Background: an optimization exercise with open tools, aiming at small area. Do not read the settings as production practice. At most, simulation tests tie the RTL to the original design; equivalence was not proved. The series may have gaps, and a smaller design here may also do less where the tests do not look. The RTL of run 10 was laid out without a check of its function. Power figures rest on the tool's default switching activity, not on a simulated workload.

**design/flow/config.mk**
```make
export PLATFORM = sky130hd
export DESIGN_NAME = joltage
export DESIGN_NICKNAME = joltage
export VERILOG_FILES = /design/flow/design.v
export SDC_FILE = /design/flow/constraint.sdc
export NUM_CORES = 4
export LEC_CHECK = 0
export CAP_MARGIN = 20
export CORE_MARGIN = 2
export CORE_UTILIZATION = 60
export SLEW_MARGIN = 20
```
**design/flow/constraint.sdc**
```tcl
create_clock -name core_clock -period 25.0 [get_ports {clk}]
set_input_delay 5.0000 -clock core_clock [delete_from_list [all_inputs] [get_ports {clk}]]
set_output_delay 5.0000 -clock core_clock [all_outputs]
set_load 0.01 [all_outputs]
```
**design/flow/design.v**
```verilog
module joltage #(parameter int LENGTH = 100) (
    input logic clk, rst, start, data_valid,
    input logic [4*LENGTH-1:0] line_flat,
    output logic [15:0] joltage1_out,
    output logic [63:0] joltage2_out,
    output logic done
    );
    localparam int NB = 87;                    
    function automatic logic [3:0] half(input logic cin, input logic [3:0] d);
        half[0] = d[1] ^ cin;
        half[1] = d[2] ^ (cin & d[1]);
        half[2] = d[3] ^ (cin & ~(d[2] & d[1]));
        half[3] = cin & (d[3] | (d[2] & d[1]));
    endfunction
    function automatic logic ge(input logic [3:0] a, input logic [3:0] b);
        logic g3, g2, g1, e3, e2, e1;
        g3 = a[3] & ~b[3];  e3 = ~(a[3] ^ b[3]);
        g2 = a[2] & ~b[2];  e2 = ~(a[2] ^ b[2]);
        g1 = a[1] & ~b[1];  e1 = ~(a[1] ^ b[1]);
        ge = g3 | (e3 & (g2 | (e2 & (g1 | (e1 & (a[0] | ~b[0]))))));
    endfunction
    logic [2:0] q;            
    logic [7:0] sw;           
    logic run, clr, done_q;
    assign done = done_q;
    logic q0, q6, ph_r, ph_s, s_first, ph_d, ph_c, fin;
    assign q0      = (q == 3'd0);
    assign q6      = (q == 3'd6);
    assign ph_r    = run & (sw < 8'd10);
    assign ph_s    = run & (sw >= 8'd10) & (sw < 8'd98);
    assign s_first = (sw == 8'd10);
    assign ph_d    = run & (sw >= 8'd98) & (sw < 8'd138);
    assign ph_c    = run & (((sw >= 8'd138) & (sw < 8'd141)) | ((sw == 8'd141) & (q < 3'd3)));
    assign fin     = run & (sw == 8'd141) & (q == 3'd2);
    always_ff @(posedge clk) begin : ctrl
        if (data_valid) begin
            q  <= 3'd0;
            sw <= 8'd0;
        end else begin
            q  <= q6 ? 3'd0 : q + 3'd1;
            if (q6) sw <= sw + 8'd1;
        end
        if (rst) begin
            run    <= 1'b0;
            done_q <= 1'b0;
            clr    <= 1'b1;
        end else begin
            if (data_valid) run <= 1'b1;
            else if (fin) run <= 1'b0;
            if (start) done_q <= 1'b0;
            else if (fin) done_q <= 1'b1;
            if (fin) clr <= 1'b0;
        end
    end
    logic [3:0] buf_q [0:NB-1];
    genvar s;
    generate
        for (s = 0; s < NB; s++) begin : g_buf
            localparam int DIG = (25 * s + 35) % NB;
            always_ff @(posedge clk)
                buf_q[s] <= ~((line_flat[4*DIG +: 4] & {4{data_valid}}) |
                              (buf_q[(s + NB - 1) % NB] & {4{run}}));
        end
    endgenerate
    logic [3:0] x;            
    assign x = buf_q[NB-1] ^ {4{~sw[0]}};
    logic [7:0] rot [0:6];
    logic [3:0] prev;
    logic act;
    logic [3:0] h0, h1, pe, y_sel, o0, o1;
    logic ae, force_sh, e0, e1, cin;
    assign h0 = rot[0][3:0];
    assign h1 = rot[0][7:4];
    assign y_sel    = (ph_r | s_first) ? prev : x;
    assign pe       = q0 ? y_sel : prev;
    assign ae       = (q < 3'd2) | act;
    assign force_sh = ph_r & ~q0;
    assign e0       = (ph_r | ph_s) & ae & (force_sh | ge(pe, h0));
    assign e1       = e0 & (force_sh | ge(h0, h1));
    assign cin      = (q >= 3'd2) & prev[0];
    always_comb begin : unit
        if (ph_d) begin
            o0 = half(cin, h0);
            o1 = half(h0[0], h1);
        end else begin
            o0 = e0 ? pe : h0;
            o1 = e1 ? h0 : h1;
        end
    end
    always_ff @(posedge clk) begin : unit_seq
        if (data_valid)
            prev <= line_flat[4*97 +: 4];
        else
            prev <= q0 ? y_sel : h1;
        act <= e1;
    end
    genvar j;
    generate
        for (j = 0; j < 7; j++) begin : g_rot
            localparam int D0 = (j < 2) ? 98 : 83 + 2 * j;
            logic [7:0] nxt;
            if (j == 6) begin : g_tail
                assign nxt = {o1, o0};
            end else begin : g_mid
                assign nxt = rot[j+1];
            end
            always_ff @(posedge clk)
                rot[j] <= ({line_flat[4*(D0+1) +: 4], line_flat[4*D0 +: 4]} & {8{data_valid}}) |
                          (nxt & {8{run}});
        end
    endgenerate
    logic [15:0] j1;
    logic [63:0] j2;
    logic cy1, cy2, st1, st2, r1, r2, a1, a2, s1, s2, c1, c2;
    assign st1 = ph_d & q0 & (sw < 8'd114);
    assign st2 = (ph_d & q6) | ph_c;
    assign a1  = h1[0];
    assign a2  = ph_d & h1[0];
    assign r1  = j1[0] & ~clr;
    assign r2  = j2[0] & ~clr;
    assign s1  = r1 ^ a1 ^ cy1;
    assign s2  = r2 ^ a2 ^ cy2;
    assign c1  = (r1 & a1) | (r1 & cy1) | (a1 & cy1);
    assign c2  = (r2 & a2) | (r2 & cy2) | (a2 & cy2);
    always_ff @(posedge clk) begin : totals
        if (st1) j1 <= {s1, j1[15:1]};
        if (st2) j2 <= {s2, j2[63:1]};
        if (data_valid) begin
            cy1 <= 1'b0;
            cy2 <= 1'b0;
        end else begin
            if (st1) cy1 <= c1;
            if (st2) cy2 <= c2;
        end
    end
    assign joltage1_out = j1;
    assign joltage2_out = j2;
endmodule
```
**design/flow/flow/run.sh**
```bash
#!/bin/bash
# The standard layout (standard.sh), with two changes:
#  - port buffers are buf_1 instead of the default clkdlybuf4s50_1;
#  - the clock tree uses clkbuf_8 buffers, each driving up to 14 registers,
#    and no dummy loads.
export BUFFER_PORTS_ARGS="-buffer_cell sky130_fd_sc_hd__buf_1"
export CTS_ARGS="-sink_clustering_enable -repair_clock_nets -dont_use_dummy_load -buf_list {sky130_fd_sc_hd__clkbuf_8} -sink_clustering_size 14 -sink_clustering_max_diameter 50"
bash standard.sh > standard.log 2>&1
```
**design/flow/standard.sh**
```bash
#!/bin/bash
# synth_recipe.tcl (not shown) runs the flow's synth.tcl, then flattens the netlist and writes it again
# the make line also repeats each setting of config.mk as NAME=value (left out here)
make -C /OpenROAD-flow-scripts/flow DESIGN_CONFIG=/design/flow/config.mk WORK_HOME=/design/flow/orfs CLKGATE_MAP_FILE= SYNTH_SCRIPT=/design/flow/synth_recipe.tcl "${@:-finish}"
```
==> run summary, run 1 <==
vias per cell=5.68; Crit path max-delay family=buffers and inverters; post-layout util=0.708; asr flop ratio synth=0; FF-to-FF path depth=12; Synth area leader=dfxtp_1; Final Cell Area=18,400 sq um; Internal=1100 uW; Top Ports=485; clk root buf=clkbuf_8; core area=26,000 sq um; cts hold-fix bufs=0; CTS tree=built; largest net degree at the start of global routing=240; area of the multi-input gates=4420 sq um; Worst-Skew Late Latency=0.57 ns; Vias=11,300; Final Max Tran Viols=0; synthesis-stage register bit count=505; Worst-path clk slew=0.08 ns; Critical Path AT=7.23 ns; setup TNS=0 ns; Max Freq=0.147 GHz; outcome=finished clean; ratio of cells with drive above 1 in the final layout=0.0407; Yosys cell types=54; Num Clock Sinks=505; P_seq=913 uW; Primary FF master, synth=dfxtp_1; Leak=0.00684 uW; DR DRC count=0; slowest stage delay, CP=0.74 ns; All-Layer GR Usage=0.269; Area Overhead vs Synth=16.5%; Period minus WS final=6.80 ns; CP Data Required Time=25.42 ns; antenna violations before repair=19; Worst Setup Path Type=input port to flip-flop; Die Span X=166 microns; # setup viols final=0; Initial Utilization=0.608; Ys Warns=3; RSZ-0062 raised after global routing=false; H-tree depth=2
## run 1: per-layer routing
| metal | track usage | up-vias | part of all wire |
|---|---|---|---|
| met3 | 0.0879 | 97 | 0.085 |
| met4 | 0.111 | 16 | 0.036 |
| li1 | - | 5465 | - |
| met5 | 0 | - | 0.0029 |
| met1 | 0.326 | 5340 | 0.39 |
| met2 | 0.444 | 411 | 0.48 |
## run 1: synth_stat cells (all sizes together), types with 5 or more instances
library cell  instances
xnor2                 8
mux2i                 7
nor3                  6
a2111oi               6
and3                  6
a211oi               11
nand3                 6
o31ai                 5
nand2                12
edfxtp               80
and2                  8
xor2                  7
a21oi                11
a22o                 49
ha                   15
nor2                 22
a21o                  8
o21ai                14
inv                  18
clkbuf               98
a22oi               348
dfxtp               425
nand2b                5
## run 1: state kept, by name, summed over array words and instances (netlist names)
name    cells
prev        4
buf_q     348
sw          8
q           3
j1         16
rot        56
cy1         1
act         1
done_q      1
cy2         1
run         1
j2         64
clr         1
## run 1: layout make-up
| type | instances | area share |
|---|---|---|
| inverters | 18 | 0.00367 |
| flip-flops and latches | 505 | 0.593 |
| repair buffers | 493 | 0.106 |
| clock buffers | 43 | 0.0322 |
| well taps | 335 | 0.0228 |
| diodes | 11 | 0.00150 |
| multi-input cells | 588 | 0.240 |
## run 1: cell families after synthesis
kind of cell | count (synthesis) | share of synthesized area
flops | 505 | 0.691
buf+inv | 120 | 0.0296
compound gates | 471 | 0.226
xor+xnor | 15 | 0.00832
fa+ha+maj | 17 | 0.0144
simple gates | 78 | 0.0261
mux | 7 | 0.00444
## run 1: through the flow
step / total power [uW] / setup slack, ns / cells
2_1_floorplan: 1000 / 18.94 / 1213
3_3_place_gp: 1050 / 17.64 / 1937
3_5_place_dp: 1050 / 17.63 / 1937
4_1_cts: 1430 / 18.17 / 1980
5_1_grt: 1490 / 17.91 / 1992
6_report: 1420 / 18.20 / 1993
## run 1: path summary, 6_finish.rpt
path / to / slack [ns] / from
setup / recovery: rot[6][3]$_DFF_P_ / 18.20 / data_valid
hold / removal: buf_q[81][1]$_DFF_P_ / 0.39 / buf_q[80][1]$_DFF_P_
setup reg to reg: rot[6][4]$_DFF_P_ / 21.42 / sw[0]$_SDFFE_PP0P_
hold reg to reg: buf_q[81][1]$_DFF_P_ / 0.39 / buf_q[80][1]$_DFF_P_
Figure 1. Signal wires on met1 (run 1).
(2 px per micron) Supply wires on this layer in gray. Cells faint in the background.
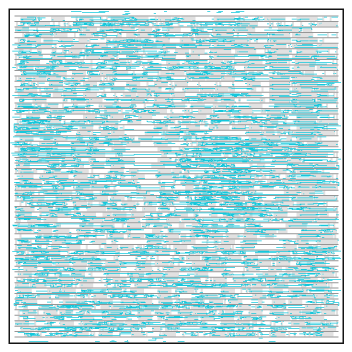
1,847 nets have wire on it. The layer carries 15,200 microns of wire. The wires run mostly horizontal. The layer holds 39% of the routed length. The longest straight run is 38.2 microns.

Figure 2. Top view of the die (run 1).
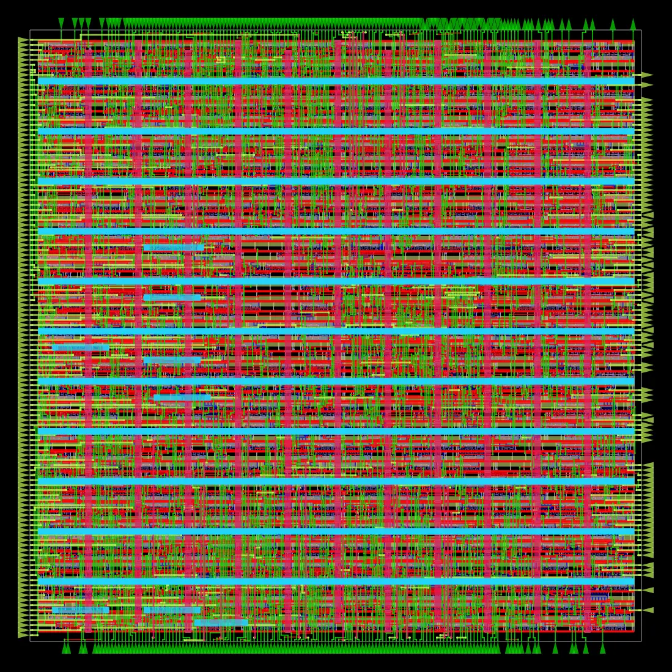
Layout Cells excl Fill: 1,993
die height: 166 microns

Figure 3. Signal metal coverage by tile (run 1).
(2 px per micron) The die is cut into 33 by 33 equal tiles; black is low, pale yellow is high, scaled to the fullest tile. Values are wire area over tile area, all layers added.
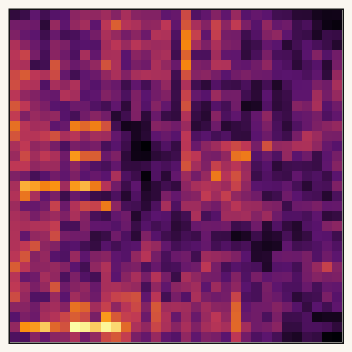
9.8% of the tiles are over half the peak. 0.40% of the tiles are nearly empty. The mean over all tiles is 0.24. The fullest tile reaches 0.75.

Figure 4. Clock distribution (run 1).
(3 px per micron)
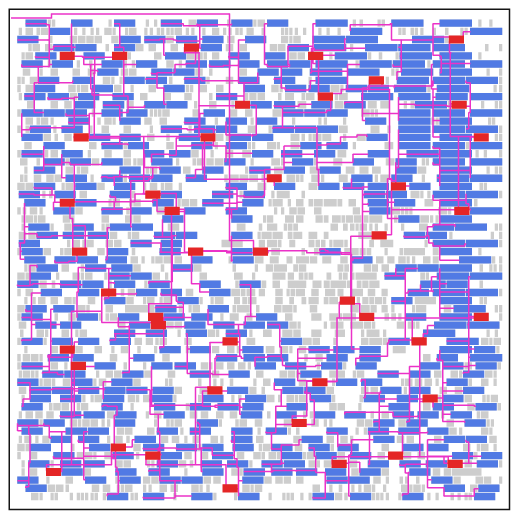
Key: clock wires = magenta [length 4,780 microns]; flip-flops = blue [count 505]; clock drivers = red [count 43]
Position of the flops: widely spread. There are 44 routed clock nets.

Figure 5. Selected gate families (run 1).
(3 px per micron)
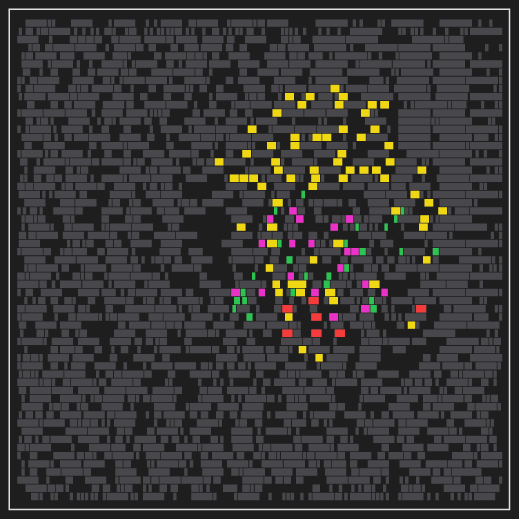

==> inputs of run 2 (changes only) <==
==> design/flow/flow/run.sh (replaced) <==
#!/bin/bash
# The standard layout (standard.sh), with two changes:
#  - port buffers are buf_1 instead of the default clkdlybuf4s50_1;
#  - the clock tree uses clkbuf_4 buffers, each driving up to 8 registers,
#    and no dummy loads.
export BUFFER_PORTS_ARGS="-buffer_cell sky130_fd_sc_hd__buf_1"
export CTS_ARGS="-sink_clustering_enable -repair_clock_nets -dont_use_dummy_load -buf_list {sky130_fd_sc_hd__clkbuf_4} -sink_clustering_size 8 -sink_clustering_max_diameter 40"
bash standard.sh > standard.log 2>&1
Figure 6. Selected gate families (run 2).
(3 px per micron)
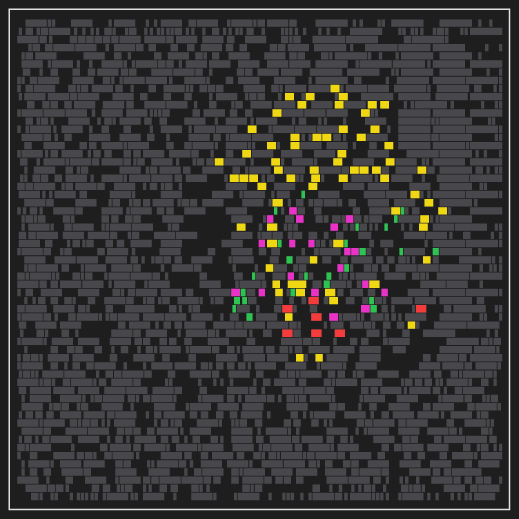
Key: AND and OR gates = magenta [cells 19, most used and2_1, where center]; NAND gates = green [cells 25, most used nand2_1]; multiplexers = red [cells 7, most used mux2i_1, where center]; AND-OR and OR-AND gates = yellow [cells 66, most used a22o_1]

Figure 7. Signal metal coverage by tile (run 2).
(2 px per micron) The die is cut into 33 by 33 equal tiles; black is low, pale yellow is high, scaled to the fullest tile. Values are wire area over tile area, all layers added.
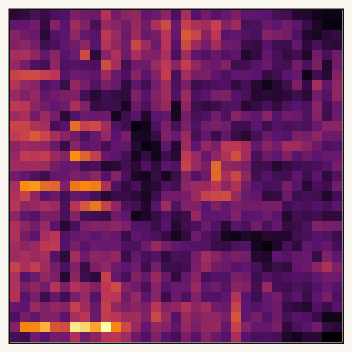
6.8% of the tiles are over half the peak. 0.20% of the tiles are nearly empty. The fullest tile reaches 0.83. The mean over all tiles is 0.24.

Figure 8. Clock distribution (run 2).
(3 px per micron)
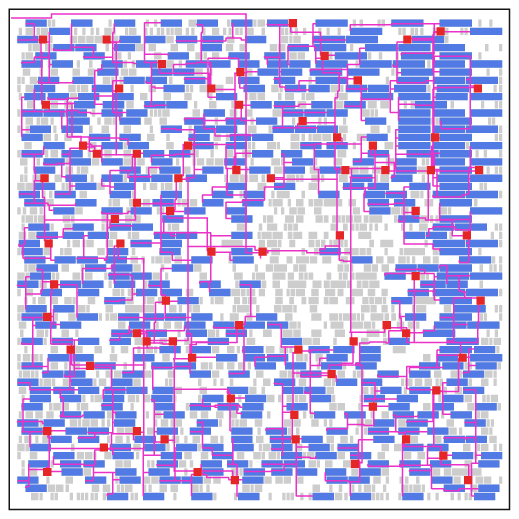
Key: clock drivers = red [count 74]; flip-flops = blue [count 505]; clock wires = magenta [length 5,190 microns]
Position of the flops: widely spread. There are 75 routed clock nets.

==> run summary, run 2 <==
Die Span X=166 microns; area of the multi-input gates=4420 sq um; most frequent cell after synthesis=dfxtp_1; core area=26,000 sq um; Worst-Skew Late Latency=0.68 ns; list of most frequent post-synthesis cells=dfxtp_1, a22oi_1, clkbuf_1, edfxtp_1, a22o_1; asr flop ratio synth=0; Num Clock Sinks=505; Max Freq=0.149 GHz; slowest stage delay, CP=0.74 ns; outcome=finished clean; Final Cell Area=18,400 sq um; max reg flops=348; antenna violations before repair=21; cts hold-fix bufs=0; clk root buf=clkbuf_4; DR DRC count=0; vias per cell=5.71; Top reg by flops=buf_q; Worst Setup Path Type=input port to flip-flop; Top Ports=485; Primary FF master, synth=dfxtp_1; Worst-path clk slew=0.09 ns; Final Max Tran Viols=0; Vias=11,600; Initial Utilization=0.608; Area Overhead vs Synth=16.3%; ratio of cells with drive above 1 in the final layout=0.0584
-- run 2: routing by layer --
layer / GRT usage / up-vias / part of all wire
met5: 0 / - / 0.0028
met4: 0.141 / 16 / 0.042
met3: 0.0958 / 124 / 0.087
met2: 0.440 / 462 / 0.48
met1: 0.327 / 5419 / 0.39
li1: - / 5552 / -
-- run 2: worst register-to-register path: stages, from the launching register on --
cell       delay, ns
dfxtp_1         0.61
inv_1           0.13
ha_1            0.21
and3b_1         0.19
a211o_1         0.34
and2_2          0.27
a21o_1          0.19
ha_1            0.18
nand2b_1        0.17
a211o_1         0.29
a31o_4          0.29
a2111oi_0       0.47
nor3_1          0.08
-- run 2: final cells by class --
type,instances,area share
inverter,18,0.00368
clock buffer,74,0.0303
timing repair buffer,493,0.106
sequential,505,0.594
multi-input combinational,588,0.241
antenna,13,0.00177
tap,335,0.0228
-- run 2: final timing paths --
path | startpoint | endpoint | slack (ns) | cells past startpoint
min | buf_q[78][3]$_DFF_P_ | buf_q[79][3]$_DFF_P_ | 0.38 | 1
max reg2reg | sw[0]$_SDFFE_PP0P_ | rot[6][3]$_DFF_P_ | 21.39 | 12
max | data_valid | rot[6][3]$_DFF_P_ | 18.30 | 6
min reg2reg | buf_q[78][3]$_DFF_P_ | buf_q[79][3]$_DFF_P_ | 0.38 | 1
-- run 2: kinds of logic (layout without fill, tap and decap cells) --
group	Yosys count	count (layout)	synth area share
adders and majority gates	17	17	0.0144
buffers and inverters	120	585	0.0296
and+or+nand+nor	78	78	0.0261
xor gates and xnor gates	15	15	0.00832
DFF	505	505	0.691
AOI/OAI and AO/OA	471	471	0.226
other	0	13	0
muxes	7	7	0.00444
-- run 2: through the flow --
stage          instances  total power (uW)
2_1_floorplan       1213              1000
5_1_grt             2025              1480
6_report            2026              1410
3_3_place_gp        1937              1050
3_5_place_dp        1937              1050
4_1_cts             2011              1430
-- run 2: power by group through the flow --
stage               sequential (uW)  clock [uW]  combinational [uW]
finish                          913         381                 120
global route                    919         428                 136
CTS                             916         395                 117
detailed placement              933           0                 116
global placement                933           0                 112
floorplan                       920           0                83.4
Figure 9. Top view of the die (run 2).
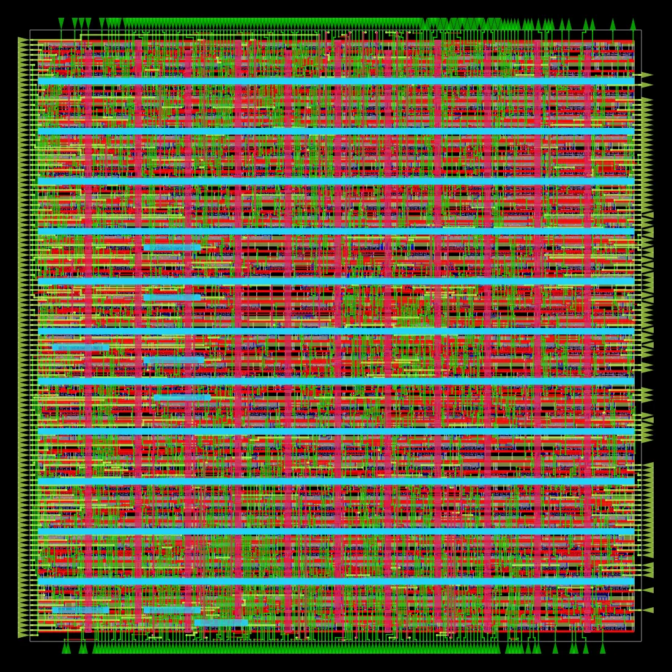

==> inputs of run 3 (changes only) <==
--- a/design/flow/design.v
+++ b/design/flow/design.v
@@ -23,19 +23,21 @@
     logic [7:0] sw;           
     logic run, clr, done_q;
     assign done = done_q;
-    logic q0, q6, ph_r, ph_s, s_first, ph_d, ph_c, fin;
+    logic q0, q6, ph_r, ph_s, s_first, ph_d, ph_c, fin, d_hi, c_last;
     assign q0      = (q == 3'd0);
     assign q6      = (q == 3'd6);
-    assign ph_r    = run & (sw < 8'd10);
-    assign ph_s    = run & (sw >= 8'd10) & (sw < 8'd98);
-    assign s_first = (sw == 8'd10);
-    assign ph_d    = run & (sw >= 8'd98) & (sw < 8'd138);
-    assign ph_c    = run & (((sw >= 8'd138) & (sw < 8'd141)) | ((sw == 8'd141) & (q < 3'd3)));
-    assign fin     = run & (sw == 8'd141) & (q == 3'd2);
+    assign d_hi    = sw[7] & sw[6] & (sw[5] | (sw[4] & sw[3]));
+    assign ph_r    = run & ~sw[7] & sw[6];
+    assign ph_s    = run & sw[7] & ~d_hi;
+    assign s_first = (sw == 8'd128);
+    assign ph_d    = run & d_hi;
+    assign c_last  = sw[1] & sw[0];
+    assign ph_c    = run & ~sw[7] & ~sw[6] & ~(c_last & (q >= 3'd3));
+    assign fin     = run & ~sw[7] & ~sw[6] & c_last & (q == 3'd2);
     always_ff @(posedge clk) begin : ctrl
         if (data_valid) begin
             q  <= 3'd0;
-            sw <= 8'd0;
+            sw <= 8'd118;
         end else begin
             q  <= q6 ? 3'd0 : q + 3'd1;
             if (q6) sw <= sw + 8'd1;
@@ -57,9 +59,15 @@
     generate
         for (s = 0; s < NB; s++) begin : g_buf
             localparam int DIG = (25 * s + 35) % NB;
-            always_ff @(posedge clk)
-                buf_q[s] <= ~((line_flat[4*DIG +: 4] & {4{data_valid}}) |
-                              (buf_q[(s + NB - 1) % NB] & {4{run}}));
+            if (s == 0 || s % 2 == 1) begin : g_gated
+                always_ff @(posedge clk)
+                    buf_q[s] <= ~((line_flat[4*DIG +: 4] | {4{~data_valid}}) &
+                                  (buf_q[(s + NB - 1) % NB] | {4{~run}}));
+            end else begin : g_free
+                always_ff @(posedge clk)
+                    buf_q[s] <= ~((line_flat[4*DIG +: 4] & {4{data_valid}}) |
+                                  buf_q[s - 1]);
+            end
         end
     endgenerate
     logic [3:0] x;            
@@ -79,7 +87,7 @@
     assign e1       = e0 & (force_sh | ge(h0, h1));
     assign cin      = (q >= 3'd2) & prev[0];
     always_comb begin : unit
-        if (ph_d) begin
+        if (ph_d & (~q0 | (sw[7:4] == 4'b1110))) begin
             o0 = half(cin, h0);
             o1 = half(h0[0], h1);
         end else begin
@@ -112,7 +120,7 @@
     logic [15:0] j1;
     logic [63:0] j2;
     logic cy1, cy2, st1, st2, r1, r2, a1, a2, s1, s2, c1, c2;
-    assign st1 = ph_d & q0 & (sw < 8'd114);
+    assign st1 = ph_d & q0 & (sw[7:4] == 4'b1110);
     assign st2 = (ph_d & q6) | ph_c;
     assign a1  = h1[0];
     assign a2  = ph_d & h1[0];
==> design/flow/flow/run.sh (replaced) <==
#!/bin/bash
# The standard layout (standard.sh), with two changes:
#  - port buffers are buf_1 instead of the default clkdlybuf4s50_1;
#  - the clock tree uses clkbuf_4 buffers, each driving up to 11 registers,
#    and no dummy loads.
export BUFFER_PORTS_ARGS="-buffer_cell sky130_fd_sc_hd__buf_1"
export CTS_ARGS="-sink_clustering_enable -repair_clock_nets -dont_use_dummy_load -buf_list {sky130_fd_sc_hd__clkbuf_4} -sink_clustering_size 11 -sink_clustering_max_diameter 45"
bash standard.sh > standard.log 2>&1
--- a/design/flow/config.mk
+++ b/design/flow/config.mk
@@ -7,5 +7,5 @@
 export LEC_CHECK = 0
 export CAP_MARGIN = 20
 export CORE_MARGIN = 2
-export CORE_UTILIZATION = 60
+export CORE_UTILIZATION = 76
 export SLEW_MARGIN = 20
Figure 10. Top view of the die (run 3).
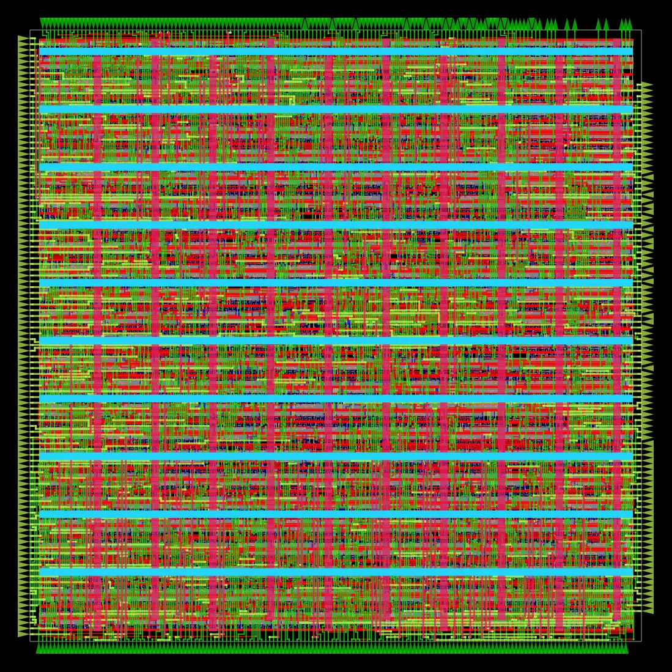
drt total wl: 41,000 microns
die height: 144 microns
Layout Cells excl Fill: 1,908
Top Ports: 485

Figure 11. Signal wires on met1 (run 3).
(2 px per micron) Supply wires on this layer in gray. Cells faint in the background.
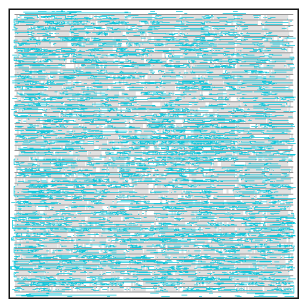
The layer holds 35% of the routed length. The wires run mostly horizontal. The longest straight run is 50.1 microns. 1,865 nets have wire on it. The layer carries 14,300 microns of wire.

==> run summary, run 3 <==
Die Span X=144 microns; max reg flops=348; PD cells=78.8 nW/um^2; setup TNS=0 ns; multiplexer share of the synthesized area=0.00733; Ys Warns=3; list of most frequent post-synthesis cells=dfxtp_1, a21oi_1, o22ai_1, edfxtp_1, clkbuf_1; crit-path cells=clkbuf_4 -> inv_6 -> buf_4 -> o22ai_1; CTS tree=built; Synth area leader=dfxtp_1; Area Overhead vs Synth=15.8%; adder-cell area share of the yosys netlist=0.0145; xor/xnor share of the synthesized area=0.00767; largest registers=buf_q (348), j2 (64), rot (56); Initial Utilization=0.768; vias per cell=6.01; antenna violations before repair=8; slowest stage delay, CP=0.81 ns; Crit path max-delay family=buffers and inverters; Worst-path clk slew=0.11 ns; outcome=finished clean; DR DRC count=0; ratio of cells with drive above 1 in the final layout=0.0436; clk root buf=clkbuf_4; Worst Setup Path Type=input port to flip-flop; nets@finish=2,052; Worst-Skew Late Latency=0.70 ns; most frequent cell after synthesis=dfxtp_1; largest net degree at the start of global routing=115; RSZ-0062 raised after global routing=false; compound-gate portion of the synthesized area=0.186; Vias=11,500; Synth Area in Simple Gates=0.0252; Leak=0.00627 uW; Num Clock Sinks=505; buffer levels on the longest clock path=3; Max Freq=0.146 GHz; Period minus WS final=6.84 ns; All-Layer GR Usage=0.379; post_cts resized=0; largest family of logic cells by synthesized area=compound AO/OA/AOI/OAI gates; Tcrit/Tclk final=0.274; # setup viols final=0; Inst Count DP=1,844; asr flop ratio synth=0; H-tree depth=2; synthesis-stage register bit count=505; core area=19,300 sq um; Critical Path AT=7.38 ns; Top reg by flops=buf_q; Final Max Tran Viols=0; Yosys cell types=50; CP Data Required Time=25.53 ns; Final Total Pwr=1350 uW; Routed wire per std cell=21.5 microns; cts hold-fix bufs=0; Primary FF master, synth=dfxtp_1
Figure 12. Selected gate families (run 3).
(3 px per micron)
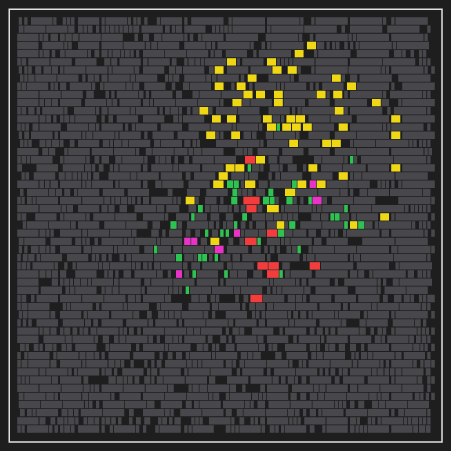
Key: multiplexers = red [cells 10, most used mux2i_1, where center]; AND-OR and OR-AND gates = yellow [cells 57, most used a22o_1]; NAND gates = green [cells 39, most used nand2_1, where center]; AND and OR gates = magenta [cells 7, most used and3_1, where center]

[run 3: changes by cell type in the layout (fill, tap and decap cells not counted), sizes merged, moves of 4 or more]
cell     delta
a22oi     -345
a21oi     +176
o22ai     +176
clkbuf     -23
nand2       +9
a211oi      -7
and2        -7
a2111oi     -6
a21o        -6
nor2        -5
mux2        +4
o31ai       -4
[run 3: kinds of logic after synthesis]
kind of cell / count (synthesis)
adders and majority gates: 16
buffers and inverters: 95
DFF: 505
muxes: 10
xor gates and xnor gates: 13
AOI/OAI and AO/OA: 450
and+or+nand+nor: 76
[run 3: layer usage]
metal | vias up | share of wire | GRT usage
met5 | - | 0 | 0
met4 | 0 | 0.064 | 0.253
met3 | 184 | 0.10 | 0.125
met2 | 684 | 0.48 | 0.615
met1 | 5378 | 0.35 | 0.427
li1 | 5217 | - | -
[run 3: final timing paths]
path                        start                    to  slack [ns]  cells after the start
max                    data_valid  buf_q[29][2]$_DFF_P_       18.16                      4
min reg2reg  buf_q[63][3]$_DFF_P_  buf_q[64][3]$_DFF_P_        0.38                      1
min          buf_q[63][3]$_DFF_P_  buf_q[64][3]$_DFF_P_        0.38                      1
max reg2reg      run$_SDFFE_PP0P_     rot[6][3]$_DFF_P_       20.82                     11
[run 3: through the flow]
| step | setup slack [ns] | area (sq um) | utilization |
|---|---|---|---|
| 2_1_floorplan | 18.98 | 14800 | - |
| 3_3_place_gp | 17.54 | 16800 | 0.867 |
| 3_5_place_dp | 17.50 | 16800 | 0.867 |
| 4_1_cts | 18.22 | 17200 | 0.887 |
| 5_1_grt | 18.03 | 17200 | 0.889 |
| 6_report | 18.16 | 17200 | 0.889 |
[run 3: report_power, final]
group	internal [uW]	leakage, uW	total [uW]	switching, uW
registers	890	0.00424	917	26.5
clock network	94.1	0.000235	324	230
logic	52.6	0.00180	113	60.5
[run 3: cell type report]
class                   count  area (sq um)
multi-input cells         565          3580
fillers                   928          2140
well taps                 265           332
inverters                  18          77.6
diodes                     13          32.5
repair buffers            491          1880
clock buffers              51           383
flip-flops and latches    505         10900
[run 3: worst reg2reg max path, cell delays in order, from the launching register on]
cell and delay, ns:
dfxtp_2 0.33, buf_4 0.52, and3b_1 0.37, a31o_1 0.41, nor2_1 0.20, mux2_2 0.35, ha_1 0.32, a221oi_1 0.45
o31ai_4 0.16, o21ai_2 0.30, mux2_4 0.33, a221o_1 0.33
Figure 13. Signal metal coverage by tile (run 3).
(2 px per micron) The die is cut into 29 by 29 equal tiles; black is low, pale yellow is high, scaled to the fullest tile. Values are wire area over tile area, all layers added.
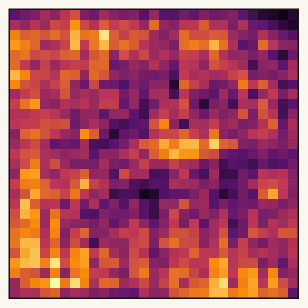

==> inputs of run 4 (changes only) <==
==> design/flow/flow/run.sh (replaced) <==
#!/bin/bash
# The standard layout (standard.sh), with two changes:
#  - port buffers are buf_1 instead of the default clkdlybuf4s50_1;
#  - the clock tree uses clkbuf_4 buffers, each driving up to 11 registers,
#    and no dummy loads.
export BUFFER_PORTS_ARGS="-buffer_cell sky130_fd_sc_hd__buf_1"
export CTS_ARGS="-sink_clustering_enable -repair_clock_nets -dont_use_dummy_load -buf_list {sky130_fd_sc_hd__clkbuf_4} -sink_clustering_size 11 -sink_clustering_max_diameter 32"
bash standard.sh > standard.log 2>&1
--- a/design/flow/config.mk
+++ b/design/flow/config.mk
@@ -7,5 +7,5 @@
 export LEC_CHECK = 0
 export CAP_MARGIN = 20
 export CORE_MARGIN = 2
-export CORE_UTILIZATION = 76
+export CORE_UTILIZATION = 72
 export SLEW_MARGIN = 20
Figure 14. Signal metal coverage by tile (run 4).
(2 px per micron) The die is cut into 30 by 30 equal tiles; black is low, pale yellow is high, scaled to the fullest tile. Values are wire area over tile area, all layers added.
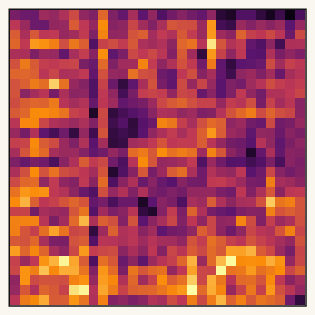
The fullest tile reaches 0.65. The mean over all tiles is 0.31. 45% of the tiles are over half the peak.

Figure 15. Top view of the die (run 4).
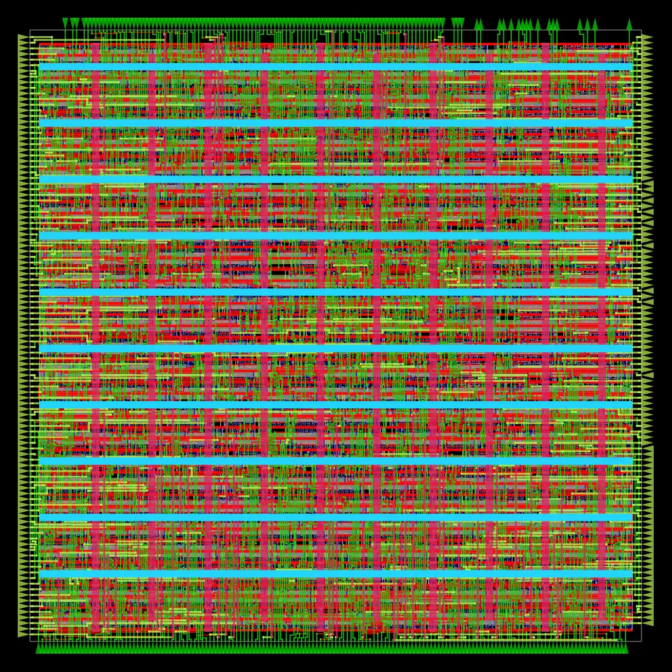
die area: 21,800 sq um
post-layout util: 0.852

Figure 16. Clock distribution (run 4).
(3 px per micron)
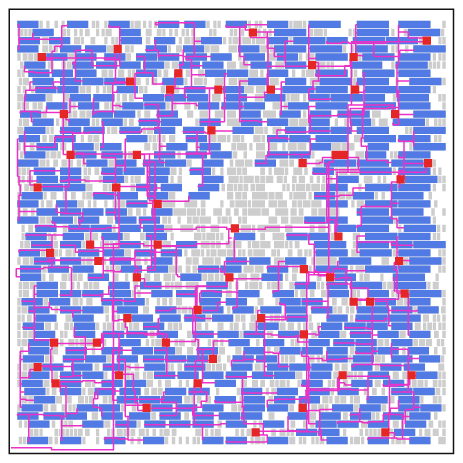
Key: flip-flops = blue [count 505]; clock drivers = red [count 57]; clock wires = magenta [length 4,540 microns]
Position of the flops: widely spread. There are 58 routed clock nets.

==> run summary, run 4 <==
Top reg by flops=buf_q; Worst-Skew Late Latency=0.70 ns; die height=148 microns; Leak=0.00630 uW; Crit. Startpoint=data_valid; Combinational Power Share=0.082; Initial Utilization=0.734; max reg flops=348; Routed wire per std cell=20.6 microns; Crit path max-delay family=buffers and inverters; most frequent cell after synthesis=dfxtp_1; buffer levels on the longest clock path=3; Internal=1050 uW; largest net degree at the start of global routing=113; FF-to-FF path depth=11; final setup margin=17.94 ns; area post-placement=16,800 sq um; Die Span X=148 microns; Clock Power Share=0.247; antenna violations before repair=7; worst reg2reg setup slack=20.90 ns; Final Cell Area=17,200 sq um; list of most frequent post-synthesis cells=dfxtp_1, a21oi_1, o22ai_1, edfxtp_1, clkbuf_1; Worst Setup Path Type=input port to flip-flop; Critical Path AT=7.59 ns; post_cts resized=0; outcome=finished clean; Net Sw Frac=0.232; Tcrit/Tclk final=0.282; Vias=11,200; slowest stage delay, CP=0.87 ns; Max Freq=0.142 GHz; asr flop ratio synth=0; hold path start=buf_q[21][1]$_DFF_P_; CP Data Required Time=25.53 ns; Yosys cell types=50
## run 4: cell families after synthesis
group	synth area share
buffers and inverters	0.0247
AND/OR/NAND/NOR	0.0252
flip-flops	0.735
adder cells (fa/ha/maj)	0.0145
XOR/XNOR	0.00767
AO/OA/AOI/OAI	0.186
multiplexers	0.00733
## run 4: power by group through the flow
stage / combinational (uW) / clock, uW / sequential, uW
finish: 112 / 337 / 915
global placement: 104 / 0 / 931
floorplan: 70.1 / 0 / 923
CTS: 111 / 340 / 915
detailed placement: 110 / 0 / 932
global route: 124 / 372 / 921
## run 4: cell type report
class | count | area (sq um)
diodes | 12 | 30.0
clock buffers | 57 | 428
fillers | 1171 | 2990
inverters | 18 | 77.6
multi-input cells | 565 | 3580
flip-flops and latches | 505 | 10900
well taps | 270 | 338
repair buffers | 491 | 1880
## run 4: worst reg2reg max path, stage by stage, from the launching register on
cell      delay [ns]
dfxtp_2         0.33
buf_4           0.51
and3b_1         0.37
a31o_1          0.39
nor2_1          0.19
mux2_2          0.34
ha_1            0.32
a221oi_1        0.43
o31ai_4         0.14
o21ai_2         0.30
mux2_4          0.34
a221o_1         0.33
## run 4: path summary, 6_finish.rpt
check,endpoint
min,buf_q[22][1]$_DFF_P_
min reg2reg,buf_q[22][1]$_DFF_P_
max,buf_q[10][0]$_DFF_P_
max reg2reg,rot[6][3]$_DFF_P_
## run 4: stage by stage
| step | util | std cells | power (uW) | hold WS [ns] |
|---|---|---|---|---|
| 2_1_floorplan | - | 1165 | 993 | 0.365 |
| 3_3_place_gp | 0.829 | 1849 | 1030 | 0.366 |
| 3_5_place_dp | 0.829 | 1849 | 1040 | 0.368 |
| 4_1_cts | 0.850 | 1906 | 1370 | 0.354 |
| 5_1_grt | 0.852 | 1914 | 1420 | 0.369 |
| 6_report | 0.852 | 1918 | 1360 | 0.355 |
## run 4: per-layer routing
| metal | global-route usage | part of all wire | up-vias |
|---|---|---|---|
| li1 | - | - | 5232 |
| met1 | 0.420 | 0.36 | 5276 |
| met2 | 0.590 | 0.49 | 583 |
| met4 | 0.187 | 0.048 | 0 |
| met5 | 0 | 0 | - |
| met3 | 0.104 | 0.10 | 126 |
Figure 17. Selected gate families (run 4).
(3 px per micron)
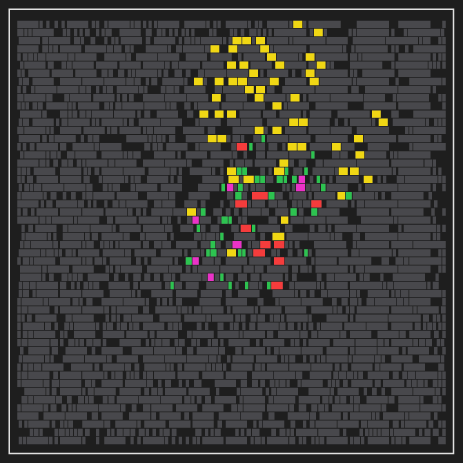

==> inputs of run 5 (changes only) <==
==> design/flow/flow/run.sh (replaced) <==
#!/bin/bash
# The standard layout (standard.sh), with two changes:
#  - port buffers are buf_1 instead of the default clkdlybuf4s50_1;
#  - the clock tree uses clkbuf_4 buffers, each driving up to 9 registers,
#    and no dummy loads.
export BUFFER_PORTS_ARGS="-buffer_cell sky130_fd_sc_hd__buf_1"
export CTS_ARGS="-sink_clustering_enable -repair_clock_nets -dont_use_dummy_load -buf_list {sky130_fd_sc_hd__clkbuf_4} -sink_clustering_size 9 -sink_clustering_max_diameter 45"
bash standard.sh > standard.log 2>&1
--- a/design/flow/config.mk
+++ b/design/flow/config.mk
@@ -7,5 +7,5 @@
 export LEC_CHECK = 0
 export CAP_MARGIN = 20
 export CORE_MARGIN = 2
-export CORE_UTILIZATION = 72
+export CORE_UTILIZATION = 60
 export SLEW_MARGIN = 20
Figure 18. Selected gate families (run 5).
(3 px per micron)
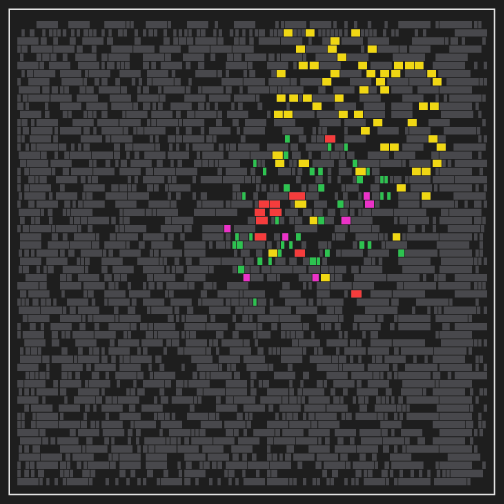
Key: multiplexers = red [cells 10, most used mux2i_1, where center]; AND and OR gates = magenta [cells 7, most used and3_1]; NAND gates = green [cells 39, most used nand2_1]; AND-OR and OR-AND gates = yellow [cells 57, most used a22o_1]

Figure 19. Signal metal coverage by tile (run 5).
(2 px per micron) The die is cut into 32 by 32 equal tiles; black is low, pale yellow is high, scaled to the fullest tile. Values are wire area over tile area, all layers added.
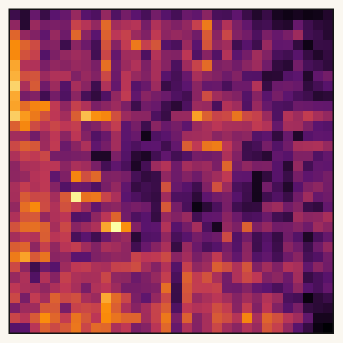
The fullest tile reaches 0.67. The emptiest ninth of the die: upper right. 20% of the tiles are over half the peak. 0.10% of the tiles are nearly empty. The mean over all tiles is 0.25.

==> run summary, run 5 <==
core area=24,300 sq um; Final Cell Area=17,400 sq um; Synth Area in Simple Gates=0.0252; most frequent cell after synthesis=dfxtp_1; All-Layer GR Usage=0.285; Final Max Tran Viols=0; post_cts resized=0; worst reg2reg setup slack=21.14 ns; PD cells=79.6 nW/um^2; Initial Utilization=0.610; outcome=finished clean; Num Clock Sinks=505; die height=161 microns; xor/xnor share of the synthesized area=0.00767; multiplexer share of the synthesized area=0.00733; Worst-path clk slew=0.09 ns; Top Ports=485; Synth area leader=dfxtp_1; compound-gate portion of the synthesized area=0.186; CTS tree=built; list of most frequent post-synthesis cells=dfxtp_1, a21oi_1, o22ai_1, edfxtp_1, clkbuf_1; largest net degree at the start of global routing=110; Critical Path AT=7.46 ns; setup TNS=0 ns; Ys Warns=3; # setup viols final=0; cts hold-fix bufs=0; CP Data Required Time=25.53 ns; Tcrit/Tclk final=0.277; Max Freq=0.144 GHz; RSZ-0062 raised after global routing=false; largest family of logic cells by synthesized area=compound AO/OA/AOI/OAI gates; vias per cell=5.53; Top reg by flops=buf_q; H-tree depth=3; buffer levels on the longest clock path=3; Vias=11,000; max reg flops=348; Worst Setup Path Type=input port to flip-flop; ratio of cells with drive above 1 in the final layout=0.0529
Figure 20. Clock distribution (run 5).
(3 px per micron)
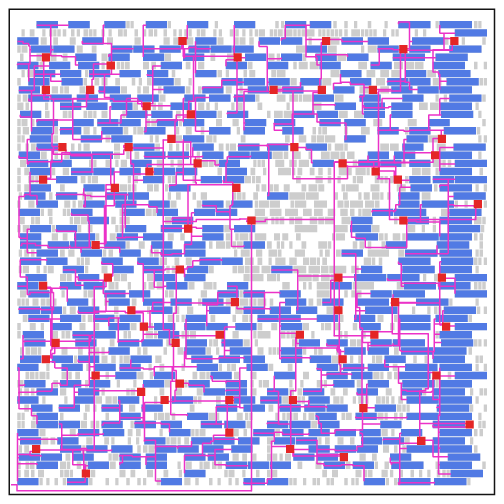
Key: flip-flops = blue [count 505]; clock drivers = red [count 66]; clock wires = magenta [length 4,960 microns]
Position of the flops: widely spread. There are 67 routed clock nets.

[run 5: cell counts after synthesis]
No cell type changed its count.
[run 5: through the flow]
stage                     worst slack [ns]  hold WS, ns  cells  utilization
final                                18.07        0.350   1985        0.715
after global routing                 17.93        0.351   1979        0.714
after floorplan                      18.98        0.365   1165            -
after CTS                            18.18        0.348   1970        0.713
after global placement               17.52        0.366   1904        0.693
after detailed placement             17.50        0.368   1904        0.693
[run 5: kinds of logic (layout without fill, tap and decap cells)]
kind of cell	count (synthesis)	count (layout)
adder cells (fa/ha/maj)	16	16
XOR/XNOR	13	13
AND/OR/NAND/NOR	76	76
AO/OA/AOI/OAI	450	450
multiplexers	10	10
buffers and inverters	95	576
other	0	15
flip-flops	505	505
[run 5: layer usage]
metal | vias up | part of all wire | global-route usage
met1 | 5152 | 0.39 | 0.339
li1 | 5273 | - | -
met5 | - | 0.0014 | 0
met4 | 8 | 0.042 | 0.152
met3 | 110 | 0.088 | 0.100
met2 | 428 | 0.48 | 0.457
[run 5: worst max-delay path, cell delays in order]
cell and delay [ns]:
clkbuf_4 0.10, buf_4 0.67, buf_4 0.92, nand2_1 0.19, and3_1 0.25, a221oi_1 0.21
[run 5: final cells by class]
cell class	count	area, sq um
antenna	15	37.5
inverter	18	77.6
multi-input combinational	565	3580
sequential	505	10900
fill	1962	6930
tap	324	405
timing repair buffer	492	1880
clock buffer	66	495
[run 5: report_power, final]
part / total [uW] / internal, uW / switching [uW]
Sequential: 914 / 890 / 24.4
Combinational: 108 / 52.6 / 55.9
Clock: 361 / 122 / 239
[run 5: final timing paths]
check                                           from              endpoint  depth (start not counted)
worst min register to register  buf_q[61][3]$_DFF_P_  buf_q[62][3]$_DFF_P_                          1
worst min-delay path            buf_q[61][3]$_DFF_P_  buf_q[62][3]$_DFF_P_                          1
worst max-delay path                      data_valid     rot[6][7]$_DFF_P_                          6
worst max register to register    sw[0]$_SDFFE_PP0P_     rot[6][3]$_DFF_P_                         11
Figure 21. Top view of the die (run 5).
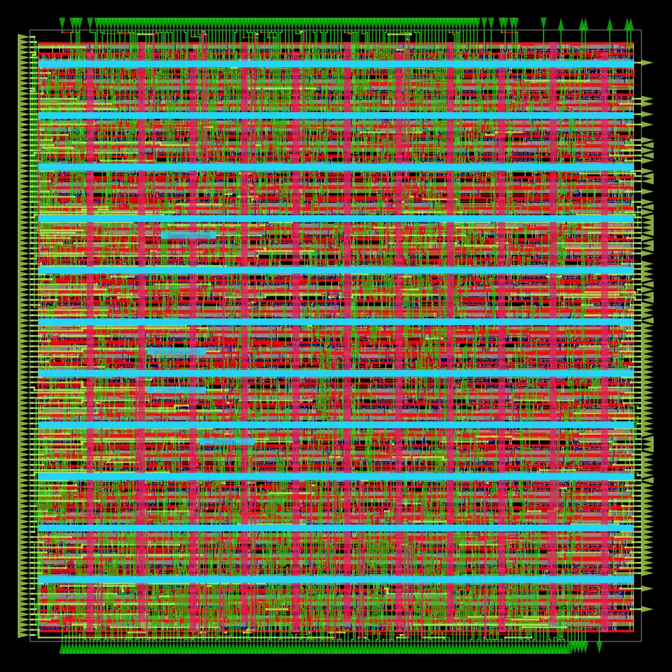

==> inputs of run 6 (changes only) <==
==> design/flow/flow/run.sh (replaced) <==
#!/bin/bash
# The standard layout (standard.sh), with two changes:
#  - port buffers are buf_1 instead of the default clkdlybuf4s50_1;
#  - the clock tree uses clkbuf_4 buffers, each driving up to 10 registers,
#    and no dummy loads.
export BUFFER_PORTS_ARGS="-buffer_cell sky130_fd_sc_hd__buf_1"
export CTS_ARGS="-sink_clustering_enable -repair_clock_nets -dont_use_dummy_load -buf_list {sky130_fd_sc_hd__clkbuf_4} -sink_clustering_size 10 -sink_clustering_max_diameter 45"
bash standard.sh > standard.log 2>&1
--- a/design/flow/config.mk
+++ b/design/flow/config.mk
@@ -5,7 +5,8 @@
 export SDC_FILE = /design/flow/constraint.sdc
 export NUM_CORES = 4
 export LEC_CHECK = 0
-export CAP_MARGIN = 20
+export CAP_MARGIN = 10
 export CORE_MARGIN = 2
 export CORE_UTILIZATION = 60
-export SLEW_MARGIN = 20
+export GPL_TIMING_DRIVEN = 0
+export SLEW_MARGIN = 10
Figure 22. Top view of the die (run 6).
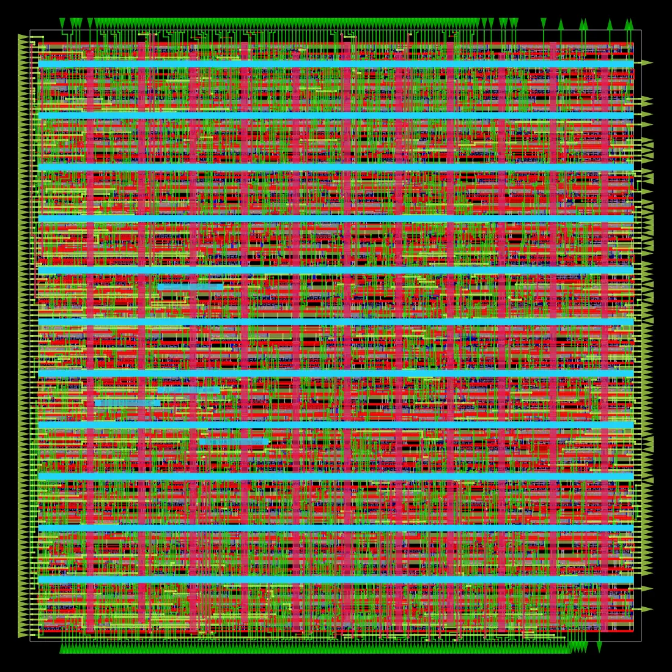
die height: 161 microns
Final Cell Area: 17,600 sq um
die area: 26,000 sq um
post-layout util: 0.724
drt total wl: 39,700 microns

Figure 23. Signal wires on met1 (run 6).
(2 px per micron) Supply wires on this layer in gray. Cells faint in the background.
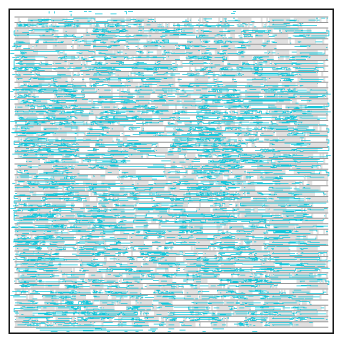
The wires run mostly horizontal. The longest straight run is 51.5 microns.

Figure 24. Clock distribution (run 6).
(3 px per micron)
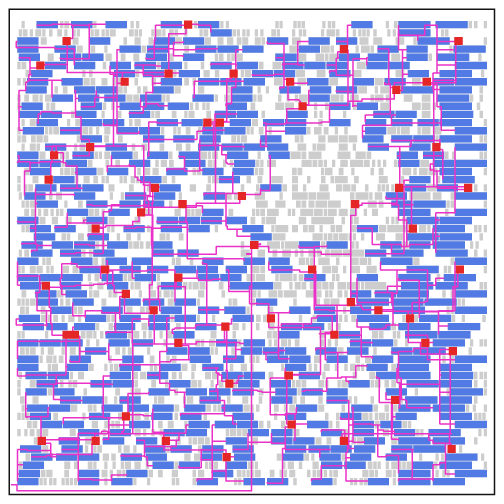
Key: flip-flops = blue [count 505]; clock drivers = red [count 57]; clock wires = magenta [length 4,990 microns]
There are 58 routed clock nets.

==> run summary, run 6 <==
outcome=finished clean; Worst-path clk slew=0.11 ns; Worst Setup Path Type=flip-flop to primary output; post_cts resized=0; Leak=0.00638 uW; buffer levels on the longest clock path=3; cts hold-fix bufs=0; RSZ-0062 raised after global routing=false; ratio of cells with drive above 1 in the final layout=0.0427; crit-path cells=buf_1; antenna violations before repair=21; Max Freq=0.159 GHz; Final Max Tran Viols=0; Routed wire per std cell=19.3 microns; All-Layer GR Usage=0.296; Critical Path Stages=1; most frequent cell after synthesis=dfxtp_1; clk root buf=clkbuf_4; Die Span X=161 microns; WHS=0.356 ns; CP Data Required Time=20.00 ns; Vias=11,300; Setup crit end=joltage1_out[12]; H-tree depth=2; Primary FF master, synth=dfxtp_1; Num Clock Sinks=505; setup TNS=0 ns
==> run 6: cell counts after synthesis <==
No cell type changed its count.
==> run 6: how the worst min path moves through the flow <==
stage                          from                    to  cells past startpoint
3_3_place_gp   buf_q[57][1]$_DFF_P_  buf_q[58][1]$_DFF_P_                      1
3_5_place_dp   buf_q[39][2]$_DFF_P_  buf_q[40][2]$_DFF_P_                      1
4_1_cts        buf_q[81][2]$_DFF_P_  buf_q[82][2]$_DFF_P_                      1
5_1_grt        buf_q[37][0]$_DFF_P_  buf_q[38][0]$_DFF_P_                      1
6_report       buf_q[81][2]$_DFF_P_  buf_q[82][2]$_DFF_P_                      1
2_1_floorplan   buf_q[9][0]$_DFF_P_  buf_q[10][0]$_DFF_P_                      1
==> run 6: per-layer routing <==
layer / wire length [microns] / track usage / part of all wire
met4: 1880 / 0.171 / 0.047
met1: 15000 / 0.340 / 0.38
met2: 19100 / 0.477 / 0.48
met5: 62 / 0 / 0.0016
met3: 3690 / 0.110 / 0.093
==> run 6: logic make-up (layout without fill, tap and decap cells) <==
logic type / Yosys count / count (layout)
DFF: 505 / 505
AOI/OAI and AO/OA: 450 / 450
buffers and inverters: 95 / 639
and+or+nand+nor: 76 / 76
adders and majority gates: 16 / 16
xor gates and xnor gates: 13 / 13
muxes: 10 / 10
other: 0 / 22
==> run 6: metrics by stage <==
stage          instance area (sq um)  cells   util
3_5_place_dp                   17100   1976  0.704
3_3_place_gp                   17100   1973  0.702
6_report                       17600   2055  0.724
5_1_grt                        17600   2045  0.723
2_1_floorplan                  14800   1165      -
4_1_cts                        17600   2033  0.722
==> run 6: power breakdown <==
part / switching, uW / total, uW / internal (uW)
clock network: 237 / 342 / 105
registers: 23.5 / 914 / 890
logic: 59.3 / 114 / 54.4
==> run 6: area by class of cell <==
| class | instances | area (sq um) | share of cell area |
|---|---|---|---|
| Antenna cell | 22 | 55.1 | 0.00313 |
| Clock buffer | 57 | 428 | 0.0243 |
| Inverter | 18 | 67.6 | 0.00384 |
| Buffer | 77 | 299 | 0.0170 |
| Sequential cell | 505 | 10900 | 0.620 |
| Tap cell | 324 | 405 | 0.0230 |
| Multi-Input combinational cell | 565 | 3580 | 0.203 |
| Timing Repair Buffer | 487 | 1860 | 0.106 |
Figure 25. Signal metal coverage by tile (run 6).
(2 px per micron) The die is cut into 32 by 32 equal tiles; black is low, pale yellow is high, scaled to the fullest tile. Values are wire area over tile area, all layers added.
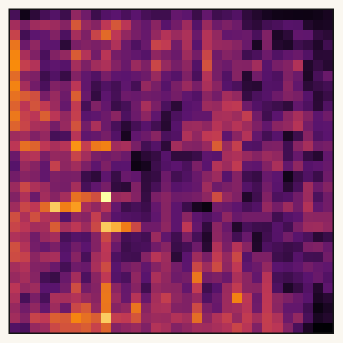

==> inputs of run 7 (changes only) <==
==> design/flow/config.mk (replaced) <==
export PLATFORM = sky130hd
export DESIGN_NAME = joltage
export DESIGN_NICKNAME = joltage
export VERILOG_FILES = /design/flow/design.v
export SDC_FILE = /design/flow/constraint.sdc
export NUM_CORES = 4
export LEC_CHECK = 0
export CAP_MARGIN = 20
export CORE_MARGIN = 2
export CORE_UTILIZATION = 70
export SLEW_MARGIN = 20
Figure 26. Signal metal coverage by tile (run 7).
(2 px per micron) The die is cut into 30 by 30 equal tiles; black is low, pale yellow is high, scaled to the fullest tile. Values are wire area over tile area, all layers added.
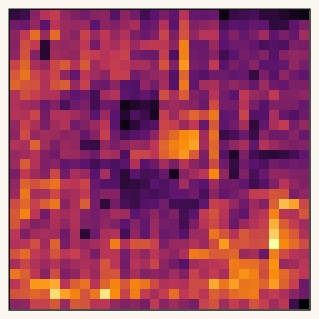
The fullest tile reaches 0.73. The emptiest ninth of the die: upper right. 27% of the tiles are over half the peak. The mean over all tiles is 0.30. 0.10% of the tiles are nearly empty.

Figure 27. Selected gate families (run 7).
(3 px per micron)
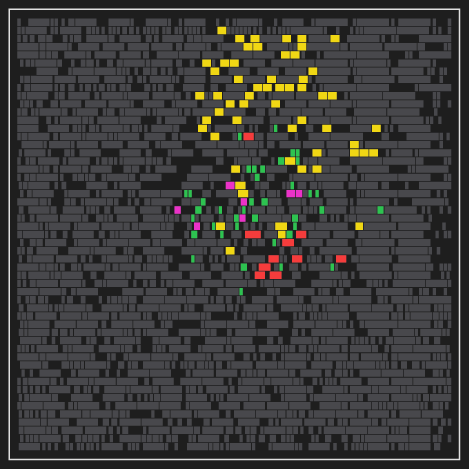
Key: NAND gates = green [cells 39, most used nand2_1, where center]; AND and OR gates = magenta [cells 7, most used and3_1, where center]; AND-OR and OR-AND gates = yellow [cells 57, most used a22o_1, where top center]; multiplexers = red [cells 10, most used mux2i_1, where center]

Figure 28. Signal wires on met1 (run 7).
(2 px per micron) Supply wires on this layer in gray. Cells faint in the background.
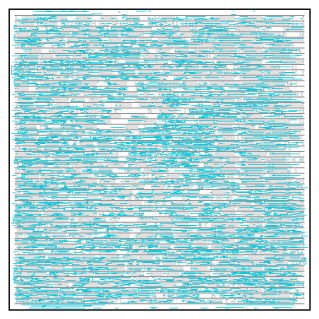
The layer carries 14,400 microns of wire. The longest straight run is 41.9 microns.

==> run summary, run 7 <==
Worst path slowest cell=buf_12; post_cts resized=0; Synth area leader=dfxtp_1; cts hold-fix bufs=0; synthesis-stage register bit count=505; largest registers=buf_q (348), j2 (64), rot (56); list of most frequent post-synthesis cells=dfxtp_1, a21oi_1, o22ai_1, edfxtp_1, clkbuf_1; slowest stage delay, CP=0.56 ns; die area=22,400 sq um; length of routed met2 wiring=18,900 microns; CP Data Required Time=25.54 ns; PD cells=79.0 nW/um^2; Met1 Routed Length=14,400 microns; RSZ-0062 raised after global routing=false; outcome=finished clean; Period minus WS final=6.42 ns; crit-path cells=clkbuf_4 -> buf_12 -> nand2_1 -> nor3b_1 -> a221oi_1; buffer levels on the longest clock path=3; Initial Utilization=0.711; most frequent cell after synthesis=dfxtp_1; Area Overhead vs Synth=16.1%; DR DRC count=0; setup TNS=0 ns; Ys Warns=3; nets@finish=2,056; largest net degree at the start of global routing=229; most common cell after layout, fill and taps aside=buf_1; CTS tree=built; Final Max Tran Viols=0; H-tree depth=2; wire length on met3=3900 microns; Primary FF master, synth=dfxtp_1; Top reg by flops=buf_q; Routed wire per std cell=20.5 microns; Max Freq=0.156 GHz; ratio of cells with drive above 1 in the final layout=0.0459; Worst-Skew Late Latency=0.70 ns; Num Clock Sinks=505; First-pass DRT Iterations=5; asr flop ratio synth=0; Top Ports=485; Die Span X=150 microns; top sig layer=met4; WHS=0.380 ns; Critical Path AT=6.96 ns; antenna violations before repair=9; die height=150 microns; clk root buf=clkbuf_4; Hold Path Class=flip-flop to flip-flop; CP Max Fanout=228; # setup viols final=0; core area=20,900 sq um; drt initial violations=880; max reg flops=348; Yosys cell types=50; drt total wl=39,400 microns; All-Layer GR Usage=0.339; Leak=0.00629 uW; Vias=11,200; vias per cell=5.81
[run 7: cell counts after synthesis]
Identical to the previous run, type by type.
[run 7: worst paths after layout]
check / slack, ns / cells after the start / end / start
worst min-delay path: 0.38 / 1 / buf_q[84][1]$_DFF_P_ / buf_q[83][1]$_DFF_P_
worst max register to register: 20.94 / 11 / rot[6][3]$_DFF_P_ / run$_SDFFE_PP0P_
worst min register to register: 0.38 / 1 / buf_q[84][1]$_DFF_P_ / buf_q[83][1]$_DFF_P_
worst max-delay path: 18.58 / 5 / rot[6][4]$_DFF_P_ / data_valid
[run 7: stage by stage]
step	area, sq um	setup WS (ns)	util	cells
floorplan	14800	18.98	-	1165
global placement	16800	18.01	0.804	1853
detailed placement	16800	17.97	0.804	1853
CTS	17200	18.69	0.824	1909
global route	17200	18.56	0.825	1916
finish	17200	18.58	0.825	1919
[run 7: layout make-up]
cell class                      count  area, sq um  area share
Sequential cell                   505        10900       0.633
Timing Repair Buffer              490         1880       0.109
Antenna cell                       10         25.0     0.00145
Tap cell                          275          344      0.0200
Clock buffer                       56          420      0.0244
Inverter                           18         77.6     0.00450
Multi-Input combinational cell    565         3580       0.208
[run 7: cells by family after synthesis]
| family | synth area share |
|---|---|
| AOI/OAI and AO/OA | 0.186 |
| xor gates and xnor gates | 0.00767 |
| adders and majority gates | 0.0145 |
| buffers and inverters | 0.0247 |
| DFF | 0.735 |
| muxes | 0.00733 |
| and+or+nand+nor | 0.0252 |
[run 7: report_power, final]
group	switching (uW)	total (uW)	internal, uW
registers	25.5	916	890
logic	58.8	112	52.8
clock network	231	334	103
[run 7: routing by layer]
| metal | vias up | global-route usage |
|---|---|---|
| li1 | 5230 | - |
| met1 | 5223 | 0.396 |
| met2 | 563 | 0.556 |
| met3 | 142 | 0.109 |
| met4 | 0 | 0.190 |
| met5 | - | 0 |
[run 7: worst max-delay path, delay by kind of cell]
family / cells / cell delay (ns)
buffers and inverters: 2 / 0.85
AND/OR/NAND/NOR: 2 / 0.45
AO/OA/AOI/OAI: 1 / 0.26
Figure 29. Clock distribution (run 7).
(3 px per micron)
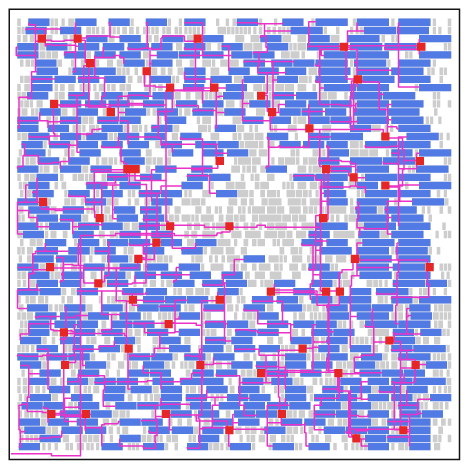

==> inputs of run 8 (changes only) <==
--- a/design/flow/design.v
+++ b/design/flow/design.v
@@ -112,9 +112,15 @@
             end else begin : g_mid
                 assign nxt = rot[j+1];
             end
-            always_ff @(posedge clk)
-                rot[j] <= ({line_flat[4*(D0+1) +: 4], line_flat[4*D0 +: 4]} & {8{data_valid}}) |
-                          (nxt & {8{run}});
+            if (j % 2 == 1) begin : g_free
+                always_ff @(posedge clk)
+                    rot[j] <= ({line_flat[4*(D0+1) +: 4], line_flat[4*D0 +: 4]} & {8{data_valid}}) |
+                              nxt;
+            end else begin : g_gated
+                always_ff @(posedge clk)
+                    rot[j] <= ({line_flat[4*(D0+1) +: 4], line_flat[4*D0 +: 4]} & {8{data_valid}}) |
+                              (nxt & {8{run}});
+            end
         end
     endgenerate
     logic [15:0] j1;
Figure 30. Clock distribution (run 8).
(3 px per micron)
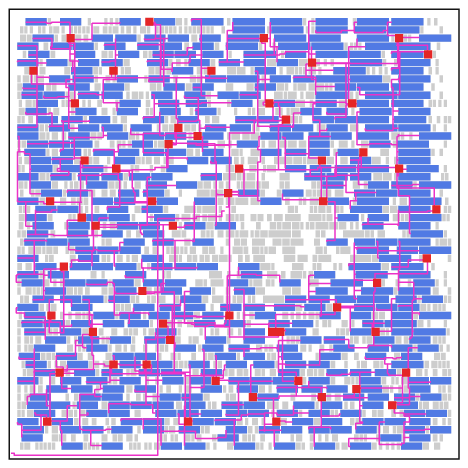
Key: flip-flops = blue [count 505]; clock wires = magenta [length 4,680 microns]; clock drivers = red [count 56]
Position of the flops: widely spread. There are 57 routed clock nets.

Figure 31. Top view of the die (run 8).
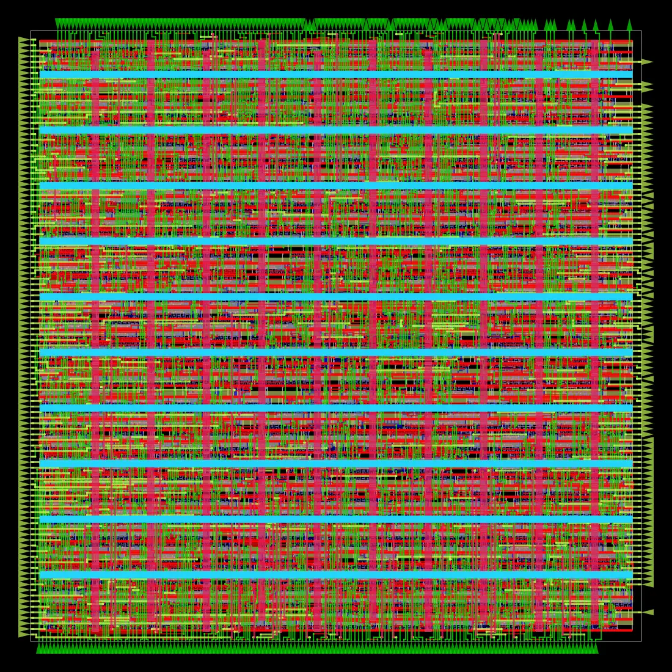
die area: 22,300 sq um
Die Span X: 149 microns
Final Cell Area: 17,200 sq um
num rows: 53
post-layout util: 0.823

==> run summary, run 8 <==
Num Clock Sinks=505; core area=20,900 sq um; Ys Warns=3; Critical path buffers and inverters=3; most common cell after layout, fill and taps aside=buf_1; outcome=finished clean; Worst Setup Path Type=input port to flip-flop; Top Ports=485; Worst-path clk slew=0.11 ns; CP Data Required Time=25.55 ns; synthesis-stage register bit count=505; Area Overhead vs Synth=16.2%; list of most frequent post-synthesis cells=dfxtp_1, a21oi_1, o22ai_1, edfxtp_1, clkbuf_1; Critical Path AT=7.20 ns; Crit path max-delay family=buffers and inverters; Final Max Tran Viols=0; worst reg2reg setup slack=21.20 ns; drt total wl=38,100 microns; buffer levels on the longest clock path=3; Period minus WS final=6.65 ns; crit-path cells=clkbuf_4 -> inv_4 -> buf_6 -> o22ai_1; asr flop ratio synth=0; Leak=0.00638 uW; Initial Utilization=0.709; ratio of cells with drive above 1 in the final layout=0.0453; nets@finish=2,056; antenna violations before repair=6; Hold Path Class=flip-flop to flip-flop; RSZ-0062 raised after global routing=false; Yosys cell types=50; most frequent cell after synthesis=dfxtp_1; setup TNS=0 ns; CTS tree=built; First-pass DRT Iterations=7; Max Freq=0.150 GHz
Figure 32. Signal wires on met1 (run 8).
(2 px per micron) Supply wires on this layer in gray. Cells faint in the background.
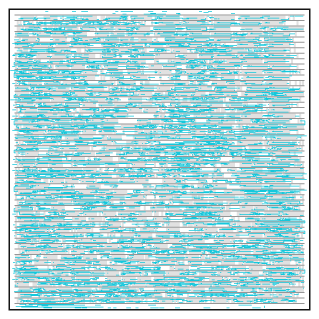
1,848 nets have wire on it. The layer holds 38% of the routed length. The wires run mostly horizontal. The layer carries 14,500 microns of wire. The longest straight run is 41.4 microns.

==> run 8: layout make-up <==
type,count,area [sq um],share of cell area
Tap cell,275,344,0.0200
Sequential cell,505,10900,0.634
Multi-Input combinational cell,565,3550,0.206
Antenna cell,8,20.0,0.00116
Clock buffer,56,420,0.0244
Timing Repair Buffer,490,1880,0.109
Inverter,18,75.1,0.00436
==> run 8: layer usage <==
layer	part of all wire	vias to the layer above
met5	0	-
met4	0.046	0
met3	0.090	127
met2	0.48	528
met1	0.38	5181
li1	-	5213
==> run 8: logic make-up (layout without fill, tap and decap cells) <==
group,Yosys count,after routing,synth area share
muxes,10,10,0.00735
xor gates and xnor gates,13,13,0.00769
DFF,505,505,0.737
other,0,8,0
and+or+nand+nor,76,76,0.0253
buffers and inverters,93,564,0.0243
adders and majority gates,16,16,0.0145
AOI/OAI and AO/OA,450,450,0.184
==> run 8: final timing paths <==
kind / start / end / depth (start not counted)
setup / recovery: data_valid / buf_q[51][2]$_DFF_P_ / 4
hold reg to reg: buf_q[3][1]$_DFF_P_ / buf_q[4][1]$_DFF_P_ / 1
setup reg to reg: sw[0]$_SDFFE_PP0P_ / rot[6][3]$_DFF_P_ / 11
hold / removal: buf_q[3][1]$_DFF_P_ / buf_q[4][1]$_DFF_P_ / 1
==> run 8: through the flow <==
| step | instance area, sq um | cells | hold WS (ns) | utilization | total power, uW |
|---|---|---|---|---|---|
| 5_1_grt | 17200 | 1914 | 0.365 | 0.823 | 1420 |
| 3_3_place_gp | 16800 | 1853 | 0.366 | 0.802 | 1040 |
| 6_report | 17200 | 1917 | 0.343 | 0.823 | 1370 |
| 4_1_cts | 17200 | 1909 | 0.338 | 0.822 | 1370 |
| 3_5_place_dp | 16800 | 1853 | 0.369 | 0.802 | 1040 |
| 2_1_floorplan | 14800 | 1163 | 0.365 | - | 996 |
==> run 8: where the power goes <==
group          leakage (uW)  switching [uW]  internal, uW  total, uW
clock              0.000258             234           103        337
sequential          0.00424            25.5           892        917
combinational       0.00188            57.6          53.5        111
total               0.00638             317          1050       1370
Figure 33. Selected gate families (run 8).
(3 px per micron)
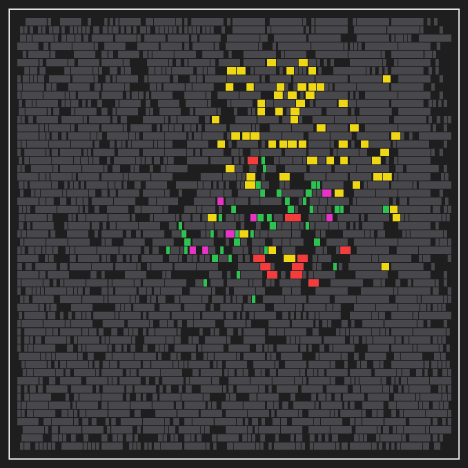

==> inputs of run 9 (changes only) <==
--- a/design/flow/design.v
+++ b/design/flow/design.v
@@ -54,18 +54,29 @@
             if (fin) clr <= 1'b0;
         end
     end
+    logic bshift, bsh_q;      
+    assign bshift = bsh_q & ~rst;
+    always_ff @(posedge clk) begin : bsh
+        if (rst) bsh_q <= 1'b0;
+        else if (data_valid) bsh_q <= 1'b1;
+        else if (d_hi) bsh_q <= 1'b0;
+    end
     logic [3:0] buf_q [0:NB-1];
     genvar s;
     generate
         for (s = 0; s < NB; s++) begin : g_buf
             localparam int DIG = (25 * s + 35) % NB;
-            if (s == 0 || s % 2 == 1) begin : g_gated
+            if (s % 3 == 0) begin : g_gated
                 always_ff @(posedge clk)
                     buf_q[s] <= ~((line_flat[4*DIG +: 4] | {4{~data_valid}}) &
-                                  (buf_q[(s + NB - 1) % NB] | {4{~run}}));
-            end else begin : g_free
+                                  (buf_q[(s + NB - 1) % NB] | {4{~bshift}}));
+            end else if (s % 3 == 1) begin : g_free0
                 always_ff @(posedge clk)
                     buf_q[s] <= ~((line_flat[4*DIG +: 4] & {4{data_valid}}) |
+                                  buf_q[s - 1]);
+            end else begin : g_free1
+                always_ff @(posedge clk)
+                    buf_q[s] <= ~((line_flat[4*DIG +: 4] | {4{~data_valid}}) &
                                   buf_q[s - 1]);
             end
         end
Figure 34. Selected gate families (run 9).
(3 px per micron)
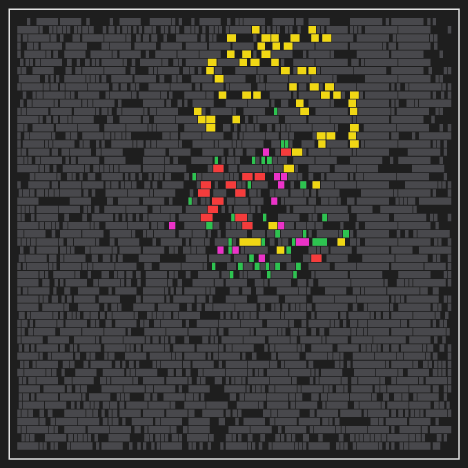
Key: NAND gates = green [cells 34, most used nand2_1, where center]; AND-OR and OR-AND gates = yellow [cells 54, most used a21o_1]; multiplexers = red [cells 14, most used mux2i_1, where center]; AND and OR gates = magenta [cells 11, most used and3_1, where center]

Figure 35. Signal metal coverage by tile (run 9).
(2 px per micron) The die is cut into 30 by 30 equal tiles; black is low, pale yellow is high, scaled to the fullest tile. Values are wire area over tile area, all layers added.
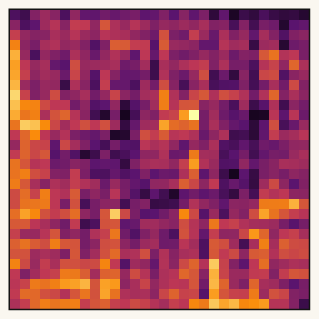
The fullest tile reaches 0.70. 31% of the tiles are over half the peak. The mean over all tiles is 0.30.

Figure 36. Clock distribution (run 9).
(3 px per micron)
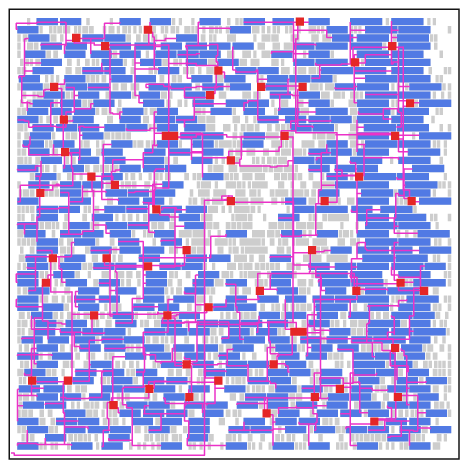
Key: clock drivers = red [count 56]; clock wires = magenta [length 4,670 microns]; flip-flops = blue [count 506]
There are 57 routed clock nets.

==> run summary, run 9 <==
DR DRC count=0; CTS tree=built; setup TNS=0 ns; Period minus WS final=6.67 ns; vias per cell=5.66; Routed wire per std cell=20.2 microns; Num Clock Sinks=506; multiplexer share of the synthesized area=0.00981; xor/xnor share of the synthesized area=0.00829; Synth Area in Simple Gates=0.0240; Top Ports=485; Primary FF master, synth=dfxtp_1; Worst-Skew Late Latency=0.72 ns; Leak=0.00638 uW; Worst Hold Depth=1; num rows=53; most common cell after layout, fill and taps aside=buf_1; max reg flops=348; largest family of logic cells by synthesized area=compound AO/OA/AOI/OAI gates; largest net degree at the start of global routing=121; Vias=10,900; pre-CTS setup slack=17.67 ns; outcome=finished clean; First-pass DRT Iterations=5; Initial Utilization=0.708; All-Layer GR Usage=0.337; most frequent cell after synthesis=dfxtp_1; nets@finish=2,063; Layout Cells excl Fill=1,928
-- run 9: how the worst max path moves through the flow --
stage,endpoint,slack (ns),start,depth (start not counted)
floorplan,buf_q[0][0]$_DFF_P_,18.86,data_valid,5
global placement,prev[2]$_DFF_P_,17.70,data_valid,4
detailed placement,prev[2]$_DFF_P_,17.67,data_valid,4
CTS,prev[2]$_DFF_P_,18.40,data_valid,4
global route,prev[2]$_DFF_P_,18.26,data_valid,4
finish,prev[2]$_DFF_P_,18.33,data_valid,4
-- run 9: per-layer routing --
| layer | global-route usage | share of wire |
|---|---|---|
| met4 | 0.186 | 0.053 |
| met3 | 0.113 | 0.10 |
| met2 | 0.561 | 0.49 |
| met5 | 0 | 0 |
| met1 | 0.382 | 0.36 |
-- run 9: critical path, stage by stage --
cell	delay (ns)
clkbuf_4	0.26
buf_4	0.80
buf_4	0.81
o21ai_0	0.22
-- run 9: power breakdown --
part	internal [uW]	switching [uW]
registers	886	22.3
clock network	103	233
logic	48.6	54.1
total	1040	309
-- run 9: final cells by class --
type	count	area (sq um)
Sequential cell	506	10900
Fill cell	1301	3670
Multi-Input combinational cell	569	3540
Timing Repair Buffer	491	1870
Clock buffer	56	420
Tap cell	275	344
Inverter	19	76.3
Antenna cell	12	30.0
-- run 9: kinds of logic (layout without fill, tap and decap cells) --
| group | after synthesis | in the layout |
|---|---|---|
| flops | 506 | 506 |
| compound gates | 454 | 454 |
| buf+inv | 89 | 566 |
| simple gates | 71 | 71 |
| fa+ha+maj | 16 | 16 |
| xor+xnor | 14 | 14 |
| mux | 14 | 14 |
| other cells | 0 | 12 |
-- run 9: per-stage QoR --
step / instance area [sq um] / util / hold WS [ns]
5_1_grt: 17200 / 0.824 / 0.373
3_3_place_gp: 16800 / 0.803 / 0.355
2_1_floorplan: 14800 / - / 0.354
6_report: 17200 / 0.824 / 0.366
4_1_cts: 17200 / 0.823 / 0.372
3_5_place_dp: 16800 / 0.803 / 0.361
Figure 37. Signal wires on met1 (run 9).
(2 px per micron) Supply wires on this layer in gray. Cells faint in the background.
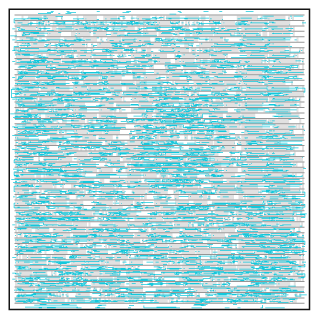

==> inputs of run 10 (changes only) <==
--- a/design/flow/design.v
+++ b/design/flow/design.v
@@ -54,31 +54,14 @@
             if (fin) clr <= 1'b0;
         end
     end
-    logic bshift, bsh_q;      
-    assign bshift = bsh_q & ~rst;
-    always_ff @(posedge clk) begin : bsh
-        if (rst) bsh_q <= 1'b0;
-        else if (data_valid) bsh_q <= 1'b1;
-        else if (d_hi) bsh_q <= 1'b0;
-    end
     logic [3:0] buf_q [0:NB-1];
     genvar s;
     generate
         for (s = 0; s < NB; s++) begin : g_buf
             localparam int DIG = (25 * s + 35) % NB;
-            if (s % 3 == 0) begin : g_gated
-                always_ff @(posedge clk)
-                    buf_q[s] <= ~((line_flat[4*DIG +: 4] | {4{~data_valid}}) &
-                                  (buf_q[(s + NB - 1) % NB] | {4{~bshift}}));
-            end else if (s % 3 == 1) begin : g_free0
-                always_ff @(posedge clk)
-                    buf_q[s] <= ~((line_flat[4*DIG +: 4] & {4{data_valid}}) |
-                                  buf_q[s - 1]);
-            end else begin : g_free1
-                always_ff @(posedge clk)
-                    buf_q[s] <= ~((line_flat[4*DIG +: 4] | {4{~data_valid}}) &
-                                  buf_q[s - 1]);
-            end
+            always_ff @(posedge clk)
+                buf_q[s] <= ~((line_flat[4*DIG +: 4] & {4{data_valid}}) |
+                              (buf_q[(s + NB - 1) % NB] & {4{run}}));
         end
     endgenerate
     logic [3:0] x;            
@@ -123,15 +106,9 @@
             end else begin : g_mid
                 assign nxt = rot[j+1];
             end
-            if (j % 2 == 1) begin : g_free
-                always_ff @(posedge clk)
-                    rot[j] <= ({line_flat[4*(D0+1) +: 4], line_flat[4*D0 +: 4]} & {8{data_valid}}) |
-                              nxt;
-            end else begin : g_gated
-                always_ff @(posedge clk)
-                    rot[j] <= ({line_flat[4*(D0+1) +: 4], line_flat[4*D0 +: 4]} & {8{data_valid}}) |
-                              (nxt & {8{run}});
-            end
+            always_ff @(posedge clk)
+                rot[j] <= ({line_flat[4*(D0+1) +: 4], line_flat[4*D0 +: 4]} & {8{data_valid}}) |
+                          (nxt & {8{run}});
         end
     endgenerate
     logic [15:0] j1;
--- a/design/flow/config.mk
+++ b/design/flow/config.mk
@@ -7,5 +7,5 @@
 export LEC_CHECK = 0
 export CAP_MARGIN = 20
 export CORE_MARGIN = 2
-export CORE_UTILIZATION = 70
+export CORE_UTILIZATION = 60
 export SLEW_MARGIN = 20
Figure 38. Signal wires on met1 (run 10).
(2 px per micron) Supply wires on this layer in gray. Cells faint in the background.
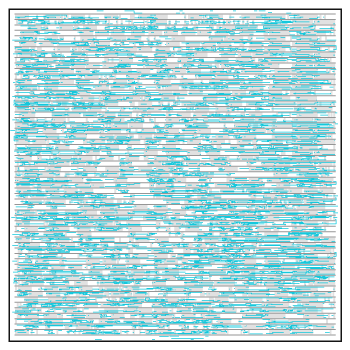
1,843 nets have wire on it. The longest straight run is 47.8 microns. The layer holds 39% of the routed length. The layer carries 15,300 microns of wire.

Figure 39. Selected gate families (run 10).
(3 px per micron)
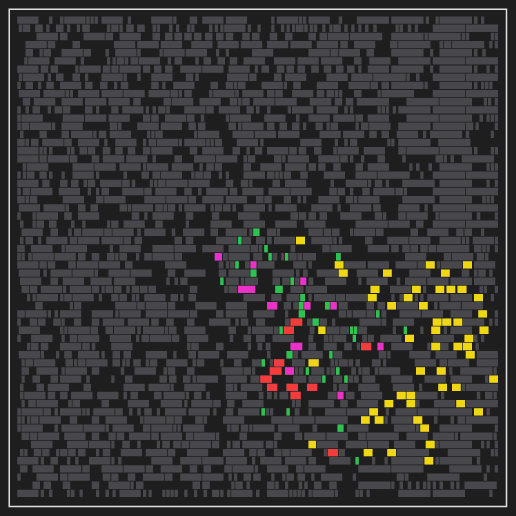
Key: AND and OR gates = magenta [cells 11, most used and3_1, where center]; multiplexers = red [cells 11, most used mux2i_1, where bottom center]; NAND gates = green [cells 33, most used nand2_1]; AND-OR and OR-AND gates = yellow [cells 52, most used a22o_1]

Figure 40. Clock distribution (run 10).
(3 px per micron)
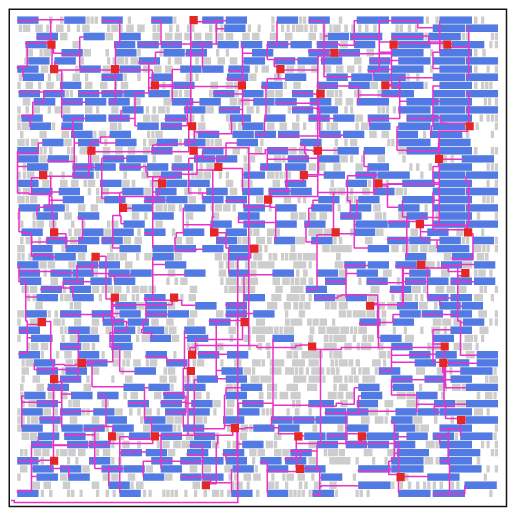
Key: clock drivers = red [count 56]; flip-flops = blue [count 505]; clock wires = magenta [length 4,940 microns]
There are 57 routed clock nets.

==> run summary, run 10 <==
First-pass DRT Iterations=5; crit-path cells=clkbuf_4 -> buf_4 -> buf_4 -> inv_1 -> o211ai_1; post_cts resized=0; Leak=0.00660 uW; worst reg2reg setup slack=21.29 ns; Ys Warns=3; Critical Path Stages=5; Worst-path clk slew=0.10 ns; Vias=11,200; ratio of cells with drive above 1 in the final layout=0.0514; Crit. Startpoint=data_valid; max reg flops=348; largest registers=buf_q (348), j2 (64), rot (56); outcome=finished clean; Critical Path AT=7.64 ns; Worst-Skew Late Latency=0.70 ns; Internal=1050 uW; slowest stage delay, CP=0.91 ns; Combinational Power Share=0.084; Net Sw Frac=0.232; P_sw=317 uW; FF-to-FF path depth=10; Final Total Pwr=1360 uW; most frequent cell after synthesis=dfxtp_1; synthesis-stage register bit count=505; Synth area leader=dfxtp_1; CP Data Required Time=25.63 ns; list of most frequent post-synthesis cells=dfxtp_1, a22oi_1, clkbuf_1, edfxtp_1, a22o_1; reg2reg end=rot[6][3]$_DFF_P_; Setup crit end=sw[1]$_SDFFE_PP1P_; final setup margin=17.99 ns; vias per cell=5.65; CTS tree=built; cts hold-fix bufs=0; Clock Power Share=0.247; PD cells=75.8 nW/um^2; drt total wl=39,600 microns; drt initial violations=953; core area=25,800 sq um; multiplexer share of the synthesized area=0.00738; antenna violations before repair=16; All-Layer GR Usage=0.271
run 10: final cells by class:
type	instances	area, sq um
diodes	11	27.5
clock buffers	56	420
fillers	2049	7760
inverters	16	60.1
multi-input cells	564	4260
flip-flops and latches	505	10900
well taps	335	419
repair buffers	494	1900
run 10: through the flow:
stage / instance area (sq um) / utilization
final: 18000 / 0.699
after global placement: 17600 / 0.681
after floorplan: 15600 / -
after CTS: 18000 / 0.698
after detailed placement: 17600 / 0.681
after global routing: 18000 / 0.698
run 10: metal layers:
metal | GRT usage | share of wire | vias up
met3 | 0.101 | 0.099 | 63
met5 | 0 | 0.0017 | -
met4 | 0.103 | 0.022 | 10
li1 | - | - | 5401
met1 | 0.327 | 0.39 | 5314
met2 | 0.442 | 0.49 | 405
run 10: power by group through the flow:
stage          clock, uW  sequential, uW  combinational [uW]
6_report             337             912                 115
5_1_grt              379             918                 129
4_1_cts              347             912                 115
3_5_place_dp           0             930                 115
3_3_place_gp           0             930                 111
2_1_floorplan          0             920                78.8
run 10: worst min-delay path by stage:
stage | startpoint | endpoint | slack (ns) | cells after the start
2_1_floorplan | buf_q[9][0]$_DFF_P_ | buf_q[10][0]$_DFF_P_ | 0.39 | 1
3_3_place_gp | buf_q[47][0]$_DFF_P_ | buf_q[48][0]$_DFF_P_ | 0.39 | 1
3_5_place_dp | buf_q[63][1]$_DFF_P_ | buf_q[64][1]$_DFF_P_ | 0.40 | 1
4_1_cts | buf_q[72][3]$_DFF_P_ | buf_q[73][3]$_DFF_P_ | 0.37 | 1
5_1_grt | buf_q[72][3]$_DFF_P_ | buf_q[73][3]$_DFF_P_ | 0.36 | 1
6_report | buf_q[72][3]$_DFF_P_ | buf_q[73][3]$_DFF_P_ | 0.38 | 1
run 10: kinds of logic (layout without fill, tap and decap cells):
kind of cell    after synthesis  after routing
simple gates                 73             73
fa+ha+maj                    16             16
other cells                   0             11
buf+inv                     114            566
xor+xnor                     13             13
compound gates              451            451
mux                          11             11
flops                       505            505
run 10: worst reg2reg max path, stage by stage, from the launching register on:
cell and delay, ns:
dfxtp_1 0.57, inv_1 0.09, ha_1 0.21, and4bb_4 0.22, a211oi_4 0.37, mux2_2 0.41
ha_1 0.22, or3b_2 0.48, a31oi_2 0.26, a21oi_1 0.22, o311ai_0 0.49

[afterwards: timing with drivers on the ports]
No port has a modelled driver above. Below, the same layouts with a new extraction and two added sets of constraints.
Step 1: set_driving_cell puts a clkbuf_16 on clk and a buf_2 on each other input, an assumption about the parent block.
Step 2 moves the port delays by t, midway between the first and last clock arrival at a register: inputs arrive t later, outputs are due t later. That takes back most of the time a late clock gives input paths.
Slacks: ideal ports / drivers / drivers and shift; pairs: ideal ports / drivers.
| run | t (ns) | setup WS [ns] | worst hold slack (ns) | worst setup path after step 2 | cell pins on the clock port's net |
|---|---|---|---|---|---|
| run 1 | 0.584 | 18.196 / 18.214 / 17.630 | 0.388 / 0.388 / 0.388 | input to register | 1 |
| run 2 | 0.694 | 18.301 / 18.318 / 17.625 | 0.376 / 0.376 / 0.376 | input to register | 1 |
| run 3 | 0.725 | 18.155 / 18.180 / 17.455 | 0.377 / 0.377 / 0.377 | input to register | 1 |
| run 4 | 0.710 | 17.938 / 17.960 / 17.250 | 0.355 / 0.355 / 0.355 | input to register | 1 |
| run 5 | 0.697 | 18.069 / 18.090 / 17.393 | 0.350 / 0.350 / 0.350 | input to register | 1 |
| run 6 | 0.716 | 18.724 / 18.675 / 18.010 | 0.356 / 0.356 / 0.356 | input to register | 1 |
| run 7 | 0.710 | 18.582 / 18.603 / 17.893 | 0.380 / 0.380 / 0.380 | input to register | 1 |
| run 8 | 0.729 | 18.348 / 18.372 / 17.643 | 0.343 / 0.343 / 0.343 | input to register | 1 |
| run 9 | 0.746 | 18.331 / 18.355 / 17.609 | 0.366 / 0.366 / 0.366 | input to register | 1 |
| run 10 | 0.726 | 17.993 / 18.003 / 17.277 | 0.378 / 0.378 / 0.378 | input to register | 1 |
After both steps every run listed still meets setup and hold. For run 9, which loses most, drivers alone change the setup slack by +0.024 ns; drivers and shift together by -0.722 ns.
